From an optimization exercise on the open Yosys and OpenROAD flow, aimed at small area; shortcuts taken in it are not production practice.
RTL that was checked went through simulation tests only; none was proved equivalent to the original.
Not every run is shown, and edits may drop behaviour that the tests do not exercise.
Only the layout flow was run in runs 3 and 4; the RTL was not checked for function there.

File: flow/run.sh
#!/bin/bash
# synth_recipe.tcl (not shown) runs the flow's synth.tcl, then flattens the netlist and writes it again
# the make line also repeats each setting of config.mk as NAME=value (left out here)
make -C /OpenROAD-flow-scripts/flow DESIGN_CONFIG=/design/flow/config.mk WORK_HOME=/design/flow/orfs CLKGATE_MAP_FILE= SYNTH_SCRIPT=/design/flow/synth_recipe.tcl finish
File: flow/constraint.sdc
create_clock -name core_clock -period 10.0 [get_ports {clk}]
set_input_delay 2.0000 -clock core_clock [delete_from_list [all_inputs] [get_ports {clk}]]
set_output_delay 2.0000 -clock core_clock [all_outputs]
set_load 0.01 [all_outputs]
File: flow/design.v
`timescale 1ns / 1ps
module SincronizadorVGA(
  input wire clk,reset,
  output wire hsync,vsync,video_on,
  output wire [9:0] pixelx,pixely
  );
localparam HD=10'd640;  
localparam HF=10'd48; 
localparam HB=10'd16; 
localparam HR=10'd96; 
localparam VD=10'd480; 
localparam VF=10'd10; 
localparam VB=10'd33; 
localparam VR=10'd2; 
reg [1:0] mod4_reg;  
reg [9:0] hcount_reg,hcount_next; 
reg [9:0] vcount_reg,vcount_next; 
reg vsync_reg,hsync_reg;
wire vsync_next,hsync_next;
wire h_end,v_end; 
reg pixel_tick;
always @(posedge clk,posedge reset)
if (reset) 
begin
vcount_reg<=0;
hcount_reg<=0;
vsync_reg<=1'b0;
hsync_reg<=1'b0;
end
else 
begin
vcount_reg<=vcount_next;
hcount_reg<=hcount_next;
vsync_reg<=vsync_next;
hsync_reg<=hsync_next;
end
always @(posedge clk,posedge reset)
if (reset)
begin
pixel_tick<=0;
mod4_reg<=2'b00;
end
else if (mod4_reg== 2'b11) 
begin
pixel_tick<=0;
mod4_reg<=2'b00;
end
else 
begin
if (mod4_reg== 2'b10)
begin
pixel_tick<=~pixel_tick;  
mod4_reg<=mod4_reg+1;
end
else
begin
pixel_tick<=0;
mod4_reg<=mod4_reg+1;
end
end
assign h_end=(hcount_reg==(HD+HF+HB+HR-1)); 
assign v_end=(vcount_reg==(VD+VF+VB+VR-1)); 
always @*
if (pixel_tick) 
if (h_end)  
hcount_next=0;
else
hcount_next=hcount_reg+1; 
else
hcount_next=hcount_reg; 
always @*
if (pixel_tick & h_end) 
if (v_end)  
vcount_next=0;
else
vcount_next=vcount_reg+1; 
else
vcount_next=vcount_reg;  
assign hsync_next=~(hcount_reg>=(HD+HB) && hcount_reg<=(HD+HB+HR-1));
assign vsync_next=~(vcount_reg>=(VD+VB-23) && vcount_reg<=(VD+VB+VR-1-23));
assign video_on=(hcount_reg<HD) && (vcount_reg<VD); 
assign hsync=hsync_reg;
assign vsync=vsync_reg;
assign pixelx=hcount_reg;
assign pixely=vcount_reg;
endmodule
`timescale 1ns / 1ps
module ImpresionDatos
    (
    input wire clk,ProgramarCrono,
    input wire instrucciones,
    input wire [6:0] SegundosU,SegundosD,minutosU,minutosD,horasU,horasD,
    fechaU,mesU,anoU,diaSemanaU, numeroSemanaU,fechaD,mesD,anoD,diaSemanaD,
    numeroSemanaD,
    input wire [6:0] SegundosUT,minutosUT,horasUT,
    input wire [6:0] SegundosDT,minutosDT,horasDT,
    input wire Escribir, 
    input wire [7:0] cursor, 
    input wire [9:0] pixelx,  
    input wire [9:0] pixely, 
    output wire [18:0] rom_addr, 
    output wire [2:0] color_addro,  
    output wire dpo, 
    output wire graficosO 
 );
reg dp; 
reg [6:0] char_addr;  
reg [2:0] color_addr; 
reg [19:0] address; 
reg graficos; 
reg [5:0] contadorx;
reg [9:0] contadorxcambio;
reg [9:0] contadory;
reg numG;
reg numP;
reg cuadros;
reg sem;
reg cron;
reg dias;
reg anoo20;
reg instr;
parameter ancho_NumG=62;
parameter ancho_NumP=8;
parameter anchoCursor=124; 
parameter alto_NumG=105;  
parameter alto_NumP=15;  
localparam IsegundosD=10'd459; 
localparam IsegundosU=10'd524; 
localparam ARsegundos=10'd197; 
localparam IminutosD=10'd260;
localparam IminutosU=10'd324;
localparam ARminutos=10'd197;
localparam IhorasD=10'd59; 
localparam IhorasU=10'd123;
localparam ARhoras=10'd197;
localparam IdiaD=10'd448; 
localparam IanoD=488;
localparam IanoU=496;
localparam ARanoo=419;
localparam IsemanaD=10'd360;
localparam IsemanaU=10'd367;
localparam ARsemana=10'd14;
localparam IfechaD=464;
localparam IfechaU=471;
localparam ARfecha=10'd454;
localparam ImesD=496; 
localparam ImesU=503;
localparam cronoHoras=10'd127;
localparam cronoMinutos=10'd152;
localparam cronoSegundos=10'd176;
localparam textoSemana=10'd272;
localparam textoCronometro= 10'd19 ;
localparam ARano=433;
always @(posedge clk)
  if (pixely >= 244  && (pixely <= 247)) begin
        dp<=1'd1;color_addr<=3'd1;graficos<=1'd0;end
  else if ((pixelx >= IsegundosD) && (pixelx<=IsegundosD+ancho_NumG) && (pixely >= ARsegundos) & (pixely<=ARsegundos+alto_NumG))begin
        char_addr <= SegundosD;  
        graficos<=1'd1;
        numG<=1;
        dias<=0;
        anoo20<=0;
        instr<=0;
        dp<=1'd1; end
    else if ((pixelx >= IsegundosU) && (pixelx<=IsegundosU+ancho_NumG) && (pixely >= ARsegundos) && (pixely<=ARsegundos+alto_NumG))begin
        char_addr <= SegundosU;  
        graficos<=1'd1;
        numG<=1;
        dias<=0;
        anoo20<=0;
        instr<=0;
        dp<=1'd1;end
    else if ((cursor==8'h21) &&( Escribir) && (pixelx >= IsegundosD) && (pixelx<=IsegundosD+anchoCursor) && (pixely >= ARsegundos+alto_NumG + 10'd4) && (pixely<=ARsegundos+alto_NumG + 10'd6))begin
        color_addr<=4'd2; 
        graficos<=1'd0;
        dp<=1'd1;end
  else if ((pixelx >= IminutosD) && (pixelx<=IminutosD+ancho_NumG) && (pixely >= ARminutos) && (pixely<=ARminutos+alto_NumG))begin
      char_addr <= minutosD;  
      graficos<=1'd1;
      numG<=1;
      dias<=0;
      anoo20<=0;
      instr<=0;
      dp<=1'd1;end
  else if ((pixelx >= IminutosU) && (pixelx<=IminutosU+ancho_NumG) && (pixely >= ARminutos) && (pixely<=ARminutos+alto_NumG))begin
      char_addr <= minutosU;  
      graficos<=1'd1;
      numG<=1;
      dias<=0;
      anoo20<=0;
      instr<=0;
      dp<=1'd1;end
   else if ((cursor==8'h22) &&( Escribir) && (pixelx >= IminutosD) && (pixelx<=IminutosD+anchoCursor) && (pixely >= ARminutos+alto_NumG + 10'd4) && (pixely<=ARminutos+alto_NumG+ 10'd6))begin
      color_addr<=4'd2;
      graficos<=1'd0;
      dp<=1'd1;end
 else if ((pixelx >= IhorasD) && (pixelx<=IhorasD+ancho_NumG) && (pixely >= ARhoras) && (pixely<=ARhoras+alto_NumG))begin
    char_addr <= horasD;  
    graficos<=1'd1;
    numG<=1;
    dias<=0;
    anoo20<=0;
    instr<=0;
    dp<=1'd1; end
    else if ((pixelx >= IhorasU) && (pixelx<=IhorasU+ancho_NumG) && (pixely >= ARhoras) && (pixely<=ARhoras+alto_NumG))begin
        char_addr <= horasU; 
        graficos<=1'd1;
        numG<=1;
        dias<=0;
        anoo20<=0;
        instr<=0;
        dp<=1'd1;end
     else if ((cursor==8'h23) &&( Escribir) && (pixelx >= IhorasD) && (pixelx<=IhorasD+anchoCursor) && (pixely >= ARhoras+alto_NumG + 10'd4) && (pixely<=ARhoras+alto_NumG+ 10'd6))begin
        color_addr<=4'd2; 
        graficos<=1'd0;
        dp<=1'd1;end 
   else if ((pixelx >= IsemanaU) && (pixelx<=IsemanaU+ancho_NumP) && (pixely >= ARsemana) && (pixely<=ARsemana+alto_NumP))begin
        char_addr <= numeroSemanaU; 
        graficos<=1'd1;
        numG<=0;
        numP<=1;
        dias<=0;
        anoo20<=0;
        instr<=0;
        dp<=1'd1;end
   else if ((pixelx >= IsemanaD) && (pixelx<=IsemanaD+ancho_NumP) && (pixely >= ARsemana) && (pixely<=ARsemana+alto_NumP))begin
        char_addr <= numeroSemanaD; 
        graficos<=1'd1;
        numG<=0;
        numP<=1;
        dias<=0;
        anoo20<=0;
        instr<=0;
        dp<=1'd1;end
     else if ((cursor==8'h28) &&( Escribir) && (pixelx >= IsemanaD) && (pixelx<=IsemanaD+2*ancho_NumP) && (pixely >= ARsemana +alto_NumP+ 10'd2) && (pixely<=ARsemana +alto_NumP+ 10'd3))begin
        color_addr<=4'd2; 
        graficos<=1'd0;
        dp<=1'd1;end
else if ((pixelx >= textoSemana) && (pixelx<=textoSemana+63) && (pixely >= ARsemana) && (pixely<=ARsemana+14))begin
   graficos<=1'd1;
   numG<=0;
   numP<=0;
   cuadros<=0;
   sem<=1;
   dias<=0;
   anoo20<=0;
   instr<=0;
   dp<=1'd1; end
else if ((pixelx >= textoCronometro) && (pixelx<=textoCronometro+101) && (pixely >= ARano) && (pixely<=ARano+alto_NumP))begin
   graficos<=1'd1;
   numG<=0;
   cuadros<=0;
   numP<=0;
   sem<=0;
   cron<=1;
   dias<=0;
   anoo20<=0;
   instr<=0;
   dp<=1'd1; end
     else if ((pixelx >= 472) && (pixelx<=486) && (pixely >= ARanoo+1) && (pixely<=ARanoo+alto_NumP+1))begin
     char_addr <= 7'h30; 
       graficos<=1;
       numG<=0;
       cuadros<=0;
       numP<=0;
       sem<=0;
       cron<=0;
       dias<=0;
       anoo20<=1;
       instr<=0;
       dp<=1'd1;end 
 else if ((pixelx >= cronoHoras) && (pixelx<cronoHoras+ancho_NumP) && (pixely >= ARano+3) & (pixely<=ARano+alto_NumP))begin
     char_addr <= horasDT;  
     graficos<=1;
     numG<=0;
     cuadros<=0;
     sem<=0;
     numP<=1;
     dias<=0;
     anoo20<=0;
     instr<=0;
     dp<=1'd1; end
 else if ((pixelx >= cronoHoras+ancho_NumP) && (pixelx<cronoHoras+ 2*ancho_NumP) && (pixely >= ARano+3) && (pixely<=ARano+alto_NumP))begin
     char_addr <= horasUT;  
     graficos<=1;
     numG<=0;
     cuadros<=0;
     sem<=0;
     numP<=1;
     dias<=0;
     anoo20<=0;
     instr<=0;
     dp<=1'd1;end
  else if ((cursor==8'h43) &&( ProgramarCrono) && (pixelx >= cronoHoras) && (pixelx<=cronoHoras+ 2*ancho_NumP) && (pixely >= ARano+alto_NumP + 10'd2) && (pixely<=ARano+alto_NumP+ 10'd3))begin
     color_addr<=4'd2; 
     graficos<=1'd0;
     dp<=1'd1;end
else if ((pixelx >= cronoMinutos) && (pixelx<cronoMinutos+ancho_NumP) && (pixely >= ARano+3) && (pixely<=ARano+alto_NumP))begin
   char_addr <= minutosDT;  
   graficos<=1;
   numG<=0;
   cuadros<=0;
   sem<=0;
   numP<=1;
   dias<=0;
   anoo20<=0;
   instr<=0;
   dp<=1'd1;end
else if ((pixelx >= cronoMinutos+ancho_NumP ) && (pixelx<cronoMinutos+ 2*ancho_NumP) && (pixely >= ARano+3) && (pixely<=ARano+alto_NumP))begin
   char_addr <= minutosUT;  
   graficos<=1;
   numG<=0;
   cuadros<=0;
   sem<=0;
   numP<=1;
   dias<=0;
   anoo20<=0;
   instr<=0;
   dp<=1'd1;end
else if ((cursor==8'h42) && ( ProgramarCrono) && (pixelx >= cronoMinutos) && (pixelx<=cronoMinutos+ 2*ancho_NumP) && (pixely >= ARano+alto_NumP + 10'd2) && (pixely<=ARano+alto_NumP+ 10'd3))begin
   color_addr<=4'd2; 
   graficos<=1'd0;
   dp<=1'd1;end 
else if ((pixelx >= cronoSegundos ) && (pixelx<cronoSegundos+ancho_NumP) && (pixely >= ARano+3) && (pixely<=ARano+alto_NumP))begin
 char_addr <= SegundosDT;  
 graficos<=1;
 numG<=0;
 cuadros<=0;
 sem<=0;
 numP<=1;
 dias<=0;
 anoo20<=0;
 instr<=0;
 dp<=1'd1; end
 else if ((pixelx >= cronoSegundos+ancho_NumP ) && (pixelx<cronoSegundos+ 2*ancho_NumP) && (pixely >= ARano+3) && (pixely<=ARano+alto_NumP))begin
     char_addr <= SegundosUT; 
     graficos<=1;
     numG<=0;
     cuadros<=0;
     sem<=0;
     numP<=1;
     dias<=0;
     anoo20<=0;
     instr<=0;
     dp<=1'd1;end
     else if ((cursor==8'h41) &&( ProgramarCrono) && (pixelx >= cronoSegundos) && (pixelx<=cronoSegundos+ 2*ancho_NumP) && (pixely >= ARano+alto_NumP + 10'd2) && (pixely<=ARano+alto_NumP+ 10'd3))begin
     color_addr<=4'd2; 
     graficos<=1'd0;
     dp<=1'd1;end 
        else if ((pixelx >= IdiaD) && (pixelx<=IdiaD+64) && (pixely >= ARano) && (pixely<=ARano+alto_NumP))begin  
            char_addr <= diaSemanaU;
            graficos<=1;
            numG<=0;
            cuadros<=0;
            sem<=0;
            numP<=0;
            cron<=0;
            dias<=1;
            anoo20<=0;
            instr<=0;
            dp<=1'd1;end
      else if ((cursor==8'h27) &&( Escribir) && (pixelx >= IdiaD) && (pixelx<=533) && (pixely >= ARano+alto_NumP + 10'd2) && (pixely<=ARano+alto_NumP + 10'd3))begin
            color_addr<=4'd2; 
            graficos<=1'd0;
            dp<=1'd1;end
        else if ((pixelx >= IanoD) && (pixelx<=IanoD+ancho_NumP) && (pixely >= ARanoo) && (pixely<=ARanoo+alto_NumP-3))begin
            char_addr <= anoD; 
            graficos<=1;
            numG<=0;
            cuadros<=0;
            sem<=0;
            numP<=1;
            cron<=0;
            dias<=0;
            anoo20<=0;
            instr<=0;
            dp<=1'd1;end
        else if ((pixelx >= IanoU) && (pixelx<=IanoU+ancho_NumP) && (pixely >= ARanoo) && (pixely<=ARanoo+alto_NumP-3))begin
            char_addr <= anoU; 
            graficos<=1;
            numG<=0;
            cuadros<=0;
            sem<=0;
            numP<=1;
            cron<=0;
            dias<=0;
            anoo20<=0;
            instr<=0;
            dp<=1'd1;end
        else if ((cursor==8'h26) &&( Escribir) && (pixelx >= IanoD) && (pixelx<=IanoD +2*ancho_NumP) && (pixely >= ARanoo+alto_NumP + 10'd2) && (pixely<=ARanoo+alto_NumP + 10'd3))begin
            char_addr <= 7'h0a;  
            graficos<=1'd0;
            dp<=1'd1;end
          else if ((pixelx >= IfechaD) && (pixelx<=IfechaD+ancho_NumP) && (pixely >= ARfecha) && (pixely<=ARfecha+alto_NumP-3))begin
              char_addr <= fechaD; 
              graficos<=1;
              numG<=0;
              cuadros<=0;
              sem<=0;
              numP<=1;
              cron<=0;
              dias<=0;
              anoo20<=0;
              instr<=0;
              dp<=1'd1;end
          else if ((pixelx >= IfechaU) && (pixelx<=IfechaU+ancho_NumP) && (pixely >= ARfecha) && (pixely<=ARfecha+alto_NumP-3))begin
              char_addr <= fechaU; 
              graficos<=1;
              numG<=0;
              cuadros<=0;
              sem<=0;
              numP<=1;
              cron<=0;
              dias<=0;
              anoo20<=0;
              instr<=0;
              dp<=1'd1;end
          else if ((cursor==8'h24) &&( Escribir) && (pixelx >= IfechaD) && (pixelx<=IfechaD+2*ancho_NumP) && (pixely >= ARfecha+alto_NumP + 10'd2) && (pixely<=ARfecha+alto_NumP+ 10'd3))begin
               color_addr<=4'd2; 
               graficos<=1'd0;
               dp<=1'd1;end 
           else if ((pixelx >= ImesD) && (pixelx<=ImesD+ancho_NumP) && (pixely >= ARfecha) && (pixely<=ARfecha+alto_NumP-3))begin
               char_addr <=mesD; 
               graficos<=1;
               numG<=0;
               cuadros<=0;
               sem<=0;
               numP<=1;
               cron<=0;
               dias<=0;
               anoo20<=0;
               instr<=0;
               dp<=1'd1;end
           else if ((pixelx >= ImesU) && (pixelx<=ImesU+ancho_NumP) && (pixely >= ARfecha) && (pixely<=ARfecha+alto_NumP-3))begin
               char_addr <= mesU; 
               graficos<=1;
               numG<=0;
               cuadros<=0;
               sem<=0;
               numP<=1;
               cron<=0;
               dias<=0;
               anoo20<=0;
               instr<=0;
               dp<=1'd1;end
           else if ((cursor==8'h25) &&( Escribir) && (pixelx >= ImesD) && (pixelx<=ImesD+2*ancho_NumP) && (pixely >= ARfecha+alto_NumP + 10'd2) && (pixely<=ARfecha+alto_NumP + 10'd3))begin
               char_addr <= 7'h0a;  
               graficos<=1'd0;
               dp<=1'd1;end
 else
begin
if ((instrucciones) && (pixely >=50) && (pixely<=125) && (50<pixelx) && (pixelx<575) )begin
cuadros<=0;
numG<=0;
numP<=0;
sem<=0;
cron<=0;
dias<=0;
anoo20<=0;
graficos<=1'd1;
instr<=1;
dp<=1'd1; end
else if ((pixely >= 423) && (pixely<=466) && (pixelx>559))begin
cuadros<=0;
numG<=0;
numP<=0;
sem<=0;
dias<=0;
cron<=0;
anoo20<=0;
graficos<=1'd1;
instr<=1;
dp<=1'd1; end
else if ((pixely >= 10'd0) && (pixely<=10'd140))begin
color_addr<=4'd0; 
graficos<=1'd0;
dp<=1'd1; end
else if ((pixely >= 10'd141) && (pixely<=157))begin
cuadros<=1;
numG<=0;
numP<=0;
sem<=0;
cron<=0;
anoo20<=0;
graficos<=1'd1;
instr<=0;
dp<=1'd1; end
else if ((pixelx <=28) && (pixely >= 158) && (pixely <= 264))begin
dp<=1'd1;color_addr<=3'd1;graficos<=1'd0;end
else if ((pixelx <=29) && (pixely >= 158)  && (pixely <= 264)) begin
dp<=1'd1;color_addr<=3'd5;graficos<=1'd0;end
else if ((pixelx <=212) && (pixely >= 158)  && (pixely <= 264)) begin
dp<=1'd1;color_addr<=3'd3;graficos<=1'd0;end
else if ((pixelx <=213) && (pixely >= 158)  && (pixely <= 264)) begin
dp<=1'd1;color_addr<=3'd5;graficos<=1'd0;end
else if ((pixelx <=228) && (pixely >= 158)  && (pixely <= 264)) begin
dp<=1'd1;color_addr<=3'd1;graficos<=1'd0;end
else if ((pixelx <=229) && (pixely >= 158)  && (pixely <= 264)) begin
dp<=1'd1;color_addr<=3'd5;graficos<=1'd0;end
else if ((pixelx <=412) && (pixely >= 158 ) && (pixely <= 264)) begin
dp<=1'd1;color_addr<=3'd3;graficos<=1'd0;end
else if ((pixelx <=413) && (pixely >= 158)  && (pixely <= 264)) begin
dp<=1'd1;color_addr<=3'd5;graficos<=1'd0;end
else if ((pixelx <=428) && (pixely >= 158)  && (pixely <= 264)) begin
dp<=1'd1;color_addr<=3'd1;graficos<=1'd0;end
else if ((pixelx <=429) && (pixely >= 158)  && (pixely <= 264)) begin
dp<=1'd1;color_addr<=3'd5;graficos<=1'd0;end
else if ((pixelx <=612) && (pixely >= 158)  && (pixely <= 264)) begin
dp<=1'd1;color_addr<=3'd3;graficos<=1'd0;end
else if ((pixelx <=613) && (pixely >= 158)  && (pixely <= 264)) begin
dp<=1'd1;color_addr<=3'd5;graficos<=1'd0;end
else if ((pixelx <=800) && (pixely >= 158)  && (pixely <= 264)) begin
dp<=1'd1;color_addr<=3'd1;graficos<=1'd0;end
else if ((pixely >=265) && (pixely<=10'd348))begin
cuadros<=1;
numG<=0;
numP<=0;
sem<=0;
cron<=0;
anoo20<=0;
graficos<=1'd1;
instr<=0;
dp<=1'd1; end
else if ((pixely >= 10'd349) && (pixely<=10'd351))begin
color_addr<=4'd0; 
graficos<=1'd0;
dp<=1'd1; end
else if ((pixely >= 10'd352) && (pixely<=10'd353))begin
color_addr<=4'd1; 
graficos<=1'd0;
dp<=1'd1; end
else if ((pixely >= 10'd354) && (pixely<=10'd472))begin
color_addr<=4'd0; 
graficos<=1'd0;
dp<=1'd1; end
else if ((pixely >= 10'd473) && (pixely<= 10'd480))begin
color_addr<=4'd2; 
graficos<=1'd0;
dp<=1'd1; end
else begin
color_addr<=4'd0;
graficos<=1'd0;
numG<=0;
cuadros<=0;
numP<=0;
dp<=1'd0; end
end
always @*
if (dias) begin
contadorx=pixelx[5:0];
end
else if (numG)begin
 if (pixelx< 10'd212) begin
contadorx=(pixelx[5:0] + 6'd5);
end
else if (pixelx< 10'd412) begin
contadorx=(pixelx[5:0] - 6'd4);
end
else if (pixelx< 10'd640) begin
contadorx=(pixelx[5:0] - 6'd12);
end
else begin
contadorx=(pixelx[5:0] + 6'd5);  
end
end
else begin
contadorx=pixelx[2:0];
end
always @* begin
contadory=10'd0;
contadorxcambio=10'd0;
if (numG) begin
contadory=pixely-192;  
case (char_addr)
7'h30:contadorxcambio=0;
7'h31:contadorxcambio=67;
7'h32:contadorxcambio=127;
7'h33:contadorxcambio=192;
7'h34:contadorxcambio=253;
7'h35:contadorxcambio=320;
7'h36:contadorxcambio=383;
7'h37:contadorxcambio=450;
7'h38:contadorxcambio=511;
7'h39:contadorxcambio=576;
default: contadorxcambio = 0;
endcase
address=contadorx+(contadory*640)+contadorxcambio;
end
else if (numP) begin
if (pixely>=ARsemana && pixely<=ARsemana+alto_NumP)begin
contadory=pixely+312;  
end
else if (pixely>=436 && pixely<=453)begin
contadory=pixely-109;  
end
else if (pixely>=419 && pixely<=431) begin
contadory=pixely-93;  
  end
else if (pixely>=454 && pixely<=466) begin
contadory=pixely-128;  
end
case (char_addr)
7'h30:contadorxcambio=1;
7'h31:contadorxcambio=10;
7'h32:contadorxcambio=21;
7'h33:contadorxcambio=31;
7'h34:contadorxcambio=40;
7'h35:contadorxcambio=51;
7'h36:contadorxcambio=60;
7'h37:contadorxcambio=71;
7'h38:contadorxcambio=80;
7'h39:contadorxcambio=90;
default: contadorxcambio = 0;
endcase
address=contadorx+(contadory*640)+contadorxcambio;
end
else if (dias) begin
contadory=pixely-88;  
case (char_addr)
7'h30:contadorxcambio=0;
7'h31:contadorxcambio=81;
7'h32:contadorxcambio=170;
7'h33:contadorxcambio=279;
7'h34:contadorxcambio=365;
7'h35:contadorxcambio=458;
7'h36:contadorxcambio=554;
default: contadorxcambio = 0;
endcase
address=contadorx+(contadory*640)+contadorxcambio;
end
else if(cuadros) begin
contadory=pixely-29;
address=pixelx+(contadory*640); 
end
else if(sem) begin
contadory=pixely+313;
address=pixelx+(contadory*640)+72; 
end
else if(cron) begin
contadory=pixely-109; 
address=pixelx+(contadory*640)+90; 
end
else if(instr) begin
if (pixely >= 423) begin
contadory=pixely-254; 
address=pixelx+(contadory*640)+15; 
end
else begin
contadory=pixely+108; 
address=pixelx+(contadory*640-50); 
end
end
else if(anoo20) begin
contadory=pixely-93;
address=pixelx+(contadory*640)-44; 
end
else begin
address=0;
end
end
assign rom_addr = address;
assign graficosO=graficos;
assign dpo=dp;
assign color_addro=color_addr;
endmodule
`timescale 1ns / 1ps
module Interfaz(
    input wire clk,reset,
    input wire instrucciones,ProgramarCrono,ring, 
    input wire [7:0] cursor, 
    input wire Escribir, 
    output wire  [11:0] rgbO, 
    output wire hsync,vsync, 
    output wire video_on,
    input wire [7:0] datos0,datos1,datos2,datos3,datos4,datos5,datos6,datos7,datos8,
    datos9,datos10,
    output wire [18:0] mem_addr,
    output wire mem_en,
    input wire [11:0] mem_data
    );
wire [9:0] pixelx, pixely;
reg tick; 
reg [6:0] SegundosU, minutosU,horasU, fechaU,mesU,anoU,diaSemanaU, numeroSemanaU;
reg [6:0] SegundosD,minutosD,horasD,fechaD,mesD,anoD,diaSemanaD,numeroSemanaD;
reg [6:0] SegundosUT,minutosUT,horasUT;
reg [6:0] SegundosDT,minutosDT,horasDT;
wire [11:0] datoMemoria;    
wire [18:0] address;       
wire graficos;             
wire dp; 
wire [2:0] color_addr;     
reg [11:0] color;
reg [11:0] colorMux;
localparam [11:0] colorAlarma=12'hf00;
reg [11:0] rgb;
always @(posedge clk) 
if (pixely>=10'd480)  
begin
  tick<=1;
end
else
begin
  tick<=0;
end
always @(posedge clk, posedge reset)
if (reset)begin  
SegundosU <= 7'h00;
SegundosD<= 7'h00;
minutosU <= 7'h00;
minutosD <= 7'h00;
horasU <= 7'h00;
horasD <= 7'h00;
fechaU <= 7'h00;
fechaD <= 7'h00;
mesU <= 7'h00;
mesD <= 7'h00;
anoU <= 7'h00;
anoD <= 7'h00;
diaSemanaU <= 7'h00;
diaSemanaD <= 7'h00;
numeroSemanaU <= 7'h00;
numeroSemanaD <= 7'h00;
SegundosUT <= 7'h00;
SegundosDT <= 7'h00;
minutosUT <= 7'h00;
minutosDT <= 7'h00;
horasUT <= 7'h00;
horasDT <= 7'h00;
end
else begin
if (tick)begin  
SegundosU <= {4'h3,datos0[3:0]};
SegundosD <= {4'h3,datos0[7:4]};
minutosU <= {4'h3,datos1[3:0]};
minutosD <= {4'h3,datos1[7:4]};
horasU <= {4'h3,datos2[3:0]};
horasD <= {4'h3,datos2[7:4]};
fechaU <= {4'h3,datos3[3:0]};
fechaD <= {4'h3,datos3[7:4]};
mesU <= {4'h3,datos4[3:0]};
mesD <= {4'h3,datos4[7:4]};
anoU <= {4'h3,datos5[3:0]};
anoD <= {4'h3,datos5[7:4]};
diaSemanaU <= {4'h3,datos6[3:0]};
diaSemanaD <= {4'h3,datos6[7:4]};
numeroSemanaU <= {4'h3,datos7[3:0]};
numeroSemanaD <= {4'h3,datos7[7:4]};
SegundosUT <= {4'h3,datos8[3:0]};
SegundosDT <= {4'h3,datos8[7:4]};
minutosUT <= {4'h3,datos9[3:0]};
minutosDT <= {4'h3,datos9[7:4]};
horasUT <= {4'h3,datos10[3:0]};
horasDT <= {4'h3,datos10[7:4]};
end
else begin  
SegundosU <= SegundosU;
SegundosD <= SegundosD;
minutosU <= minutosU;
minutosD <= minutosD;
horasU <= horasU;
horasD <= horasD;
fechaU <= fechaU;
fechaD <= fechaD;
mesU <= mesU;
mesD <= mesD;
anoU <= anoU;
anoD <= anoD;
diaSemanaU <= diaSemanaU;
diaSemanaD <= diaSemanaD;
numeroSemanaU <= numeroSemanaU;
numeroSemanaD <= numeroSemanaD;
SegundosUT <= SegundosUT;
SegundosDT <= SegundosDT;
minutosUT <= minutosUT;
minutosDT <= minutosDT;
horasUT <= horasUT;
horasDT <= horasDT;
end
end
ImpresionDatos ImpresionDatos_unit
    (
    .clk(clk),.pixelx(pixelx),.pixely(pixely),.rom_addr(address),
    .color_addro(color_addr),
    .SegundosU(SegundosU),.SegundosD(SegundosD),.minutosU(minutosU)
    ,.minutosD(minutosD),.horasU(horasU),.horasD(horasD),.dpo(dp)
    ,.fechaU(fechaU),.mesU(mesU),.anoU(anoU),.diaSemanaU(diaSemanaU),
     .numeroSemanaU(numeroSemanaU),.fechaD(fechaD),.mesD(mesD),.anoD(anoD),.diaSemanaD(diaSemanaD),
     .numeroSemanaD(numeroSemanaD),.graficosO(graficos),
     .SegundosUT(SegundosUT),.minutosUT(minutosUT),.horasUT(horasUT),
     .SegundosDT(SegundosDT),.minutosDT(minutosDT),.horasDT(horasDT),.cursor(cursor)
     ,.Escribir(Escribir),.ProgramarCrono(ProgramarCrono),.instrucciones(instrucciones)
    );
     SincronizadorVGA SincronizadorVGA_unit(
               .clk(clk),.reset(reset),
               .hsync(hsync),.vsync(vsync),.video_on(video_on),
               .pixelx(pixelx),.pixely(pixely)
               );
assign mem_addr = address;
assign mem_en = graficos;
reg [11:0] douta_reg;
always @(posedge clk)
  if (reset)
    douta_reg <= 12'h000;
  else
    douta_reg <= mem_data;
assign datoMemoria = douta_reg;
always @*
case (color_addr)  
3'd0: color = 12'h032; 
3'd1:  color = 12'h000; 
3'd2: color = 12'hFFE; 
3'd3: color = 12'h111;
3'd4: color = 12'h222;
3'd5: color = 12'h333;
3'd6: color = 12'h032;
3'd7: color = 12'h120;
default: color = 12'h111;
endcase
always @*
if (graficos)begin
colorMux=datoMemoria;
end
else if (ring  && (pixely >= 10'd473) && (pixely<= 10'd480) ) begin
colorMux= colorAlarma; end  
else begin
colorMux=color;
end
always @(posedge clk)  
    if (video_on && dp)   
        rgb<=colorMux;
 else
    rgb <= 12'h0f7;
assign rgbO=rgb;
endmodule
File: flow/config.mk
export PLATFORM = sky130hd
export DESIGN_NAME = Interfaz
export DESIGN_NICKNAME = Interfaz
export VERILOG_FILES = /design/flow/design.v
export SDC_FILE = /design/flow/constraint.sdc
export NUM_CORES = 4
export LEC_CHECK = 0
export CAP_MARGIN = 20
export CORE_MARGIN = 2
export CORE_UTILIZATION = 40
export PLACE_DENSITY = 0.6
export SLEW_MARGIN = 20
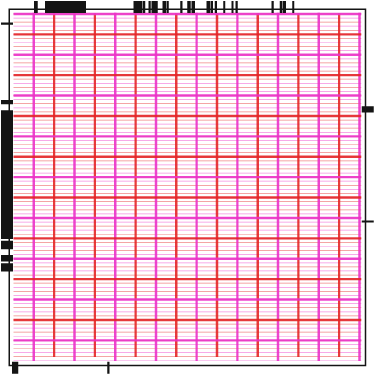
Figure 1: run 1, supply network.
(1.5 px per µm) Pins as bars on the die edge.
VSS -> magenta
VDD -> red
signal pins = 149
met5 straps = 17
met4 straps = 17
met1 rails = 86
rows = 85

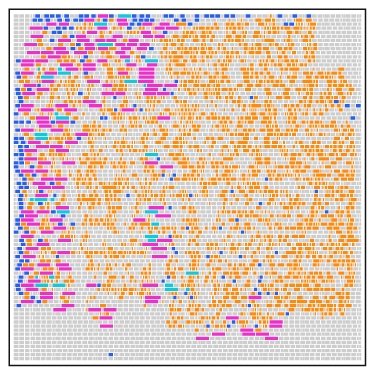
Figure 2: run 1, cells colored by class.
(1.5 px per µm) Fill, decap, tap and diode cells in gray.
clock drivers and dummy loads -> cyan  # cells 32, share of their area 2.6%
flops -> magenta  # cells 160, share of their area 17%
other buffers and delay cells -> blue  # cells 201, share of their area 8.0%
combinational and other logic -> orange  # cells 2421, share of their area 73%

==> out/qor.csv, run 1 <==
metric;value;unit
Max Cap Violations;0;
worst reg2reg startpoint;SincronizadorVGA_unit.hcount_reg[0]$_DFFE_PP0P_;
crit end category;primary output;
Post-Layout Cell Count;3510;
Setup CP Type;reg -> out;
clock sink count;160;
delay-heaviest family, CP;compound AO/OA/AOI/OAI gates;
die extent in x;236.6;µm
crit path DAT;7.39;ns
final setup fails;0;
nets;3183;
RSZ-0062 raised after global routing;no;
hold_sp;douta_reg[2]$_SDFF_PP0_;
worst path bufs/invs;4;
first-pass GRT wire length;127.3;mm
DIE HEIGHT;236.6;µm
DP Wirelength;66.07;mm
GRT overflow;0;
full die area;55960;µm²
Crit path top cell by count;o21ai_0;
WHS;0.4293;ns
Syn Std Cell Area;21630;µm²
worst-margin pin slew;1.196;ns
number of enable flip-flop cells after synthesis;13;
DR iter-0 viols;1877;
Peak Freq;0.1064;GHz
top-count cell post-synth;ha_1;
ys async rst share;68.75;%
pre-CTS WS;1.152;ns
clk buf depth;2;
IO Port Bufs;144;
routed wire length;83.05;mm
num rows;85;
synth top area cells;ha_1, dfrtp_1, xnor2_1;
Final Worst Setup Slack;0.6051;ns
Core Area;53600;µm²
CP max stage cell;dfrtp_1;
run status;complete, no violations;
routability cong.;0.9942;
synth warn;3;
CP peak stage delay;0.82;ns
min-delay worst type;reg -> reg;
initial antenna violation count;0;
#FFs+latches synth;160;
post-DR wirelength/cell;23.66;µm
CTS tree;yes;
CP max FO;16;
Relative slew margins;19.45;%
detailed-route DRC error count;0;
placed cell area;23750;µm²
fill count;5405;
setup_tns;0;ns
CTS clk-pin slew, worst paths;0.08;ns
Yosys cell types;106;
CP Launch Type;flop;
Clock Tree Root;clkbuf_16;
cell taking the most area after synthesis;ha_1;
WP data required;8.00;ns
CTS buffer count;17;
top-area cell type share of the netlist area;14.69;%
layout cells sized above 1;8.564;%
count of final hold-check violations;0;
post_cts resized;0;
ys flop type;dfrtp_1;
vias in the first global route;21400;
Mean Syn Cell Area;7.950;µm²
Post-Syn Instances;2721;
origin of the worst setup path;SincronizadorVGA_unit.vcount_reg[7]$_DFFE_PP0P_;
syn nets;3103;
placed cell count;3478;
post-layout instance area;24360;µm²
htree depth;4;
fin crit period;9.395;ns
commonest cells in the synthesized netlist;ha_1, nand2_1, a21oi_1;
ANT cells;0;
hold_buf cts;0;
largest net degree at the start of global routing;68;
post-route ant nets;0;
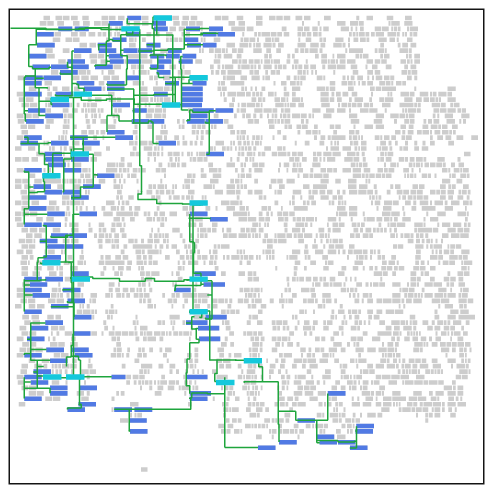
Figure 3: run 1, clock network drawn from the DEF.
(2 px per µm)
clock drivers -> cyan  # count 17
clock wires -> green  # length 2420 µm
flip-flops -> blue  # count 160
routed clock nets = 18
clk_skew: 0.01300 ns
worst-skew pair later-pin latency: 0.47 ns

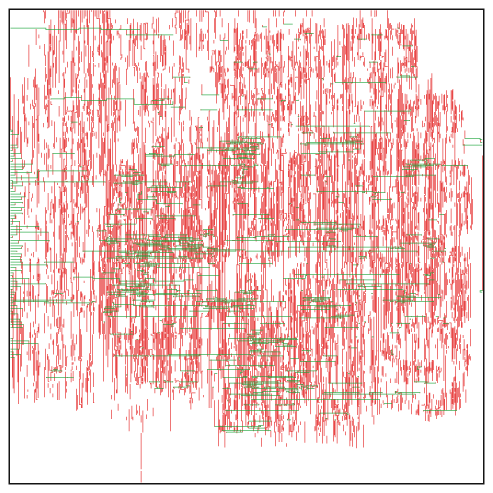
Figure 4: run 1, metal layers overlaid.
(2 px per µm) Only two layers are drawn.
metal 2 -> red  # wire length 37.9 mm
metal 3 -> green  # wire length 5100 µm

==> run 1: final timing paths <==
path                                                                         to  slack [ns]  cells past startpoint
worst max-delay path                                               mem_addr[17]        0.61                     25
worst min-delay path                                          rgb[2]$_SDFF_PN1_        0.43                      2
worst max register to register                                 color[1]$_DFF_P_        4.53                     12
worst min register to register                                rgb[2]$_SDFF_PN1_        0.43                      2
max in group asynchronous       SincronizadorVGA_unit.vcount_reg[8]$_DFFE_PP0P_        6.33                      3
min in group asynchronous             SincronizadorVGA_unit.vsync_reg$_DFF_PP0_        2.29                      2
==> run 1: layout by cell type, fill, tap and decap left out, types with 81 or more instances in the layout <==
cell type and n:
nand2_1 224, clkdlybuf4s50_1 144, mux2_2 81, xnor2_1 158, ha_1 254, o21ai_0 151, nor2_1 190, a21oi_1 200
dfrtp_1 110, inv_1 139
==> run 1: cell type report <==
| class | instances | area [µm²] | area share [%] |
|---|---|---|---|
| Clock inverter | 14 | 162.7 | 0.6677 |
| Timing Repair Buffer | 201 | 1869 | 7.673 |
| Multi-Input combinational cell | 2275 | 16570 | 68.01 |
| Sequential cell | 160 | 3887 | 15.96 |
| Tap cell | 696 | 870.8 | 3.575 |
| Clock buffer | 18 | 450.4 | 1.849 |
| Inverter | 146 | 553.0 | 2.270 |
==> run 1: routing by layer <==
metal	up-vias	GRT usage [%]	share of wire, %
met5	-	0	0
met4	0	18.62	6.8
met3	220	3.975	6.1
met2	962	47.62	46
met1	10480	36.41	41
li1	10190	-	-
==> run 1: worst register-to-register path, delay by kind of cell (launching register included) <==
kind | cells | cell delay, ns
flip-flops | 1 | 0.76
AO/OA/AOI/OAI | 4 | 1.36
multiplexers | 1 | 0.46
AND/OR/NAND/NOR | 5 | 1.80
adder cells (fa/ha/maj) | 2 | 1.04
==> run 1: kinds of logic after synthesis <==
family                     after synthesis  share of synthesized area, %
buffers and inverters                  286                         5.460
AOI/OAI and AO/OA                      806                         25.26
muxes                                  103                         5.281
adders and majority gates              268                         15.99
xor gates and xnor gates               227                         9.260
DFF                                    160                         17.95
and+or+nand+nor                        871                         20.79
==> run 2: a larger rewrite; changed files in full <==
==> flow/design.v <==
`timescale 1ns / 1ps
module SincronizadorVGA(
  input wire clk, reset,
  output reg hsync, vsync,
  output reg tick,            
  output wire video_on,
  output wire [9:0] pixelx, pixely
  );
reg [1:0] mod4_reg;
reg [9:0] hcount_reg, vcount_reg;
wire pixel_tick = &mod4_reg;
wire h_end = hcount_reg[9] & hcount_reg[8] & (&hcount_reg[4:0]);
wire v_end = vcount_reg[9] & vcount_reg[3] & vcount_reg[2];
always @(posedge clk, posedge reset)
  if (reset) begin
    mod4_reg <= 2'b00;
    hcount_reg <= 10'd0;
    vcount_reg <= 10'd0;
  end else begin
    mod4_reg <= mod4_reg + 2'd1;
    if (pixel_tick) begin
      hcount_reg <= h_end ? 10'd0 : hcount_reg + 10'd1;
      if (h_end)
        vcount_reg <= v_end ? 10'd0 : vcount_reg + 10'd1;
    end
  end
always @(posedge clk) begin
  hsync <= ~(hcount_reg >= 10'd656 && hcount_reg <= 10'd751);
  vsync <= ~(vcount_reg >= 10'd490 && vcount_reg <= 10'd491);
  tick  <= (vcount_reg >= 10'd480);
end
assign video_on = (hcount_reg < 10'd640) && (vcount_reg < 10'd480);
assign pixelx = hcount_reg;
assign pixely = vcount_reg;
endmodule
`timescale 1ns / 1ps
module ImpresionDatos(
    input wire clk,
    input wire [9:0] pixelx, pixely,
    input wire loaded,
    input wire [3:0] segU, segD, minU, minD, horU, horD, fecU, fecD, mesU, mesD,
                     anoU, anoD, diaU, semU, semD, segUT, segDT, minUT, minDT,
                     horUT, horDT,
    input wire [7:0] cursor,
    input wire Escribir, ProgramarCrono, instrucciones,
    output reg graficos,
    output reg [2:0] color,
    output wire [18:0] rom_addr
    );
localparam [3:0] M_GH=0, M_GM=1, M_GS=2, M_D=3, M_PSEM=4, M_PCRO=5, M_PANO=6,
                 M_PFEC=7, M_C=8, M_S=9, M_R=10, M_II=11, M_IT=12, M_A=13;
localparam [2:0] C_NEGRO=3'b000, C_VERDE=3'b001, C_111=3'b010, C_333=3'b011,
                 C_BLANCO=3'b100;
wire [9:0] x = pixelx, y = pixely;
reg g_n;
reg [3:0] m_n, d_n;
wire [2:0] c_n;
wire y_sem  = y >= 14 && y <= 29;
wire y_ins  = y >= 50 && y <= 125;
wire y_c1   = y >= 141 && y <= 157;
wire y_pc   = y >= 158 && y <= 264;
wire y_g    = y >= 197 && y <= 302;
wire y_raya = y >= 244 && y <= 247;
wire y_c2   = y >= 265 && y <= 348;
wire y_cur  = y >= 306 && y <= 308;
wire y_ano  = y >= 419 && y <= 431;
wire y_A    = y >= 420 && y <= 435;
wire y_RD   = y >= 433 && y <= 448;
wire y_cro  = y >= 436 && y <= 448;
wire y_tec  = y >= 423 && y <= 466;
wire y_fec  = y >= 454 && y <= 466;
wire x_hD = x >= 59 && x <= 121,  x_hU = x >= 123 && x <= 185;
wire x_mD = x >= 260 && x <= 322, x_mU = x >= 324 && x <= 386;
wire x_sD = x >= 459 && x <= 521, x_sU = x >= 524 && x <= 586;
wire x_G = x_hD | x_hU | x_mD | x_mU | x_sD | x_sU;
wire eE = Escribir, eP = ProgramarCrono;
wire curG = (cursor == 8'h21 && eE && x >= 459 && x <= 583) ||
            (cursor == 8'h22 && eE && x >= 260 && x <= 384) ||
            (cursor == 8'h23 && eE && x >= 59 && x <= 183);
wire x_cro = (x >= 127 && x <= 142) || (x >= 152 && x <= 167) || (x >= 176 && x <= 191);
always @* begin
  g_n = y_c1 | (y_c2 & !(y_cur & curG)) | (y_g & !y_raya & x_G)
      | (y_sem & ((x >= 360 && x <= 375) || (y <= 28 && x >= 272 && x <= 335)))
      | (instrucciones & y_ins & x >= 51 && x <= 574)
      | (y_tec & x >= 560)
      | (y_RD & ((x >= 19 && x <= 120) || (x >= 448 && x <= 512)))
      | (y_A & x >= 472 && x <= 486)
      | (y_cro & x_cro)
      | (y_ano & x >= 488 && x <= 504)
      | (y_fec & ((x >= 464 && x <= 479) || (x >= 496 && x <= 511)));
end
always @* begin
  d_n = diaU;
  if (y < 30) begin
    m_n = (x[6] & x[5]) ? M_PSEM : M_S;
    d_n = (x >= 367) ? semU : semD;
  end else if (y < 141) m_n = M_II;
  else if (y < 197) m_n = M_C;
  else if (y < 303) begin
    m_n = !x_G ? M_C : (x < 256) ? M_GH : (x < 448) ? M_GM : M_GS;
    d_n = (x < 122) ? horD : (x < 256) ? horU : (x < 323) ? minD : (x < 448) ? minU :
          (x < 523) ? segD : segU;
  end else if (y < 419) m_n = M_C;
  else if (x >= 560) m_n = M_IT;
  else if (x <= 120) m_n = M_R;
  else if (x < 448) begin
    m_n = M_PCRO;
    d_n = (x < 135) ? horDT : (x < 143) ? horUT : (x < 160) ? minDT : (x < 168) ? minUT :
          (x < 184) ? segDT : segUT;
  end
  else if (x >= 472 && x <= 486 && y <= 435) m_n = M_A;
  else if (y >= 454) begin
    m_n = M_PFEC;
    d_n = (x < 473) ? fecD : (x < 480) ? fecU : (x < 505) ? mesD : mesU;
  end
  else if (y >= 433) m_n = M_D;
  else begin
    m_n = M_PANO;
    d_n = (x >= 497) ? anoU : anoD;
  end
  if (!loaded) d_n = 4'hf;
end
wire cw = (y >= 473) | y_cur
        | (y >= 31 && y <= 32 && cursor == 8'h28 && eE && x >= 360 && x <= 376)
        | (y >= 450 && y <= 451 && ((cursor == 8'h43 && eP && x >= 127 && x <= 143) ||
                                     (cursor == 8'h42 && eP && x >= 152 && x <= 168) ||
                                     (cursor == 8'h41 && eP && x >= 176 && x <= 192) ||
                                     (cursor == 8'h27 && eE && x >= 448 && x <= 533)))
        | (y >= 471 && y <= 472 && cursor == 8'h24 && eE && x >= 464 && x <= 480);
wire pc = y_pc & !y_raya;
wire xb = x == 29 || x == 213 || x == 229 || x == 413 || x == 429 || x == 613;
wire xs = (x >= 29 && x <= 213) || (x >= 229 && x <= 413) || (x >= 429 && x <= 613);
wire cs = pc & xs;
wire ct = !(y_pc | (y >= 352 && y <= 353)) | (pc & xb);
assign c_n = {cw, cs, ct};
reg [3:0] modo, dig;
always @(posedge clk) begin
  graficos <= g_n;
  modo <= m_n;
  dig <= d_n;
  color <= c_n;
end
reg [9:0] xpart;
always @*
  case (modo)
    M_GH: xpart = {4'd0, x[5:0] + 6'd5};
    M_GM: xpart = {4'd0, x[5:0] - 6'd4};
    M_GS: xpart = {4'd0, x[5:0] - 6'd12};
    M_D:  xpart = {4'd0, x[5:0]};
    M_PSEM, M_PCRO, M_PANO, M_PFEC: xpart = {7'd0, x[2:0]};
    default: xpart = x;
  endcase
wire [9:0] cG = dig == 4'd0 ? 10'd0   : dig == 4'd1 ? 10'd67  : dig == 4'd2 ? 10'd127 :
                dig == 4'd3 ? 10'd192 : dig == 4'd4 ? 10'd253 : dig == 4'd5 ? 10'd320 :
                dig == 4'd6 ? 10'd383 : dig == 4'd7 ? 10'd450 : dig == 4'd8 ? 10'd511 :
                dig == 4'd9 ? 10'd576 : 10'd0;
wire [9:0] cP = dig == 4'd0 ? 10'd1   : dig == 4'd1 ? 10'd10  : dig == 4'd2 ? 10'd21  :
                dig == 4'd3 ? 10'd31  : dig == 4'd4 ? 10'd40  : dig == 4'd5 ? 10'd51  :
                dig == 4'd6 ? 10'd60  : dig == 4'd7 ? 10'd71  : dig == 4'd8 ? 10'd80  :
                dig == 4'd9 ? 10'd90  : 10'd0;
wire [9:0] cD = dig == 4'd0 ? 10'd0   : dig == 4'd1 ? 10'd81  : dig == 4'd2 ? 10'd170 :
                dig == 4'd3 ? 10'd279 : dig == 4'd4 ? 10'd365 : dig == 4'd5 ? 10'd458 :
                dig == 4'd6 ? 10'd554 : 10'd0;
reg [9:0] oy; reg [9:0] c;
always @*
  case (modo)
    M_GH, M_GM, M_GS: begin oy = -10'd192;  c = cG; end
    M_D:    begin oy = -10'd88;  c = cD; end
    M_PSEM: begin oy = 10'd312;  c = cP; end
    M_PCRO: begin oy = -10'd109;  c = cP; end
    M_PANO: begin oy = -10'd93;  c = cP; end
    M_PFEC: begin oy = -10'd128;  c = cP; end
    M_C:    begin oy = -10'd29;  c = 10'd0; end
    M_S:    begin oy = 10'd313;  c = 10'd72; end
    M_R:    begin oy = -10'd109;  c = 10'd90; end
    M_II:   begin oy = 10'd108;   c = -10'd50; end
    M_IT:   begin oy = -10'd254; c = 10'd15; end
    default: begin oy = -10'd93; c = -10'd44; end
  endcase
wire [9:0] L = xpart + c;
wire [9:0] Y = y + oy;
wire [11:0] Q = {2'b0, Y} + {Y, 2'b0} + L[9:7];
assign rom_addr = {Q, L[6:0]};
endmodule
`timescale 1ns / 1ps
module Interfaz(
    input wire clk,reset,
    input wire instrucciones,ProgramarCrono,ring,
    input wire [7:0] cursor,
    input wire Escribir,
    output wire  [11:0] rgbO,
    output wire hsync,vsync,
    output wire video_on,
    input wire [7:0] datos0,datos1,datos2,datos3,datos4,datos5,datos6,datos7,datos8,
    datos9,datos10,
    output wire [18:0] mem_addr,
    output wire mem_en,
    input wire [11:0] mem_data
    );
wire [9:0] pixelx, pixely;
wire tick;
SincronizadorVGA SincronizadorVGA_unit(
  .clk(clk), .reset(reset),
  .hsync(hsync), .vsync(vsync), .tick(tick), .video_on(video_on),
  .pixelx(pixelx), .pixely(pixely));
reg loaded;
always @(posedge clk, posedge reset)
  if (reset) loaded <= 1'b0;
  else if (tick) loaded <= 1'b1;
reg [3:0] segU, segD, minU, minD, horU, horD, fecU, fecD, mesU, mesD, anoU, anoD,
          diaU, semU, semD, segUT, segDT, minUT, minDT, horUT, horDT;
always @(posedge clk)
  if (tick) begin
    segU <= datos0[3:0];  segD <= datos0[7:4];
    minU <= datos1[3:0];  minD <= datos1[7:4];
    horU <= datos2[3:0];  horD <= datos2[7:4];
    fecU <= datos3[3:0];  fecD <= datos3[7:4];
    mesU <= datos4[3:0];  mesD <= datos4[7:4];
    anoU <= datos5[3:0];  anoD <= datos5[7:4];
    diaU <= datos6[3:0];
    semU <= datos7[3:0];  semD <= datos7[7:4];
    segUT <= datos8[3:0]; segDT <= datos8[7:4];
    minUT <= datos9[3:0]; minDT <= datos9[7:4];
    horUT <= datos10[3:0]; horDT <= datos10[7:4];
  end
wire graficos;
wire [2:0] color;    
wire [18:0] address;
ImpresionDatos ImpresionDatos_unit(
  .clk(clk), .pixelx(pixelx), .pixely(pixely), .loaded(loaded),
  .segU(segU), .segD(segD), .minU(minU), .minD(minD), .horU(horU), .horD(horD),
  .fecU(fecU), .fecD(fecD), .mesU(mesU), .mesD(mesD), .anoU(anoU), .anoD(anoD),
  .diaU(diaU), .semU(semU), .semD(semD), .segUT(segUT), .segDT(segDT),
  .minUT(minUT), .minDT(minDT), .horUT(horUT), .horDT(horDT),
  .cursor(cursor), .Escribir(Escribir), .ProgramarCrono(ProgramarCrono),
  .instrucciones(instrucciones),
  .graficos(graficos), .color(color), .rom_addr(address));
assign mem_addr = address;
assign mem_en = graficos;
reg [11:0] douta_reg;
always @(posedge clk)
  douta_reg <= mem_data;
wire cw = color[2], cs = color[1], ct = color[0];
wire [11:0] colorTab = {cw, cw, cw | (cs & ct), cw | cs,
                        cw, cw, cw | ct, cw | cs | ct,
                        cw, cw, cw | ct, cs};
wire alarm = ring && (pixely >= 10'd473) && (pixely <= 10'd480);
reg [11:0] rgb;
always @(posedge clk)
  if (video_on && !tick)
    rgb <= graficos ? douta_reg : alarm ? 12'hf00 : colorTab;
  else
    rgb <= 12'h0f7;
assign rgbO = rgb;
endmodule
==> run 2 against run 1 <==
  * Largest cell class unchanged
  * Non-clock buffer count is 48 lower
  * Die area is 54% lower
  * Area after synthesis fell by 55%
  * Hold slack got worse by 0.0015 ns
  * Fmax grew 3.9%
  * Routed wire length is 64% lower
  * Still clean on timing, DRC and antenna
  * Worst setup slack better by 0.35 ns
  * Register-to-register slack better by 1.5 ns
  * Critical path type unchanged
==> out/qor.csv, run 2 <==
metric;value;unit;change
run status;complete, no violations;;unchanged
Yosys cell types;80;;was 106
TritonRoute pass-1 iters;6;;was 7
worst reg2reg startpoint;SincronizadorVGA_unit.vcount_reg[1]$_DFFE_PP0P_;;was SincronizadorVGA_unit.hcount_reg[0]$_DFFE_PP0P_
number of enable flip-flop cells after synthesis;84;;was 13
Reg2Reg Capture Point;ImpresionDatos_unit.dig[2]$_SDFF_PN1_;;was color[1]$_DFF_P_
syn nets;1282;;was 3103
final cycle utilization of the critical path;90.40;%;was 93.95%
#FFs+latches synth;146;;was 160
synth warn;3;;unchanged
Clock Tree Root;clkbuf_16;;unchanged
nets;1384;;was 3183
hold_sp;douta_reg[2]$_DFF_P_;;was douta_reg[2]$_SDFF_PP0_
simple-gate share of the synthesized area;19.43;%;was 20.79%
crit path DAT;7.04;ns;was 7.39 ns
Ports;149;;unchanged
Post-Synth Adder-Cell Area;7.004;%;was 15.99%
Initial Util;40.52;%;was 40.36%
crit end category;primary output;;unchanged
Synth Area in Compound Gates;24.47;%;was 25.26%
largest net degree at the start of global routing;87;;was 68
synth top area cells;edfxtp_1, dfxtp_1, ha_1;;was ha_1, dfrtp_1, xnor2_1
CP max FO;21;;was 16
hold_buf cts;0;;unchanged
routability cong.;0.9270;;was 0.9942
Crit path top cell by count;a21oi_1;;was o21ai_0
final setup fails;0;;unchanged
commonest cells in the synthesized netlist;nand2_1, o21ai_0, a21oi_1;;was ha_1, nand2_1, a21oi_1
count of final hold-check violations;0;;unchanged
IO Port Bufs;144;;unchanged
Relative slew margins;27.17;%;was 19.45%
via/cell ratio;5.929;;was 6.227
routed wire length;30.16;mm;was 83.05 mm
initial antenna violation count;1;;was 0
Via Count;9225;;was 21860
CP Launch Type;flop;;unchanged
worst path bufs/invs;3;;was 4
full die area;25830;µm²;was 55960 µm²
Setup CP Type;reg -> out;;unchanged
Synth Area in XOR/XNOR;2.942;%;was 9.260%
post-layout instance area;12080;µm²;was 24360 µm²
post_cts resized;0;;unchanged
clk buf depth;2;;unchanged
post-DR wirelength/cell;19.38;µm;was 23.66 µm
GRT Overall Usage;23.27;%;was 29.23%
GRT overflow;0;;unchanged
ys async rst share;15.75;%;was 68.75%
CTS tree;yes;;unchanged
CTS buffer count;17;;unchanged
Syn Std Cell Area;9826;µm²;was 21630 µm²
delay-heaviest family, CP;compound AO/OA/AOI/OAI gates;;unchanged
post-route ant nets;0;;unchanged
min-delay worst type;reg -> reg;;unchanged
fill count;2347;;was 5405
ys flop type;edfxtp_1;;was dfrtp_1
detailed-route DRC error count;0;;unchanged
clk_skew;0.01511;ns;was 0.01300 ns
number of cells on the worst hold path;2;;unchanged
RSZ-0062 raised after global routing;no;;unchanged
CP peak stage delay;0.78;ns;was 0.82 ns
most common cell after layout, fill and taps aside;clkdlybuf4s50_1;;was ha_1
setup_tns;0;ns;unchanged
fin crit period;9.040;ns;was 9.395 ns
register area share after synthesis;39.48;%;was 17.95%
top-count cell post-synth;nand2_1;;was ha_1
top-area cell type share of the netlist area;25.67;%;was 14.69%
Min-Delay Endpoint;rgb[2]$_SDFF_PN1_;;unchanged
vias in the first global route;8774;;was 21400
Max Cap Violations;0;;unchanged
worst reg-to-reg setup slack;6.02;ns;was 4.53 ns
fin. max-slew vios;0;;unchanged
most frequent cells in the layout;clkdlybuf4s50_1, nand2_1, o21ai_0;;was ha_1, nand2_1, a21oi_1
htree depth;4;;unchanged
largest family of logic cells by synthesized area;compound AO/OA/AOI/OAI gates;;unchanged
Post-Syn Instances;1116;;was 2721
Peak Freq;0.1106;GHz;was 0.1064 GHz
Mean Syn Cell Area;8.804;µm²;was 7.950 µm²
layout cells sized above 1;5.280;%;was 8.564%
multiplexer share of the synthesized area;2.178;%;was 5.281%
WP data required;8.00;ns;about the same
DP Wirelength;21.98;mm;was 66.07 mm
placed cell area;11450;µm²;was 23750 µm²
cell taking the most area after synthesis;edfxtp_1;;was ha_1
CP max stage cell;dfxtp_1;;was dfrtp_1
DR iter-0 viols;982;;was 1877
CTS clk-pin slew, worst paths;0.07;ns;was 0.08 ns
worst-margin pin slew;1.092;ns;was 1.196 ns
first-pass GRT wire length;47.69;mm;was 127.3 mm
R2R cell count;10;;was 12
-- run 2: cell types whose count changed after synthesis, moves of 51 or more --
cell      delta
a21oi_1    -107
clkbuf_1    -52
dfrtp_1     -87
edfxtp_1    +71
ha_1       -207
inv_1      -101
mux2_2      -78
nand2_1    -120
nor2_1     -105
o21ai_0     -51
xnor2_1    -134
xor2_1      -59
-- run 2: through the flow --
step           setup WS, ns  std cells  hold WS, ns  utilization (%)
2_1_floorplan         2.946       1116       0.4040                -
3_3_place_gp          1.432       1522       0.4103            47.21
3_5_place_dp          1.419       1522       0.4142            47.21
4_1_cts              0.9482       1554       0.4309            49.70
5_1_grt              0.4281       1555       0.4494            49.81
6_report             0.9596       1556       0.4278            49.82
-- run 2: final cells by class --
class                           instances  area, µm²  area share [%]
Antenna cell                            1      2.502         0.02071
Clock buffer                           18      439.2           3.635
Clock inverter                         14      162.7           1.346
Inverter                               41      153.9           1.274
Multi-Input combinational cell        859       5505           45.57
Sequential cell                       146       3882           32.14
Tap cell                              324      405.4           3.356
Timing Repair Buffer                  153       1529           12.66
-- run 2: how the worst max path moves through the flow --
stage,startpoint,slack [ns],cells after the start,endpoint
CTS,ImpresionDatos_unit.modo[2]$_DFF_P_,0.95,25,mem_addr[17]
global route,ImpresionDatos_unit.modo[2]$_DFF_P_,0.43,25,mem_addr[17]
global placement,ImpresionDatos_unit.modo[3]$_DFF_P_,1.43,24,mem_addr[17]
floorplan,ImpresionDatos_unit.modo[2]$_DFF_P_,2.95,25,mem_addr[17]
detailed placement,ImpresionDatos_unit.modo[2]$_DFF_P_,1.42,25,mem_addr[17]
finish,ImpresionDatos_unit.modo[2]$_DFF_P_,0.96,25,mem_addr[17]
-- run 2: routing by layer --
metal / routed length, µm / GRT usage (%) / vias up
met2: 13740 / 37.44 / 409
met4: 769 / 7.346 / 2
met5: 13 / 0 / -
met1: 13380 / 31.75 / 4360
met3: 2248 / 4.545 / 52
li1: - / - / 4402
-- run 2: worst min-delay path: cells and delay by family (launching register included) --
kind	cells	cell delay, ns
DFF	1	0.31
and+or+nand+nor	2	0.09
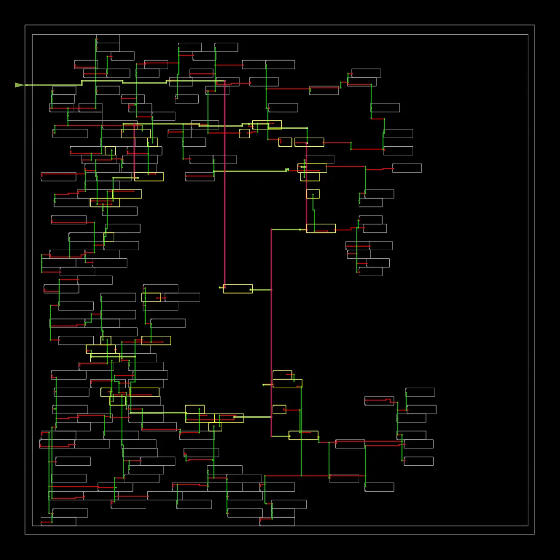
Figure 5: run 2, the clock network.
worst-skew pair later-pin latency: 0.43 ns
# clk buffers: 18
clock sink count: 146

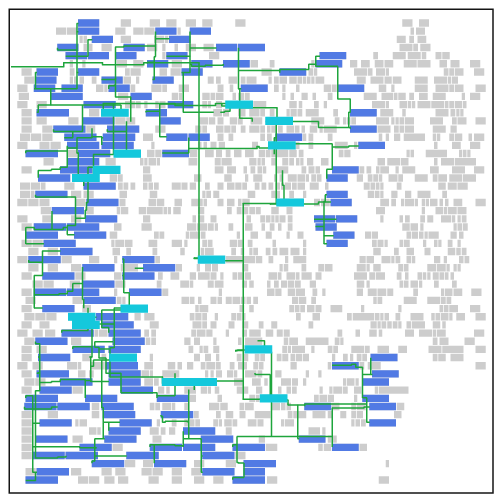
Figure 6: run 2, clock network drawn from the DEF.
(3 px per µm)
flip-flops -> blue  # count 146
clock drivers -> cyan  # count 17
clock wires -> green  # length 1970 µm
routed clock nets = 18
flops lie = spread over the die

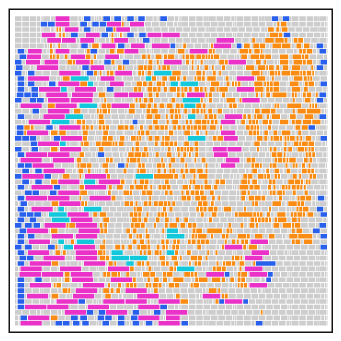
Figure 7: run 2, cells colored by class.
(2 px per µm) Fill, decap, tap and diode cells in gray.
other buffers and delay cells -> blue  # cells 153, share of their area 13%
combinational and other logic -> orange  # cells 900, share of their area 48%
flops -> magenta  # cells 146, share of their area 33%
clock drivers and dummy loads -> cyan  # cells 32, share of their area 5.2%
num rows: 57
Core Area: 24250 µm²
sequential share of cell area: 32.14%

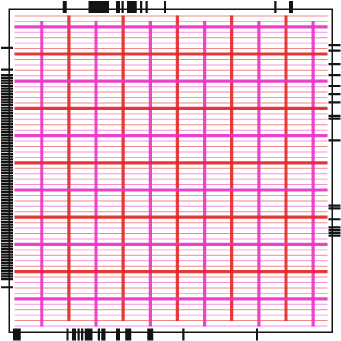
Figure 8: run 2, supply network.
(2 px per µm) Pins as bars on the die edge.
die extent in x: 160.7 µm

==> run 3: changes to the inputs <==
--- a/flow/design.v
+++ b/flow/design.v
@@ -7,9 +7,15 @@
   output wire [9:0] pixelx, pixely
   );
+function [11:0] inc12; input [11:0] a; input ci; integer i; reg c; begin
+  c = ci;
+  for (i = 0; i < 12; i = i + 1) begin inc12[i] = a[i] ^ c; c = a[i] & c; end
+end endfunction
 reg [1:0] mod4_reg;
 reg [9:0] hcount_reg, vcount_reg;
-wire pixel_tick = &mod4_reg;
 wire h_end = hcount_reg[9] & hcount_reg[8] & (&hcount_reg[4:0]);
 wire v_end = vcount_reg[9] & vcount_reg[3] & vcount_reg[2];
+wire [11:0] hm_inc = inc12({hcount_reg, mod4_reg}, 1'b1);
+wire [11:0] v_inc = inc12({2'b0, vcount_reg}, 1'b1);
+wire line_end = h_end & (&mod4_reg);
 always @(posedge clk, posedge reset)
   if (reset) begin
@@ -18,10 +24,8 @@
     vcount_reg <= 10'd0;
   end else begin
-    mod4_reg <= mod4_reg + 2'd1;
-    if (pixel_tick) begin
-      hcount_reg <= h_end ? 10'd0 : hcount_reg + 10'd1;
-      if (h_end)
-        vcount_reg <= v_end ? 10'd0 : vcount_reg + 10'd1;
-    end
+    mod4_reg <= hm_inc[1:0];
+    hcount_reg <= line_end ? 10'd0 : hm_inc[11:2];
+    if (line_end)
+      vcount_reg <= v_end ? 10'd0 : v_inc[9:0];
   end
 always @(posedge clk) begin
@@ -50,6 +54,4 @@
 localparam [3:0] M_GH=0, M_GM=1, M_GS=2, M_D=3, M_PSEM=4, M_PCRO=5, M_PANO=6,
                  M_PFEC=7, M_C=8, M_S=9, M_R=10, M_II=11, M_IT=12, M_A=13;
-localparam [2:0] C_NEGRO=3'b000, C_VERDE=3'b001, C_111=3'b010, C_333=3'b011,
-                 C_BLANCO=3'b100;
 wire [9:0] x = pixelx, y = pixely;
 reg g_n;
@@ -91,34 +93,52 @@
 end
 always @* begin
-  d_n = diaU;
-  if (y < 30) begin
-    m_n = (x[6] & x[5]) ? M_PSEM : M_S;
-    d_n = (x >= 367) ? semU : semD;
-  end else if (y < 141) m_n = M_II;
+  if (y < 30) m_n = (x[6] & x[5]) ? M_PSEM : M_S;
+  else if (y < 141) m_n = M_II;
   else if (y < 197) m_n = M_C;
-  else if (y < 303) begin
-    m_n = !x_G ? M_C : (x < 256) ? M_GH : (x < 448) ? M_GM : M_GS;
-    d_n = (x < 122) ? horD : (x < 256) ? horU : (x < 323) ? minD : (x < 448) ? minU :
-          (x < 523) ? segD : segU;
-  end else if (y < 419) m_n = M_C;
+  else if (y < 303) m_n = !x_G ? M_C : (x < 256) ? M_GH : (x < 448) ? M_GM : M_GS;
+  else if (y < 419) m_n = M_C;
   else if (x >= 560) m_n = M_IT;
   else if (x <= 120) m_n = M_R;
-  else if (x < 448) begin
-    m_n = M_PCRO;
-    d_n = (x < 135) ? horDT : (x < 143) ? horUT : (x < 160) ? minDT : (x < 168) ? minUT :
-          (x < 184) ? segDT : segUT;
-  end
+  else if (x < 448) m_n = M_PCRO;
   else if (x >= 472 && x <= 486 && y <= 435) m_n = M_A;
-  else if (y >= 454) begin
-    m_n = M_PFEC;
-    d_n = (x < 473) ? fecD : (x < 480) ? fecU : (x < 505) ? mesD : mesU;
-  end
+  else if (y >= 454) m_n = M_PFEC;
   else if (y >= 433) m_n = M_D;
-  else begin
-    m_n = M_PANO;
-    d_n = (x >= 497) ? anoU : anoD;
-  end
-  if (!loaded) d_n = 4'hf;
-end
+  else m_n = M_PANO;
+end
+wire b_sem = y < 30;
+wire b_g   = y >= 197 && y < 303;
+wire b_low = y >= 419;
+wire b_ano = b_low && y < 433;
+wire b_cro = b_low && y >= 433 && y < 454;
+wire b_fec = y >= 454;
+wire [20:0] sel;
+assign sel[0]  = b_sem & (x >= 367);             
+assign sel[1]  = b_sem & (x < 367);              
+assign sel[2]  = b_g & (x < 122);                
+assign sel[3]  = b_g & (x >= 122) & (x < 256);   
+assign sel[4]  = b_g & (x >= 256) & (x < 323);   
+assign sel[5]  = b_g & (x >= 323) & (x < 448);   
+assign sel[6]  = b_g & (x >= 448) & (x < 523);   
+assign sel[7]  = b_g & (x >= 523);               
+assign sel[8]  = b_cro & (x < 135);              
+assign sel[9]  = b_cro & (x >= 135) & (x < 143);
+assign sel[10] = b_cro & (x >= 143) & (x < 160);
+assign sel[11] = b_cro & (x >= 160) & (x < 168);
+assign sel[12] = b_cro & (x >= 168) & (x < 184);
+assign sel[13] = b_cro & (x >= 184) & (x < 448);
+assign sel[14] = b_cro & (x >= 448);             
+assign sel[15] = b_ano & (x < 497);              
+assign sel[16] = b_ano & (x >= 497);             
+assign sel[17] = b_fec & (x < 473);              
+assign sel[18] = b_fec & (x >= 473) & (x < 480);
+assign sel[19] = b_fec & (x >= 480) & (x < 505);
+assign sel[20] = b_fec & (x >= 505);             
+wire [3:0] dm = ({4{sel[0]}} & semU) | ({4{sel[1]}} & semD) | ({4{sel[2]}} & horD) |
+  ({4{sel[3]}} & horU) | ({4{sel[4]}} & minD) | ({4{sel[5]}} & minU) | ({4{sel[6]}} & segD) |
+  ({4{sel[7]}} & segU) | ({4{sel[8]}} & horDT) | ({4{sel[9]}} & horUT) | ({4{sel[10]}} & minDT) |
+  ({4{sel[11]}} & minUT) | ({4{sel[12]}} & segDT) | ({4{sel[13]}} & segUT) | ({4{sel[14]}} & diaU) |
+  ({4{sel[15]}} & anoD) | ({4{sel[16]}} & anoU) | ({4{sel[17]}} & fecD) | ({4{sel[18]}} & fecU) |
+  ({4{sel[19]}} & mesD) | ({4{sel[20]}} & mesU);
+always @* d_n = dm | {4{!loaded}};
 wire cw = (y >= 473) | y_cur
         | (y >= 31 && y <= 32 && cursor == 8'h28 && eE && x >= 360 && x <= 376)
@@ -141,10 +161,21 @@
   color <= c_n;
 end
+function [11:0] add12; input [11:0] p, q; integer i; reg c; reg [11:0] s; begin
+  c = 1'b0;
+  for (i = 0; i < 12; i = i + 1) begin
+    s[i] = p[i] ^ q[i] ^ c; c = (p[i] & q[i]) | (c & (p[i] ^ q[i])); end
+  add12 = s; end endfunction
+reg [5:0] off;
+always @*
+  case (modo)
+    M_GH: off = 6'd5;
+    M_GM: off = 6'd60;
+    default: off = 6'd52;
+  endcase
+wire [11:0] gx = add12({6'd0, x[5:0]}, {6'd0, off});
 reg [9:0] xpart;
 always @*
   case (modo)
-    M_GH: xpart = {4'd0, x[5:0] + 6'd5};
-    M_GM: xpart = {4'd0, x[5:0] - 6'd4};
-    M_GS: xpart = {4'd0, x[5:0] - 6'd12};
+    M_GH, M_GM, M_GS: xpart = {4'd0, gx[5:0]};
     M_D:  xpart = {4'd0, x[5:0]};
     M_PSEM, M_PCRO, M_PANO, M_PFEC: xpart = {7'd0, x[2:0]};
@@ -178,7 +209,8 @@
     default: begin oy = -10'd93; c = -10'd44; end
   endcase
-wire [9:0] L = xpart + c;
-wire [9:0] Y = y + oy;
-wire [11:0] Q = {2'b0, Y} + {Y, 2'b0} + L[9:7];
+wire [11:0] L = add12({2'd0, xpart}, {2'd0, c});
+wire [11:0] Y = add12({2'd0, y}, {2'd0, oy});
+wire [11:0] Q5 = add12({2'd0, Y[9:0]}, {Y[9:0], 2'b0});
+wire [11:0] Q = add12(Q5, {9'd0, L[9:7]});
 assign rom_addr = {Q, L[6:0]};
 endmodule
==> flow/flow/run.sh (new file) <==
#!/bin/bash
# Standard ORFS layout with two changes: the port buffers use the smallest
# buffer cell, and clock tree synthesis adds no dummy loads and builds the
# tree from small clock buffers. Every tool's log stays under orfs/logs/.
set -euo pipefail
export BUFFER_PORTS_ARGS="-buffer_cell sky130_fd_sc_hd__buf_1"
export CTS_ARGS="-sink_clustering_enable -repair_clock_nets -dont_use_dummy_load -buf_list sky130_fd_sc_hd__clkbuf_8"
bash standard.sh finish > flow_make.log 2>&1
==> flow/standard.sh (new file) <==
#!/bin/bash
# synth_recipe.tcl (not shown) runs the flow's synth.tcl, then flattens the netlist and writes it again
# the make line also repeats each setting of config.mk as NAME=value (left out here)
make -C /OpenROAD-flow-scripts/flow DESIGN_CONFIG=/design/flow/config.mk WORK_HOME=/design/flow/orfs CLKGATE_MAP_FILE= SYNTH_SCRIPT=/design/flow/synth_recipe.tcl "${@:-finish}"
--- a/flow/config.mk
+++ b/flow/config.mk
@@ -9,4 +9,5 @@
 export CORE_MARGIN = 2
 export CORE_UTILIZATION = 40
+export GPL_TIMING_DRIVEN = 0
 export PLACE_DENSITY = 0.6
 export SLEW_MARGIN = 20
removed: flow/run.sh
==> run 3 against run 2 <==
  * Register-to-register slack better by 0.63 ns
  * Sequential cell count stayed put
  * Cell area down 11%
  * Synthesized cell count down 12%
  * Highest routed layer is now met4
==> out/qor.csv, run 3 <==
metric;value;unit;change
run status;complete, no violations;;unchanged
Final Worst Setup Slack;0.4322;ns;was 0.9596 ns
first-pass GRT wire length;46.32;mm;was 47.69 mm
initial antenna violation count;0;;was 1
nets;1323;;was 1384
Mean Syn Cell Area;9.610;µm²;was 8.804 µm²
htree depth;4;;unchanged
ys async rst share;15.75;%;unchanged
CTS tree;yes;;unchanged
final setup fails;0;;unchanged
final cycle utilization of the critical path;95.68;%;was 90.40%
post-layout instance area;10730;µm²;was 12080 µm²
Synth Area in Compound Gates;20.14;%;was 24.47%
post-DR wirelength/cell;20.69;µm;was 19.38 µm
layout cells sized above 1;9.965;%;was 5.280%
simple-gate share of the synthesized area;19.66;%;was 19.43%
Clock Tree Root;clkbuf_8;;was clkbuf_16
most frequent cells in the layout;buf_1, nand2_1, edfxtp_1;;was clkdlybuf4s50_1, nand2_1, o21ai_0
fin. max-slew vios;0;;unchanged
#FFs+latches synth;146;;unchanged
fill count;2311;;was 2347
IO Port Bufs;144;;unchanged
Synth Area in XOR/XNOR;1.294;%;was 2.942%
synth top area cells;edfxtp_1, dfxtp_1, dfrtp_1;;was edfxtp_1, dfxtp_1, ha_1
largest net degree at the start of global routing;60;;was 87
WP data required;8.00;ns;about the same
DR iter-0 viols;739;;was 982
fin crit period;9.568;ns;was 9.040 ns
full die area;24940;µm²;was 25830 µm²
DP Wirelength;23.55;mm;was 21.98 mm
syn nets;1163;;was 1282
Syn Std Cell Area;9475;µm²;was 9826 µm²
routability cong.;0.9961;;was 0.9270
ys flop type;edfxtp_1;;unchanged
synth warn;3;;unchanged
cell taking the most area after synthesis;edfxtp_1;;unchanged
placed cell count;1450;;was 1522
Max Cap Violations;0;;unchanged
min-delay worst type;reg -> reg;;unchanged
TritonRoute pass-1 iters;6;;unchanged
setup_tns;0;ns;unchanged
post-route ant nets;0;;unchanged
Post-Synth Adder-Cell Area;10.46;%;was 7.004%
largest family of logic cells by synthesized area;compound AO/OA/AOI/OAI gates;;unchanged
Ports;149;;unchanged
number of enable flip-flop cells after synthesis;84;;unchanged
most common cell after layout, fill and taps aside;buf_1;;was clkdlybuf4s50_1
worst path bufs/invs;9;;was 3
Relative slew margins;32.82;%;was 27.17%
Peak Freq;0.1045;GHz;was 0.1106 GHz
CTS clk-pin slew, worst paths;0.09;ns;was 0.07 ns
top-count cell post-synth;nand2_1;;unchanged
CP Launch Type;flop;;unchanged
Yosys cell types;94;;was 80
CP peak stage delay;0.49;ns;was 0.78 ns
crit path DAT;7.57;ns;was 7.04 ns
via/cell ratio;5.841;;was 5.929
clk buf depth;2;;unchanged
RSZ-0062 raised after global routing;no;;unchanged
CP max FO;10;;was 21
Initial Util;40.61;%;was 40.52%
Setup CP Type;reg -> out;;unchanged
count of final hold-check violations;0;;unchanged
detailed-route DRC error count;0;;unchanged
crit end category;primary output;;unchanged
synthesis-to-finish area growth;13.23;%;was 22.95%
CP max stage cell;fa_1;;was dfxtp_1
num rows;56;;was 57
clock sink count;146;;unchanged
ANT cells;0;;was 1
delay-heaviest family, CP;adder cells;;was compound AO/OA/AOI/OAI gates
top-area cell type share of the netlist area;26.62;%;was 25.67%
Post-Layout Cell Count;1463;;was 1556
placed cell area;10450;µm²;was 11450 µm²
multiplexer share of the synthesized area;1.585;%;was 2.178%
GRT overflow;0;;unchanged
vias in the first global route;8285;;was 8774
commonest cells in the synthesized netlist;nand2_1, edfxtp_1, nor2_1;;was nand2_1, o21ai_0, a21oi_1
Post-Syn Instances;986;;was 1116
Crit path top cell by count;ha_1;;was a21oi_1
pre-CTS WS;0.4667;ns;was 1.419 ns
worst-margin pin slew;0.9985;ns;was 1.092 ns
register area share after synthesis;40.93;%;was 39.48%
-- run 3: cell count changes after synthesis, sizes merged, moves of 12 or more --
cell | before | now
inv | 39 | 55
mux2i | 18 | 6
o21ai | 102 | 53
o31ai | 17 | 5
a21oi | 94 | 49
fa | 5 | 27
nor2 | 85 | 68
xnor2 | 24 | 9
buf | 24 | 42
clkbuf | 46 | 28
-- run 3: worst paths after layout --
| check | start | to | slack, ns | depth (start not counted) |
|---|---|---|---|---|
| worst max-delay path | ImpresionDatos_unit.modo[3]$_DFF_P_ | mem_addr[18] | 0.43 | 34 |
| worst min-delay path | douta_reg[2]$_DFF_P_ | rgb[2]$_SDFF_PN1_ | 0.41 | 1 |
| worst max register to register | SincronizadorVGA_unit.vcount_reg[1]$_DFFE_PP0P_ | ImpresionDatos_unit.dig[0]$_DFF_P_ | 6.65 | 9 |
| worst min register to register | douta_reg[2]$_DFF_P_ | rgb[2]$_SDFF_PN1_ | 0.41 | 1 |
| max in group asynchronous | reset | SincronizadorVGA_unit.hcount_reg[0]$_DFF_PP0_ | 7.70 | 2 |
| min in group asynchronous | reset | SincronizadorVGA_unit.vcount_reg[3]$_DFFE_PP0P_ | 1.72 | 2 |
-- run 3: cell type report --
cell class	count	area, µm²	share of cell area, %
plain buffers	66	351.6	3.277
clock buffers	17	234.0	2.181
inverters	55	206.4	1.924
multi-input cells	715	5080	47.35
flip-flops and latches	146	3889	36.25
well taps	319	399.1	3.720
repair buffers	145	569.3	5.306
-- run 3: metrics by stage --
| step | hold WS [ns] | utilization (%) |
|---|---|---|
| 3_5_place_dp | 0.4144 | 44.77 |
| 3_3_place_gp | 0.4113 | 44.64 |
| 6_report | 0.4133 | 45.98 |
| 5_1_grt | 0.4275 | 45.98 |
| 4_1_cts | 0.4137 | 45.80 |
| 2_1_floorplan | 0.4006 | - |
-- run 3: layer usage --
| layer | track usage, % | up-vias | routed length (µm) |
|---|---|---|---|
| met2 | 39.42 | 413 | 14060 |
| met4 | 11.69 | 0 | 1262 |
| li1 | - | 3976 | - |
| met3 | 4.572 | 88 | 2098 |
| met5 | 0 | - | 0 |
| met1 | 32.61 | 4068 | 12850 |
-- run 3: what timing repair did --
item	CTS	global route
buffers inserted	0	0
gates resized for setup	1	31
setup endpoints to repair	1	3
hold buffers	0	0
pin swaps	0	3
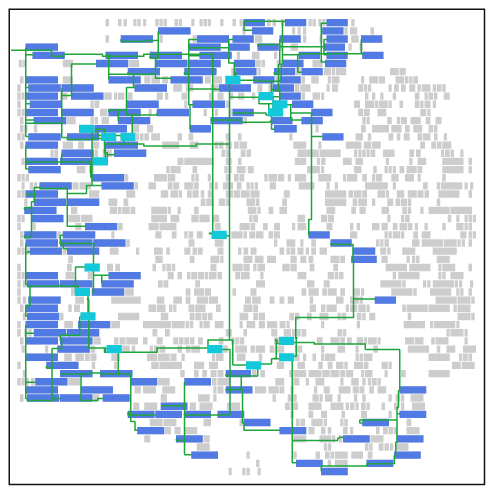
Figure 9: run 3, clock network drawn from the DEF.
(3 px per µm)
clock drivers -> cyan  # count 17
clock wires -> green  # length 1840 µm
flip-flops -> blue  # count 146
routed clock nets = 18
clk_skew: 0.03740 ns
worst-skew pair later-pin latency: 0.45 ns

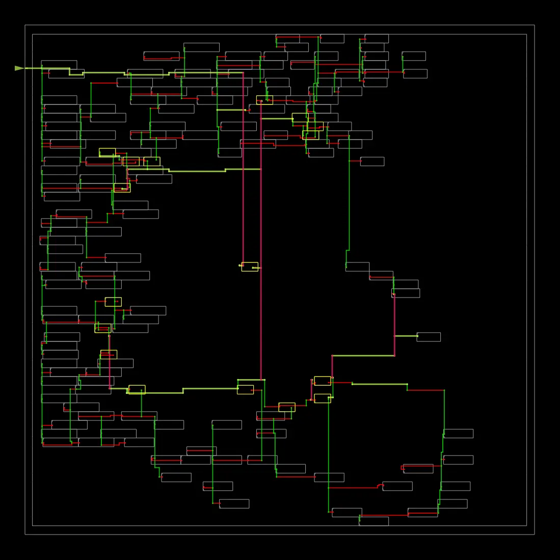
Figure 10: run 3, the clock network.
CTS buffer count: 17
sequential cell count: 146
# clk buffers: 17

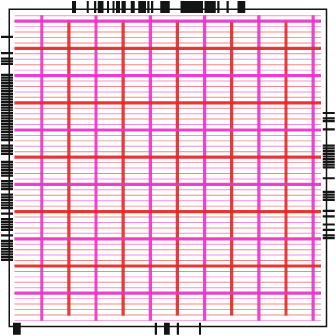
Figure 11: run 3, supply network.
(2 px per µm) Pins as bars on the die edge.
die extent in x: 157.9 µm
Core Area: 23330 µm²
DIE HEIGHT: 157.9 µm

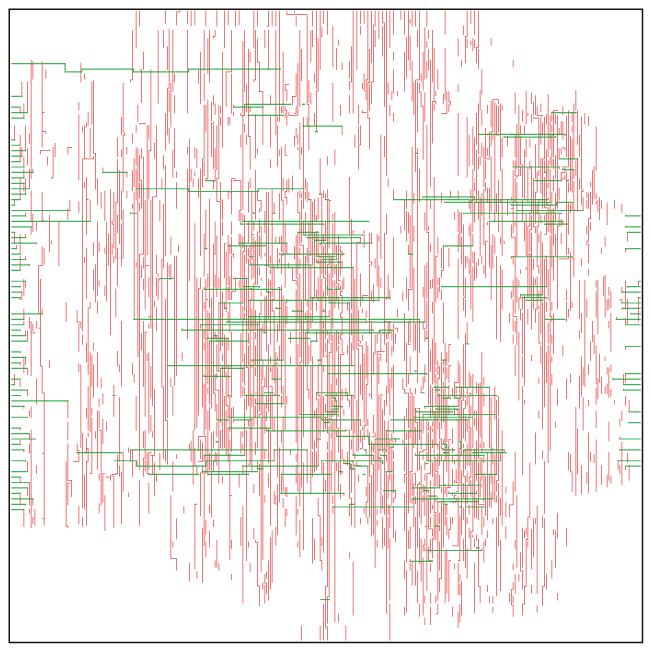
Figure 12: run 3, metal layers overlaid.
(4 px per µm) Only two layers are drawn.
metal 3 -> green  # wire length 2100 µm
metal 2 -> red  # wire length 14100 µm
GRT Overall Usage: 24.75%
Via Count: 8545
routed wire length: 30.27 mm

==> run 4: changes to the inputs <==
==> flow/flow/run.sh (replaced) <==
#!/bin/bash
# Standard ORFS layout with these changes:
#  - synthesis is the standard flow's own script, except that ABC maps the logic with an
#    area-oriented script (flow/abc_area.script); registers are untouched;
#  - the port buffers use the smallest buffer cell;
#  - clock tree synthesis adds no dummy loads and uses small clock buffers.
# Every tool's log stays under orfs/logs/; make's output goes to flow_make.log.
set -euo pipefail
W=$(pwd)
{
  head -n 1 synth_recipe.tcl
  cat <<EOT
proc abc {args} {
  set i [lsearch -exact \$args -script]
  if {\$i >= 0} { lset args [expr {\$i + 1}] $W/flow/abc_area.script }
  yosys abc {*}\$args
}
EOT
  tail -n +2 synth_recipe.tcl
} > own_synth.tcl
sed "s|SYNTH_SCRIPT=[^ ]*|SYNTH_SCRIPT=$W/own_synth.tcl|" standard.sh > own_standard.sh
export BUFFER_PORTS_ARGS="-buffer_cell sky130_fd_sc_hd__buf_1"
export CTS_ARGS="-sink_clustering_enable -repair_clock_nets -dont_use_dummy_load -buf_list sky130_fd_sc_hd__clkbuf_8"
bash own_standard.sh finish > flow_make.log 2>&1
==> flow/flow/abc_area.script (new file) <==
&get -n
&st
&deepsyn -T 60
&st
&dch -f
&nf -R 1000
&put
--- a/flow/config.mk
+++ b/flow/config.mk
@@ -6,8 +6,7 @@
 export NUM_CORES = 4
 export LEC_CHECK = 0
-export CAP_MARGIN = 20
+export CAP_MARGIN = 0
 export CORE_MARGIN = 2
 export CORE_UTILIZATION = 40
-export GPL_TIMING_DRIVEN = 0
 export PLACE_DENSITY = 0.6
-export SLEW_MARGIN = 20
+export SLEW_MARGIN = 0
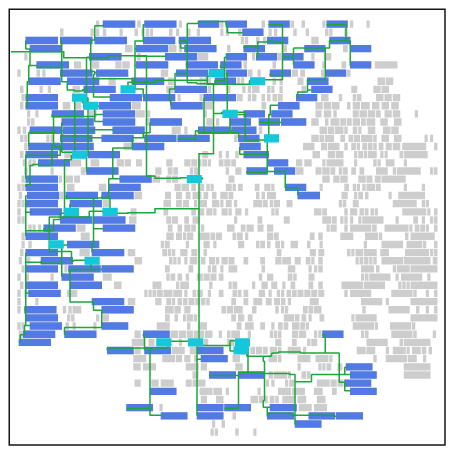
Figure 13: run 4, clock network drawn from the DEF.
(3 px per µm)
clk_skew: 0.05162 ns

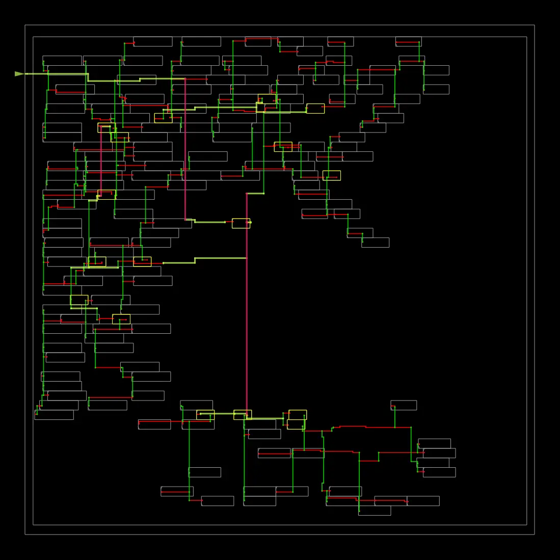
Figure 14: run 4, the clock network.
worst-skew pair later-pin latency: 0.46 ns

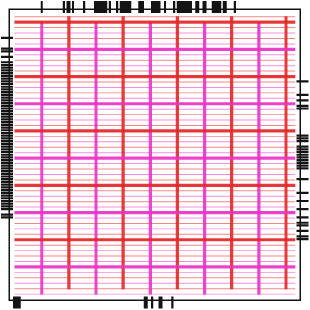
Figure 15: run 4, supply network.
(2 px per µm) Pins as bars on the die edge.
VDD -> red
VSS -> magenta
met1 rails = 52
signal pins = 149
DIE HEIGHT: 144.8 µm
Core Area: 19460 µm²
die extent in x: 144.8 µm

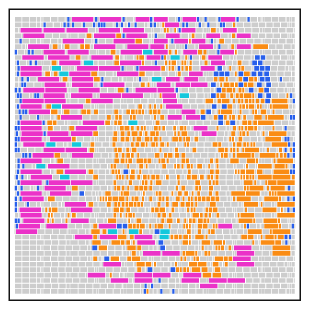
Figure 16: run 4, cells colored by class.
(2 px per µm) Fill, decap, tap and diode cells in gray.
sequential share of cell area: 40.57%
num rows: 51

==> run 4 against run 3 <==
  * Global-route usage shrank 2.0 points
  * Largest cell class unchanged
  * Area after synthesis shrank 16%
  * Clock skew rose by 0.014 ns
==> out/qor.csv, run 4 <==
metric;value;unit;change
Ports;149;;unchanged
crit path DAT;7.81;ns;was 7.57 ns
GRT overflow;0;;unchanged
detailed-route DRC error count;0;;unchanged
DP Wirelength;17.93;mm;was 23.55 mm
Final Worst Setup Slack;0.1903;ns;was 0.4322 ns
synth top area cells;edfxtp_1, dfxtp_1, dfrtp_1;;unchanged
TAP cells;265;;was 319
crit end category;primary output;;unchanged
ANT cells;0;;unchanged
Syn Std Cell Area;7929;µm²;was 9475 µm²
min-delay worst type;reg -> reg;;unchanged
routed wire length;23.89;mm;was 30.27 mm
CP peak stage delay;0.56;ns;was 0.49 ns
vias in the first global route;6430;;was 8285
initial antenna violation count;0;;unchanged
fill count;1877;;was 2311
Setup CP Type;reg -> out;;unchanged
DR iter-0 viols;727;;was 739
non-clk buf share;9.327;%;was 8.583%
full die area;20960;µm²;was 24940 µm²
most frequent cells in the layout;buf_1, nand2_1, edfxtp_1;;unchanged
flip-flop and latch area;3891;µm²;was 3889 µm²
#FFs+latches synth;146;;unchanged
clk buf depth;2;;unchanged
fin. max-slew vios;0;;unchanged
inverter count;55;;unchanged
post-route ant nets;0;;unchanged
fraction of area in multi-input gates;42.06;%;was 47.35%
nets;1169;;was 1323
Post-Layout Cell Count;1255;;was 1463
Relative slew margins;17.71;%;was 32.82%
run status;complete, no violations;;unchanged
Initial Util;40.74;%;was 40.61%
clock sink count;146;;unchanged
cell taking the most area after synthesis;edfxtp_1;;unchanged
final setup fails;0;;unchanged
Mean Syn Cell Area;10.14;µm²;was 9.610 µm²
Crit path top cell by count;buf_4;;was ha_1
CTS buffer count;17;;unchanged
ys flop type;edfxtp_1;;unchanged
CTS tree;yes;;unchanged
synthesis-to-finish area growth;20.97;%;was 13.23%
Multi-In Gates;581;;was 715
routability cong.;0.9869;;was 0.9961
largest net degree at the start of global routing;88;;was 60
ys async rst share;15.75;%;unchanged
CP max FO;3;;was 10
via/cell ratio;5.558;;was 5.841
first-pass GRT wire length;35.55;mm;was 46.32 mm
htree depth;4;;unchanged
sequential cell count;146;;unchanged
pre-CTS WS;0.1268;ns;was 0.4667 ns
syn nets;959;;was 1163
fin crit period;9.810;ns;was 9.568 ns
commonest cells in the synthesized netlist;nand2_1, edfxtp_1, nor2_1;;unchanged
number of enable flip-flop cells after synthesis;84;;unchanged
synth warn;3;;unchanged
# clk buffers;17;;unchanged
final cycle utilization of the critical path;98.10;%;was 95.68%
placed cell area;8970;µm²;was 10450 µm²
Via Count;6975;;was 8545
area occupied by multi-input gates;4034;µm²;was 5080 µm²
placed cell count;1213;;was 1450
CP max stage cell;fa_1;;unchanged
GRT Overall Usage;22.71;%;was 24.75%
WP data required;8.00;ns;about the same
top-count cell post-synth;nand2_1;;unchanged
Yosys cell types;49;;was 94
TritonRoute pass-1 iters;6;;unchanged
layout cells sized above 1;10.61;%;was 9.965%
top cell category;multi-input combinational cells;;unchanged
register area share after synthesis;48.92;%;was 40.93%
top-area cell type share of the netlist area;31.81;%;was 26.62%
Clock Tree Root;clkbuf_8;;unchanged
WHS;0.4321;ns;was 0.4133 ns
post-DR wirelength/cell;19.03;µm;was 20.69 µm
IO Port Bufs;144;;unchanged
worst-margin pin slew;1.234;ns;was 0.9985 ns
## run 4: kinds of logic (layout without fill, tap and decap cells)
kind of cell    count (synthesis)  count (layout)  share of synthesized area [%]
compound gates                179             179                          14.57
fa+ha+maj                      63              63                          12.50
xor+xnor                       12              12                          1.326
buf+inv                        55             263                          2.604
mux                             1               1                         0.1420
simple gates                  326             326                          19.95
flops                         146             146                          48.92
## run 4: critical path: cells and delay by family, from the launching register on
kind / cells / cell delay, ns
buffers and inverters: 21 / 1.83
XOR/XNOR: 2 / 0.28
AO/OA/AOI/OAI: 7 / 0.78
AND/OR/NAND/NOR: 2 / 0.62
flip-flops: 1 / 0.35
adder cells (fa/ha/maj): 14 / 3.52
## run 4: path summary, 6_finish.rpt
path	cells after the start	to	start	slack, ns
min	2	rgb[11]$_SDFF_PN0_	douta_reg[11]$_DFF_P_	0.43
min in group asynchronous	2	SincronizadorVGA_unit.vcount_reg[6]$_DFFE_PP0P_	reset	1.59
max in group asynchronous	2	SincronizadorVGA_unit.hcount_reg[7]$_DFF_PP0_	reset	8.00
min reg2reg	2	rgb[11]$_SDFF_PN0_	douta_reg[11]$_DFF_P_	0.43
max	46	mem_addr[18]	ImpresionDatos_unit.dig[3]$_DFF_P_	0.19
max reg2reg	8	ImpresionDatos_unit.dig[0]$_DFF_P_	SincronizadorVGA_unit.vcount_reg[3]$_DFFE_PP0P_	5.88
## run 4: routing by layer
layer / global-route usage, % / routed length, µm / vias to the layer above
met5: 0 / 0 / -
met4: 8.125 / 681 / 0
met3: 4.212 / 1844 / 66
met2: 36.99 / 11350 / 390
met1: 30.39 / 10010 / 3229
li1: - / - / 3290
## run 4: what timing repair did
action | in CTS | in global routing
setup endpoints to repair | 2 | 3
hold buffers | 0 | 0
setup buffers | 20 | 5
resized for setup | 16 | 41
pin swaps | 3 | 18
## run 4: metrics by stage
step                      TNS [ns]  util (%)
after CTS                        0     48.28
after detailed placement         0     46.09
after floorplan                  0         -
after global placement           0     46.09
final                            0     49.28
after global routing      -0.07898     49.28
Figure 17. Metal layers overlaid (run 4).
(4 px per µm) Only two layers are drawn.
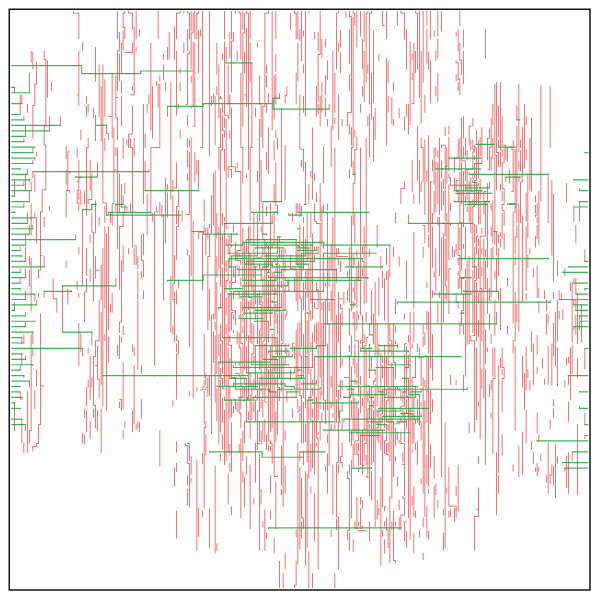

==> run 5: changes to the inputs <==
--- a/flow/design.v
+++ b/flow/design.v
@@ -212,5 +212,16 @@
 wire [11:0] Y = add12({2'd0, y}, {2'd0, oy});
 wire [11:0] Q5 = add12({2'd0, Y[9:0]}, {Y[9:0], 2'b0});
-wire [11:0] Q = add12(Q5, {9'd0, L[9:7]});
+wire [11:0] Qlo = add12({9'd0, Q5[2:0]}, {9'd0, L[9:7]});
+reg [11:0] Q;
+reg pa;
+integer qi;
+always @* begin
+  Q[2:0] = Qlo[2:0];
+  pa = Qlo[3];
+  for (qi = 3; qi < 12; qi = qi + 1) begin
+    Q[qi] = Q5[qi] ^ pa;
+    pa = pa & Q5[qi];
+  end
+end
 assign rom_addr = {Q, L[6:0]};
 endmodule
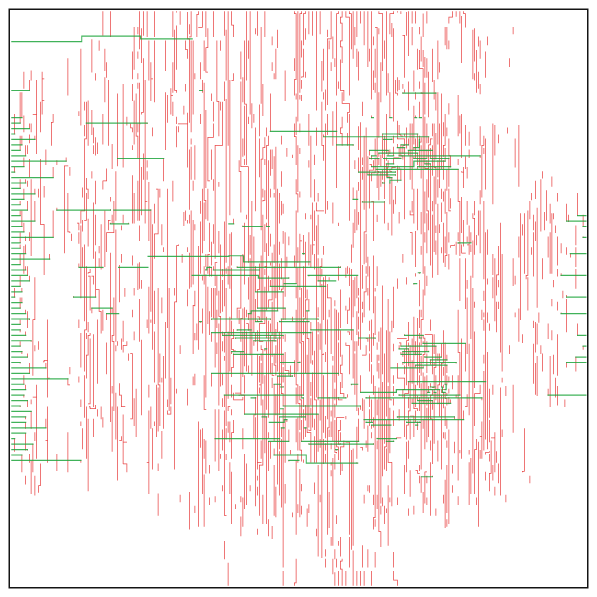
Figure 18: run 5, metal layers overlaid.
(4 px per µm) Only two layers are drawn.
GRT Overall Usage: 22.59%
routed wire length: 22.87 mm
post-DR wirelength/cell: 18.85 µm
Via Count: 6740

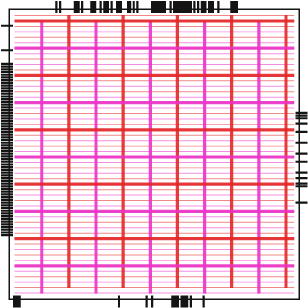
Figure 19: run 5, supply network.
(2 px per µm) Pins as bars on the die edge.
VSS -> magenta
VDD -> red
rows = 51
met5 straps = 10
signal pins = 149
met4 straps = 10
met1 rails = 52

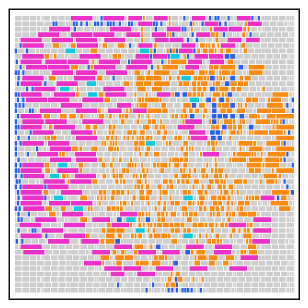
Figure 20: run 5, cells colored by class.
(2 px per µm) Fill, decap, tap and diode cells in gray.
clock drivers -> cyan  # cells 17, share of their area 2.6%
other buffers and delay cells -> blue  # cells 179, share of their area 8.8%
combinational and other logic -> orange  # cells 606, share of their area 46%
flops -> magenta  # cells 146, share of their area 43%

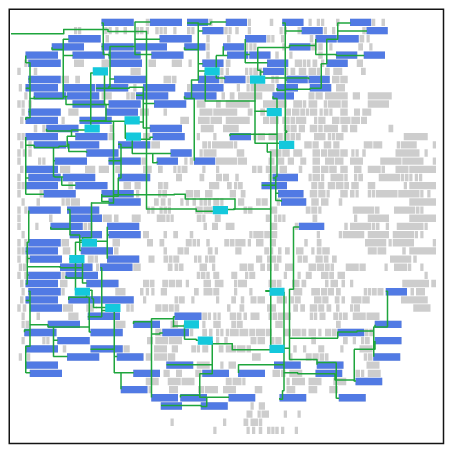
Figure 21: run 5, clock network drawn from the DEF.
(3 px per µm)
clk_skew: 0.03051 ns

==> run 5 against run 4 <==
  * Highest routed layer unchanged
  * Cell area down 1.2%
  * Worst setup slack better by 0.10 ns
  * Die area down 0.78%
  * Non-clock buffer count down 12
  * Synthesized cell count down 3.8%
  * Largest cell class unchanged
  * Sequential share of layout area up 0.55 points
  * Fmax up 1.0%
  * Utilization down 0.42 points
  * Via count down 3.4%
==> out/qor.csv, run 5 <==
metric;value;unit;change
IO Port Bufs;144;;unchanged
GR met3 Demand/Resource;4.669;%;was 4.212%
fin. max-slew vios;0;;unchanged
syn nets;929;;was 959
register area share after synthesis;49.32;%;was 48.92%
Final Worst Setup Slack;0.2910;ns;was 0.1903 ns
ys flop type;edfxtp_1;;unchanged
Clock Tree Root;clkbuf_8;;unchanged
DR iter-0 viols;614;;was 727
most common cell after layout, fill and taps aside;buf_1;;unchanged
hold_buf cts;0;;unchanged
commonest cells in the synthesized netlist;nand2_1, edfxtp_1, clkinv_1, nor2_1, dfxtp_1;;was nand2_1, edfxtp_1, nor2_1
worst reg-to-reg setup slack;6.26;ns;was 5.88 ns
CTS clk-pin slew, worst paths;0.08;ns;was 0.10 ns
initial antenna violation count;0;;unchanged
Core Area;19400;µm²;was 19460 µm²
worst-margin pin slew;1.083;ns;was 1.234 ns
nets;1127;;was 1169
full die area;20800;µm²;was 20960 µm²
Reg2Reg Capture Point;ImpresionDatos_unit.dig[0]$_DFF_P_;;unchanged
ys async rst share;15.75;%;unchanged
Ports;149;;unchanged
number of enable flip-flop cells after synthesis;84;;unchanged
clk buf depth;2;;unchanged
placed cell area;8929;µm²;was 8970 µm²
Peak Freq;0.1030;GHz;was 0.1019 GHz
top-count cell post-synth;nand2_1;;unchanged
die extent in x;144.2;µm;was 144.8 µm
vias in the first global route;6574;;was 6430
WHS;0.4280;ns;was 0.4321 ns
M1 WL;9.914;mm;was 10.01 mm
crit end category;primary output;;unchanged
hold_sp;douta_reg[5]$_DFF_P_;;was douta_reg[11]$_DFF_P_
final cycle utilization of the critical path;97.09;%;was 98.10%
TritonRoute pass-1 iters;6;;unchanged
final setup fails;0;;unchanged
post-layout instance area;9478;µm²;was 9592 µm²
WP data required;8.00;ns;about the same
worst reg2reg startpoint;SincronizadorVGA_unit.vcount_reg[4]$_DFFE_PP0P_;;was SincronizadorVGA_unit.vcount_reg[3]$_DFFE_PP0P_
first-pass GRT wire length;35.49;mm;was 35.55 mm
cell taking the most area after synthesis;edfxtp_1;;unchanged
number of cells on the worst hold path;2;;unchanged
CP max FO;7;;was 3
CP Launch Type;flop;;unchanged
CTS tree;yes;;unchanged
Relative slew margins;26.81;%;was 17.71%
R2R cell count;10;;was 8
crit path DAT;7.71;ns;was 7.81 ns
largest net degree at the start of global routing;88;;unchanged
num rows;51;;unchanged
Setup CP Type;reg -> out;;unchanged
routability cong.;0.9581;;was 0.9869
clock sink count;146;;unchanged
Yosys cell types;53;;was 49
met1 usage;29.50;%;was 30.39%
CP peak stage delay;0.51;ns;was 0.56 ns
CP max stage cell;fa_1;;unchanged
Met2 Wirelength;10.68;mm;was 11.35 mm
Crit path top cell by count;fa_2;;was buf_4
pre-CTS WS;-0.01494;ns;was 0.1268 ns
Post-Syn Instances;752;;was 782
detailed-route DRC error count;0;;unchanged
Min-Delay Endpoint;rgb[5]$_SDFF_PN1_;;was rgb[11]$_SDFF_PN0_
synth warn;3;;unchanged
post-layout util;48.86;%;was 49.28%
post-route ant nets;0;;unchanged
count of final hold-check violations;0;;unchanged
DP Wirelength;17.10;mm;was 17.93 mm
htree depth;4;;unchanged
ANT cells;0;;unchanged
#FFs+latches synth;146;;unchanged
synth top area cells;edfxtp_1, dfxtp_1, dfrtp_1;;unchanged
RSZ-0062 raised after global routing;yes;;unchanged
Syn Std Cell Area;7865;µm²;was 7929 µm²
DIE HEIGHT;144.2;µm;was 144.8 µm
top-area cell type share of the netlist area;32.07;%;was 31.81%
CTS buffer count;17;;unchanged
min-delay worst type;reg -> reg;;unchanged
Max Used Layer;met4;;unchanged
Initial Util;40.54;%;was 40.74%
WL met3;1.389;mm;was 1.844 mm
via/cell ratio;5.556;;was 5.558
most frequent cells in the layout;buf_1, nand2_1, edfxtp_1;;unchanged
routing usage on met2;35.99;%;was 36.99%
layout cells sized above 1;10.44;%;was 10.61%
run status;complete, no violations;;unchanged
worst-skew pair later-pin latency;0.46;ns;about the same
fin crit period;9.709;ns;was 9.810 ns
Max Cap Violations;0;;unchanged
synthesis-to-finish area growth;20.51;%;was 20.97%
GRT overflow;0;;unchanged
Mean Syn Cell Area;10.46;µm²;was 10.14 µm²
fill count;1869;;was 1877
busiest grt layer;met2;;unchanged
[run 5: cells by family after synthesis]
family          synth area share [%]
flops                          49.32
xor+xnor                       1.114
mux                           0.5409
simple gates                   18.58
buf+inv                        2.625
fa+ha+maj                      12.60
compound gates                 15.22
[run 5: how the worst max path moves through the flow]
stage	startpoint	cells past startpoint	slack, ns	end
floorplan	ImpresionDatos_unit.modo[3]$_DFF_P_	37	0.34	mem_addr[18]
global placement	ImpresionDatos_unit.modo[2]$_DFF_P_	40	0.03	mem_addr[18]
detailed placement	ImpresionDatos_unit.modo[2]$_DFF_P_	40	-0.01	mem_addr[18]
CTS	ImpresionDatos_unit.modo[2]$_DFF_P_	40	-0.04	mem_addr[18]
global route	ImpresionDatos_unit.modo[3]$_DFF_P_	40	-0.008	mem_addr[18]
finish	ImpresionDatos_unit.modo[3]$_DFF_P_	40	0.29	mem_addr[18]
[run 5: worst max-delay path, delay by kind of cell (launching register included)]
family                   cells  cell delay, ns
XOR/XNOR                     2            0.27
AND/OR/NAND/NOR              7            1.25
AO/OA/AOI/OAI                4            0.44
buffers and inverters        8            0.53
flip-flops                   1            0.37
adder cells (fa/ha/maj)     19            4.41
[run 5: repair_timing]
item | in CTS | in global routing
buffers inserted | 5 | 5
pin swaps | 24 | 23
endpoints found under the setup margin | 3 | 3
resized for setup | 54 | 15
[run 5: stage by stage]
| step | setup TNS [ns] | cells |
|---|---|---|
| after floorplan | 0 | 752 |
| after global placement | 0 | 1186 |
| after detailed placement | -0.01494 | 1186 |
| after CTS | -0.03633 | 1208 |
| after global routing | -0.007750 | 1213 |
| final | 0 | 1213 |
[run 5: area by class of cell]
class | instances | area (µm²) | share of cell area, %
Sequential cell | 146 | 3897 | 41.12
Multi-Input combinational cell | 551 | 3993 | 42.13
Clock buffer | 17 | 234.0 | 2.469
Tap cell | 265 | 331.6 | 3.498
Timing Repair Buffer | 179 | 804.5 | 8.488
Inverter | 55 | 217.7 | 2.297
==> run 6: changes to the inputs <==
--- a/flow/design.v
+++ b/flow/design.v
@@ -44,10 +44,11 @@
     input wire loaded,
     input wire [3:0] segU, segD, minU, minD, horU, horD, fecU, fecD, mesU, mesD,
-                     anoU, anoD, diaU, semU, semD, segUT, segDT, minUT, minDT,
+                     anoU, anoD, semU, semD, segUT, segDT, minUT, minDT,
                      horUT, horDT,
+    input wire [2:0] diaU,           
     input wire [7:0] cursor,
     input wire Escribir, ProgramarCrono, instrucciones,
     output reg graficos,
-    output reg [2:0] color,
+    output wire [2:0] color,
     output wire [18:0] rom_addr
     );
@@ -137,5 +138,5 @@
   ({4{sel[3]}} & horU) | ({4{sel[4]}} & minD) | ({4{sel[5]}} & minU) | ({4{sel[6]}} & segD) |
   ({4{sel[7]}} & segU) | ({4{sel[8]}} & horDT) | ({4{sel[9]}} & horUT) | ({4{sel[10]}} & minDT) |
-  ({4{sel[11]}} & minUT) | ({4{sel[12]}} & segDT) | ({4{sel[13]}} & segUT) | ({4{sel[14]}} & diaU) |
+  ({4{sel[11]}} & minUT) | ({4{sel[12]}} & segDT) | ({4{sel[13]}} & segUT) | ({4{sel[14]}} & {1'b0, diaU}) |
   ({4{sel[15]}} & anoD) | ({4{sel[16]}} & anoU) | ({4{sel[17]}} & fecD) | ({4{sel[18]}} & fecU) |
   ({4{sel[19]}} & mesD) | ({4{sel[20]}} & mesU);
@@ -157,8 +158,8 @@
 always @(posedge clk) begin
   graficos <= g_n;
-  modo <= m_n;
+  modo <= g_n ? m_n : {1'b0, c_n};
   dig <= d_n;
-  color <= c_n;
-end
+end
+assign color = modo[2:0];
 function [11:0] add12; input [11:0] p, q; integer i; reg c; reg [11:0] s; begin
   c = 1'b0;
@@ -251,6 +252,7 @@
   if (reset) loaded <= 1'b0;
   else if (tick) loaded <= 1'b1;
+reg [2:0] diaU;    
 reg [3:0] segU, segD, minU, minD, horU, horD, fecU, fecD, mesU, mesD, anoU, anoD,
-          diaU, semU, semD, segUT, segDT, minUT, minDT, horUT, horDT;
+          semU, semD, segUT, segDT, minUT, minDT, horUT, horDT;
 always @(posedge clk)
   if (tick) begin
@@ -261,5 +263,5 @@
     mesU <= datos4[3:0];  mesD <= datos4[7:4];
     anoU <= datos5[3:0];  anoD <= datos5[7:4];
-    diaU <= datos6[3:0];
+    diaU <= (datos6[3] | (&datos6[2:0])) ? 3'd7 : datos6[2:0];
     semU <= datos7[3:0];  semD <= datos7[7:4];
     segUT <= datos8[3:0]; segDT <= datos8[7:4];
--- a/flow/flow/run.sh
+++ b/flow/flow/run.sh
@@ -21,4 +21,4 @@
 sed "s|SYNTH_SCRIPT=[^ ]*|SYNTH_SCRIPT=$W/own_synth.tcl|" standard.sh > own_standard.sh
 export BUFFER_PORTS_ARGS="-buffer_cell sky130_fd_sc_hd__buf_1"
-export CTS_ARGS="-sink_clustering_enable -repair_clock_nets -dont_use_dummy_load -buf_list sky130_fd_sc_hd__clkbuf_8"
+export CTS_ARGS="-sink_clustering_enable -repair_clock_nets -dont_use_dummy_load -buf_list sky130_fd_sc_hd__clkbuf_8 -sink_clustering_size 24 -sink_clustering_max_diameter 120"
 bash own_standard.sh finish > flow_make.log 2>&1
--- a/flow/config.mk
+++ b/flow/config.mk
@@ -9,4 +9,5 @@
 export CORE_MARGIN = 2
 export CORE_UTILIZATION = 40
+export GPL_TIMING_DRIVEN = 0
 export PLACE_DENSITY = 0.6
 export SLEW_MARGIN = 0
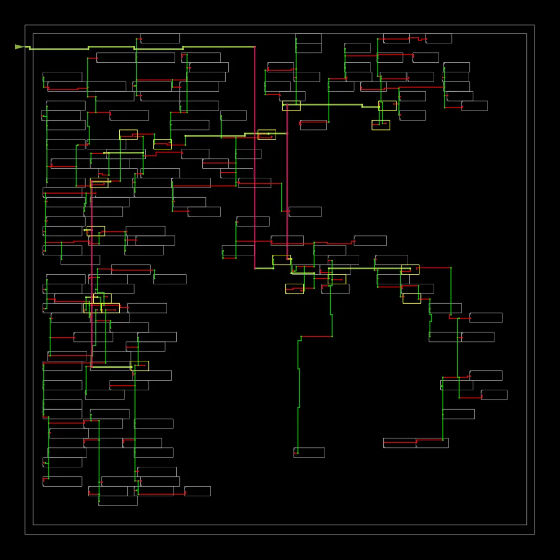
Figure 22: run 6, the clock network.
clk_skew: 0.03534 ns
sequential cell count: 142
worst-skew pair later-pin latency: 0.45 ns

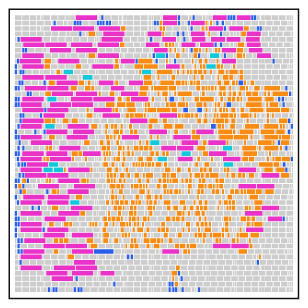
Figure 23: run 6, cells colored by class.
(2 px per µm) Fill, decap, tap and diode cells in gray.
Core Area: 19330 µm²
post-layout util: 46.97%

==> run 6 against run 5 <==
  * Final cell count down 1.2%
  * Hold slack worse by 0.0048 ns
  * Utilization is 1.9 points lower
  * Still clean
  * Clock skew up 0.0048 ns
  * Critical path depth shrank 6
  * Clock-buffer cell count did not move
  * Global-route usage down 1.1 points
==> out/qor.csv, run 6 <==
metric;value;unit;change
Yosys cell types;50;;was 53
Mean Syn Cell Area;10.23;µm²;was 10.46 µm²
post-DR wirelength/cell;18.01;µm;was 18.85 µm
hold_buf cts;0;;unchanged
ys flop type;edfxtp_1;;unchanged
CP max stage cell;fa_1;;unchanged
Initial Util;40.47;%;was 40.54%
via/cell ratio;5.593;;was 5.556
synthesis-to-finish area growth;16.07;%;was 20.51%
GR met3 Demand/Resource;3.632;%;was 4.669%
number of cells on the worst hold path;2;;unchanged
Ports;149;;unchanged
num rows;51;;unchanged
post-layout instance area;9082;µm²;was 9478 µm²
clock sink count;142;;was 146
initial antenna violation count;0;;unchanged
layout cells sized above 1;5.038;%;was 10.44%
CP Launch Type;flop;;unchanged
DP Wirelength;16.52;mm;was 17.10 mm
R2R cell count;12;;was 10
worst-margin pin slew;1.172;ns;was 1.083 ns
CP peak stage delay;0.49;ns;was 0.51 ns
full die area;20700;µm²;was 20800 µm²
pre-CTS WS;0.008465;ns;was -0.01494 ns
fin. max-slew vios;0;;unchanged
first-pass GRT wire length;33.79;mm;was 35.49 mm
DIE HEIGHT;143.9;µm;was 144.2 µm
top-count cell post-synth;nand2_1;;unchanged
Via Count;6700;;was 6740
placed cell count;1175;;was 1186
most common cell after layout, fill and taps aside;buf_1;;unchanged
WP data required;8.00;ns;about the same
fin crit period;9.619;ns;was 9.709 ns
most frequent cells in the layout;buf_1, nand2_1, edfxtp_1;;unchanged
Clock Tree Root;clkbuf_8;;unchanged
WHS;0.4232;ns;was 0.4280 ns
setup_tns;0;ns;unchanged
number of enable flip-flop cells after synthesis;83;;was 84
IO Port Bufs;144;;unchanged
Syn Std Cell Area;7825;µm²;was 7865 µm²
top-area cell type share of the netlist area;31.85;%;was 32.07%
final cycle utilization of the critical path;96.19;%;was 97.09%
DR iter-0 viols;565;;was 614
routability cong.;0.9614;;was 0.9581
Peak Freq;0.1040;GHz;was 0.1030 GHz
Max Cap Violations;0;;unchanged
cell taking the most area after synthesis;edfxtp_1;;unchanged
Relative slew margins;21.26;%;was 26.81%
placed cell area;8728;µm²;was 8929 µm²
CTS tree;yes;;unchanged
final setup fails;0;;unchanged
#FFs+latches synth;142;;was 146
Final Worst Setup Slack;0.3811;ns;was 0.2910 ns
register area share after synthesis;48.42;%;was 49.32%
CTS clk-pin slew, worst paths;0.05;ns;was 0.08 ns
busiest grt layer;met2;;unchanged
vias in the first global route;6327;;was 6574
synth warn;3;;unchanged
count of final hold-check violations;0;;unchanged
min-delay worst type;reg -> reg;;unchanged
die extent in x;143.9;µm;was 144.2 µm
GRT overflow;0;;unchanged
ANT cells;0;;unchanged
crit path DAT;7.62;ns;was 7.71 ns
ys async rst share;16.20;%;was 15.75%
commonest cells in the synthesized netlist;nand2_1, edfxtp_1, nor2_1;;was nand2_1, edfxtp_1, clkinv_1, nor2_1, dfxtp_1
Post-Syn Instances;765;;was 752
detailed-route DRC error count;0;;unchanged
routing usage on met2;34.96;%;was 35.99%
TritonRoute pass-1 iters;5;;was 6
CP max FO;6;;was 7
htree depth;4;;unchanged
run status;complete, no violations;;unchanged
synth top area cells;edfxtp_1, dfxtp_1, dfrtp_1;;unchanged
nets;1112;;was 1127
Crit path top cell by count;ha_1;;was fa_2
RSZ-0062 raised after global routing;no;;was yes
post-route ant nets;0;;unchanged
largest net degree at the start of global routing;49;;was 88
CTS buffer count;17;;unchanged
crit end category;primary output;;unchanged
Post-Layout Cell Count;1198;;was 1213
syn nets;942;;was 929
met1 usage;29.52;%;was 29.50%
clk buf depth;2;;unchanged
Setup CP Type;reg -> out;;unchanged
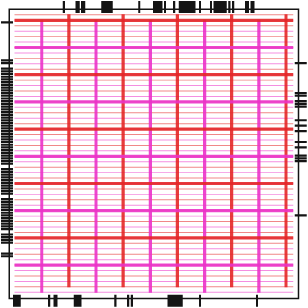
Figure 24: run 6, supply network.
(2 px per µm) Pins as bars on the die edge.
VDD -> red
VSS -> magenta
met5 straps = 10
signal pins = 149
met4 straps = 10

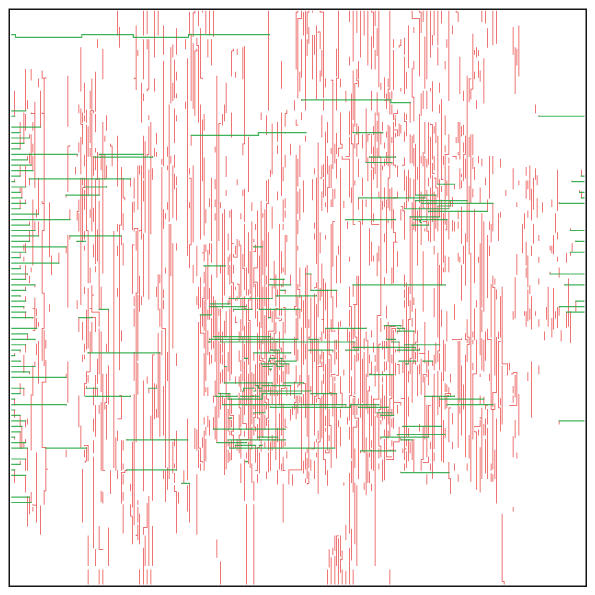
Figure 25: run 6, metal layers overlaid.
(4 px per µm) Only two layers are drawn.
GRT Overall Usage: 21.46%
routed wire length: 21.58 mm

-- run 6: changes by cell type after synthesis, sizes merged, moves of 5 or more --
cell,delta
o22ai,+5
nand2,-10
o21a,+5
a221oi,+5
o41ai,+5
nor2,+18
and3,+5
a22oi,-5
nand4,-10
a21oi,+17
nor4,+5
-- run 6: what timing repair did --
action                     4_1_cts  5_1_grt
gates resized for setup         10       20
setup endpoints to repair        3        3
pin swaps                        0        5
setup buffers                    0        6
-- run 6: layout make-up --
type	instances	area [µm²]
Fill cell	1917	10250
Multi-Input combinational cell	568	3892
Sequential cell	142	3804
Timing Repair Buffer	151	614.3
Tap cell	265	331.6
Clock buffer	17	234.0
Inverter	55	206.4
-- run 6: metal layers --
metal,wire length [µm],vias to the layer above
met2,10320,300
met3,1371,31
met4,384,0
met5,0,-
met1,9500,3187
li1,-,3182
-- run 6: path summary, 6_finish.rpt --
path                                                                from                                         endpoint  slack, ns
hold reg to reg                                     douta_reg[8]$_DFF_P_                                rgb[8]$_SDFF_PN0_       0.42
max in group asynchronous                                          reset    SincronizadorVGA_unit.hcount_reg[8]$_DFF_PP0_       7.93
setup / recovery                  ImpresionDatos_unit.modo[3]$_SDFF_PP0_                                     mem_addr[18]       0.38
min in group asynchronous                                          reset  SincronizadorVGA_unit.vcount_reg[1]$_DFFE_PP0P_       1.62
setup reg to reg           SincronizadorVGA_unit.hcount_reg[3]$_DFF_PP0_              ImpresionDatos_unit.modo[2]$_DFF_P_       6.33
hold / removal                                      douta_reg[8]$_DFF_P_                                rgb[8]$_SDFF_PN0_       0.42
-- run 6: critical path: cells and delay by family, from the launching register on --
kind / cells / cell delay [ns]
adder cells (fa/ha/maj): 20 / 5.00
AND/OR/NAND/NOR: 3 / 0.82
buffers and inverters: 8 / 0.65
flip-flops: 1 / 0.35
XOR/XNOR: 2 / 0.31
AO/OA/AOI/OAI: 1 / 0.08
-- run 6: cell families after synthesis --
group	Yosys count	share of synthesized area, %
AOI/OAI and AO/OA	196	16.57
xor gates and xnor gates	12	1.343
adders and majority gates	63	12.66
buffers and inverters	55	2.638
DFF	142	48.42
muxes	4	0.5596
and+or+nand+nor	293	17.81
==> run 7: changes to the inputs <==
==> flow/flow/abc_area.script (replaced) <==
&get -n
&st
&deepsyn -J 200 -T 900
&st
&dch -f
&nf -R 1000
&put
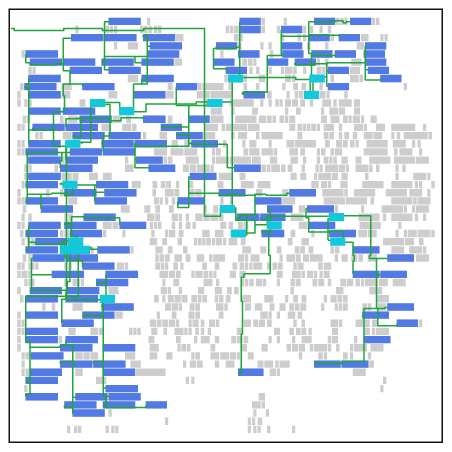
Figure 26: run 7, clock network drawn from the DEF.
(3 px per µm)

==> run 7 against run 6 <==
  * Synthesized cell count unchanged
  * Fmax unchanged
  * Area after synthesis unchanged
  * Largest cell class unchanged
==> out/qor.csv, run 7 <==
metric;value;unit;change
run status;complete, no violations;;unchanged
hold_buf cts;0;;unchanged
ANT cells;0;;unchanged
CTS buffer count;17;;unchanged
routed wire length;21.58;mm;unchanged
nets;1112;;unchanged
num rows;51;;unchanged
Post-Syn Instances;765;;unchanged
Mean Syn Cell Area;10.23;µm²;unchanged
post-route ant nets;0;;unchanged
final setup fails;0;;unchanged
GRT overflow;0;;unchanged
Max Cap Violations;0;;unchanged
die extent in x;143.9;µm;unchanged
fin crit period;9.619;ns;unchanged
CP max stage cell;fa_1;;unchanged
area occupied by multi-input gates;3892;µm²;unchanged
Ports;149;;unchanged
largest net degree at the start of global routing;49;;unchanged
register area share after synthesis;48.42;%;unchanged
top-area cell type share of the netlist area;31.85;%;unchanged
Initial Util;40.47;%;unchanged
CP peak stage delay;0.49;ns;about the same
Via Count;6700;;unchanged
Crit path top cell by count;ha_1;;unchanged
clk_skew;0.03534;ns;unchanged
synth warn;3;;unchanged
Setup CP Type;reg -> out;;unchanged
count of final hold-check violations;0;;unchanged
worst-skew pair later-pin latency;0.45;ns;about the same
post-DR wirelength/cell;18.01;µm;unchanged
final cycle utilization of the critical path;96.19;%;unchanged
Clock Tree Root;clkbuf_8;;unchanged
syn nets;942;;unchanged
clk buf depth;2;;unchanged
detailed-route DRC error count;0;;unchanged
routability cong.;0.9614;;unchanged
post-layout instance area;9082;µm²;unchanged
CTS clk-pin slew, worst paths;0.05;ns;about the same
synth top area cells;edfxtp_1, dfxtp_1, dfrtp_1;;unchanged
clock sink count;142;;unchanged
DP Wirelength;16.52;mm;unchanged
Final Worst Setup Slack;0.3811;ns;unchanged
GRT Overall Usage;21.46;%;unchanged
number of enable flip-flop cells after synthesis;83;;unchanged
DR iter-0 viols;565;;unchanged
IO Port Bufs;144;;unchanged
Core Area;19330;µm²;unchanged
CP max FO;6;;unchanged
fin. max-slew vios;0;;unchanged
synthesis-to-finish area growth;16.07;%;unchanged
fill count;1917;;unchanged
cell taking the most area after synthesis;edfxtp_1;;unchanged
crit path DAT;7.62;ns;about the same
via/cell ratio;5.593;;unchanged
Peak Freq;0.1040;GHz;unchanged
placed cell count;1175;;unchanged
CP Launch Type;flop;;unchanged
most frequent cells in the layout;buf_1, nand2_1, edfxtp_1;;unchanged
ys flop type;edfxtp_1;;unchanged
layout cells sized above 1;5.038;%;unchanged
TritonRoute pass-1 iters;5;;unchanged
first-pass GRT wire length;33.79;mm;unchanged
Relative slew margins;21.26;%;unchanged
pre-CTS WS;0.008465;ns;unchanged
setup_tns;0;ns;unchanged
RSZ-0062 raised after global routing;no;;unchanged
crit end category;primary output;;unchanged
commonest cells in the synthesized netlist;nand2_1, edfxtp_1, nor2_1;;unchanged
WP data required;8.00;ns;about the same
flip-flop and latch area;3804;µm²;unchanged
worst-margin pin slew;1.172;ns;unchanged
#FFs+latches synth;142;;unchanged
CTS tree;yes;;unchanged
ys async rst share;16.20;%;unchanged
most common cell after layout, fill and taps aside;buf_1;;unchanged
top-count cell post-synth;nand2_1;;unchanged
WHS;0.4232;ns;unchanged
placed cell area;8728;µm²;unchanged
DIE HEIGHT;143.9;µm;unchanged
vias in the first global route;6327;;unchanged
initial antenna violation count;0;;unchanged
htree depth;4;;unchanged
full die area;20700;µm²;unchanged
Yosys cell types;50;;unchanged
Post-Layout Cell Count;1198;;unchanged
min-delay worst type;reg -> reg;;unchanged
Syn Std Cell Area;7825;µm²;unchanged
==> run 7: cells by family after synthesis <==
| family | share of synthesized area, % |
|---|---|
| compound gates | 16.57 |
| xor+xnor | 1.343 |
| fa+ha+maj | 12.66 |
| buf+inv | 2.638 |
| flops | 48.42 |
| mux | 0.5596 |
| simple gates | 17.81 |
==> run 7: stage by stage <==
step                util [%]
global placement       44.98
finish                 46.97
global route           46.97
floorplan                  -
detailed placement     45.14
CTS                    46.44
==> run 7: cell type report <==
type	instances	share of cell area (%)
tap	265	3.651
inverter	55	2.273
sequential	142	41.88
multi-input combinational	568	42.86
clock buffer	17	2.576
timing repair buffer	151	6.764
==> run 7: routing by layer <==
| metal | vias up | GRT usage, % | wire length [µm] |
|---|---|---|---|
| met5 | - | 0 | 0 |
| met4 | 0 | 6.192 | 384 |
| met3 | 31 | 3.632 | 1371 |
| met2 | 300 | 34.96 | 10320 |
| met1 | 3187 | 29.52 | 9500 |
| li1 | 3182 | - | - |
==> run 7: what timing repair did <==
item / CTS / global route
pin swaps: 0 / 5
setup endpoints to repair: 3 / 3
setup buffers: 0 / 6
gates resized for setup: 10 / 20
==> run 7: worst max-delay path: cells and delay by family, from the launching register on <==
family | cells | cell delay [ns]
adder cells (fa/ha/maj) | 20 | 5.00
AND/OR/NAND/NOR | 3 | 0.82
AO/OA/AOI/OAI | 1 | 0.08
flip-flops | 1 | 0.35
buffers and inverters | 8 | 0.65
XOR/XNOR | 2 | 0.31
==> run 7: worst paths after layout <==
kind,start,end,slack [ns],cells after the start
max,ImpresionDatos_unit.modo[3]$_SDFF_PP0_,mem_addr[18],0.38,34
min,douta_reg[8]$_DFF_P_,rgb[8]$_SDFF_PN0_,0.42,2
max reg2reg,SincronizadorVGA_unit.hcount_reg[3]$_DFF_PP0_,ImpresionDatos_unit.modo[2]$_DFF_P_,6.33,12
min reg2reg,douta_reg[8]$_DFF_P_,rgb[8]$_SDFF_PN0_,0.42,2
max in group asynchronous,reset,SincronizadorVGA_unit.hcount_reg[8]$_DFF_PP0_,7.93,2
min in group asynchronous,reset,SincronizadorVGA_unit.vcount_reg[1]$_DFFE_PP0P_,1.62,2

-- static timing again, ports no longer ideal --
The results above use ideal ports. As a check the final layouts listed here were re-extracted and re-timed, cells and wires unchanged.
Step 1: set_driving_cell puts a clkbuf_16 on clk and a buf_2 on each other input, an assumption about the parent block.
Step 2, shift: input delay + t, output delay - t, t = (earliest + latest rising clock arrival at the registers) / 2. This alone moves slack from input paths to output paths.
a / b / c = no drivers / after step 1 / after step 2; a / b = the first two.
run | shift t [ns] | setup WS [ns] | latest minus earliest clock arrival (ns) | worst slew at a driven data input, ns
run 1 | 0.518 | 0.605 / 0.550 / 1.068 | 0.014 / 0.013 | 0.07
run 2 | 0.473 | 0.960 / 0.912 / 1.385 | 0.016 / 0.015 | 0.07
run 3 | 0.471 | 0.432 / 0.393 / 0.864 | 0.037 / 0.038 | 0.05
run 4 | 0.467 | 0.190 / 0.155 / 0.622 | 0.052 / 0.052 | 0.05
run 5 | 0.484 | 0.291 / 0.249 / 0.732 | 0.040 / 0.039 | 0.05
run 6 | 0.464 | 0.381 / 0.341 / 0.805 | 0.043 / 0.042 | 0.04
run 7 | 0.464 | 0.381 / 0.341 / 0.805 | 0.043 / 0.042 | 0.04
After both steps setup and hold are still met in every run listed.
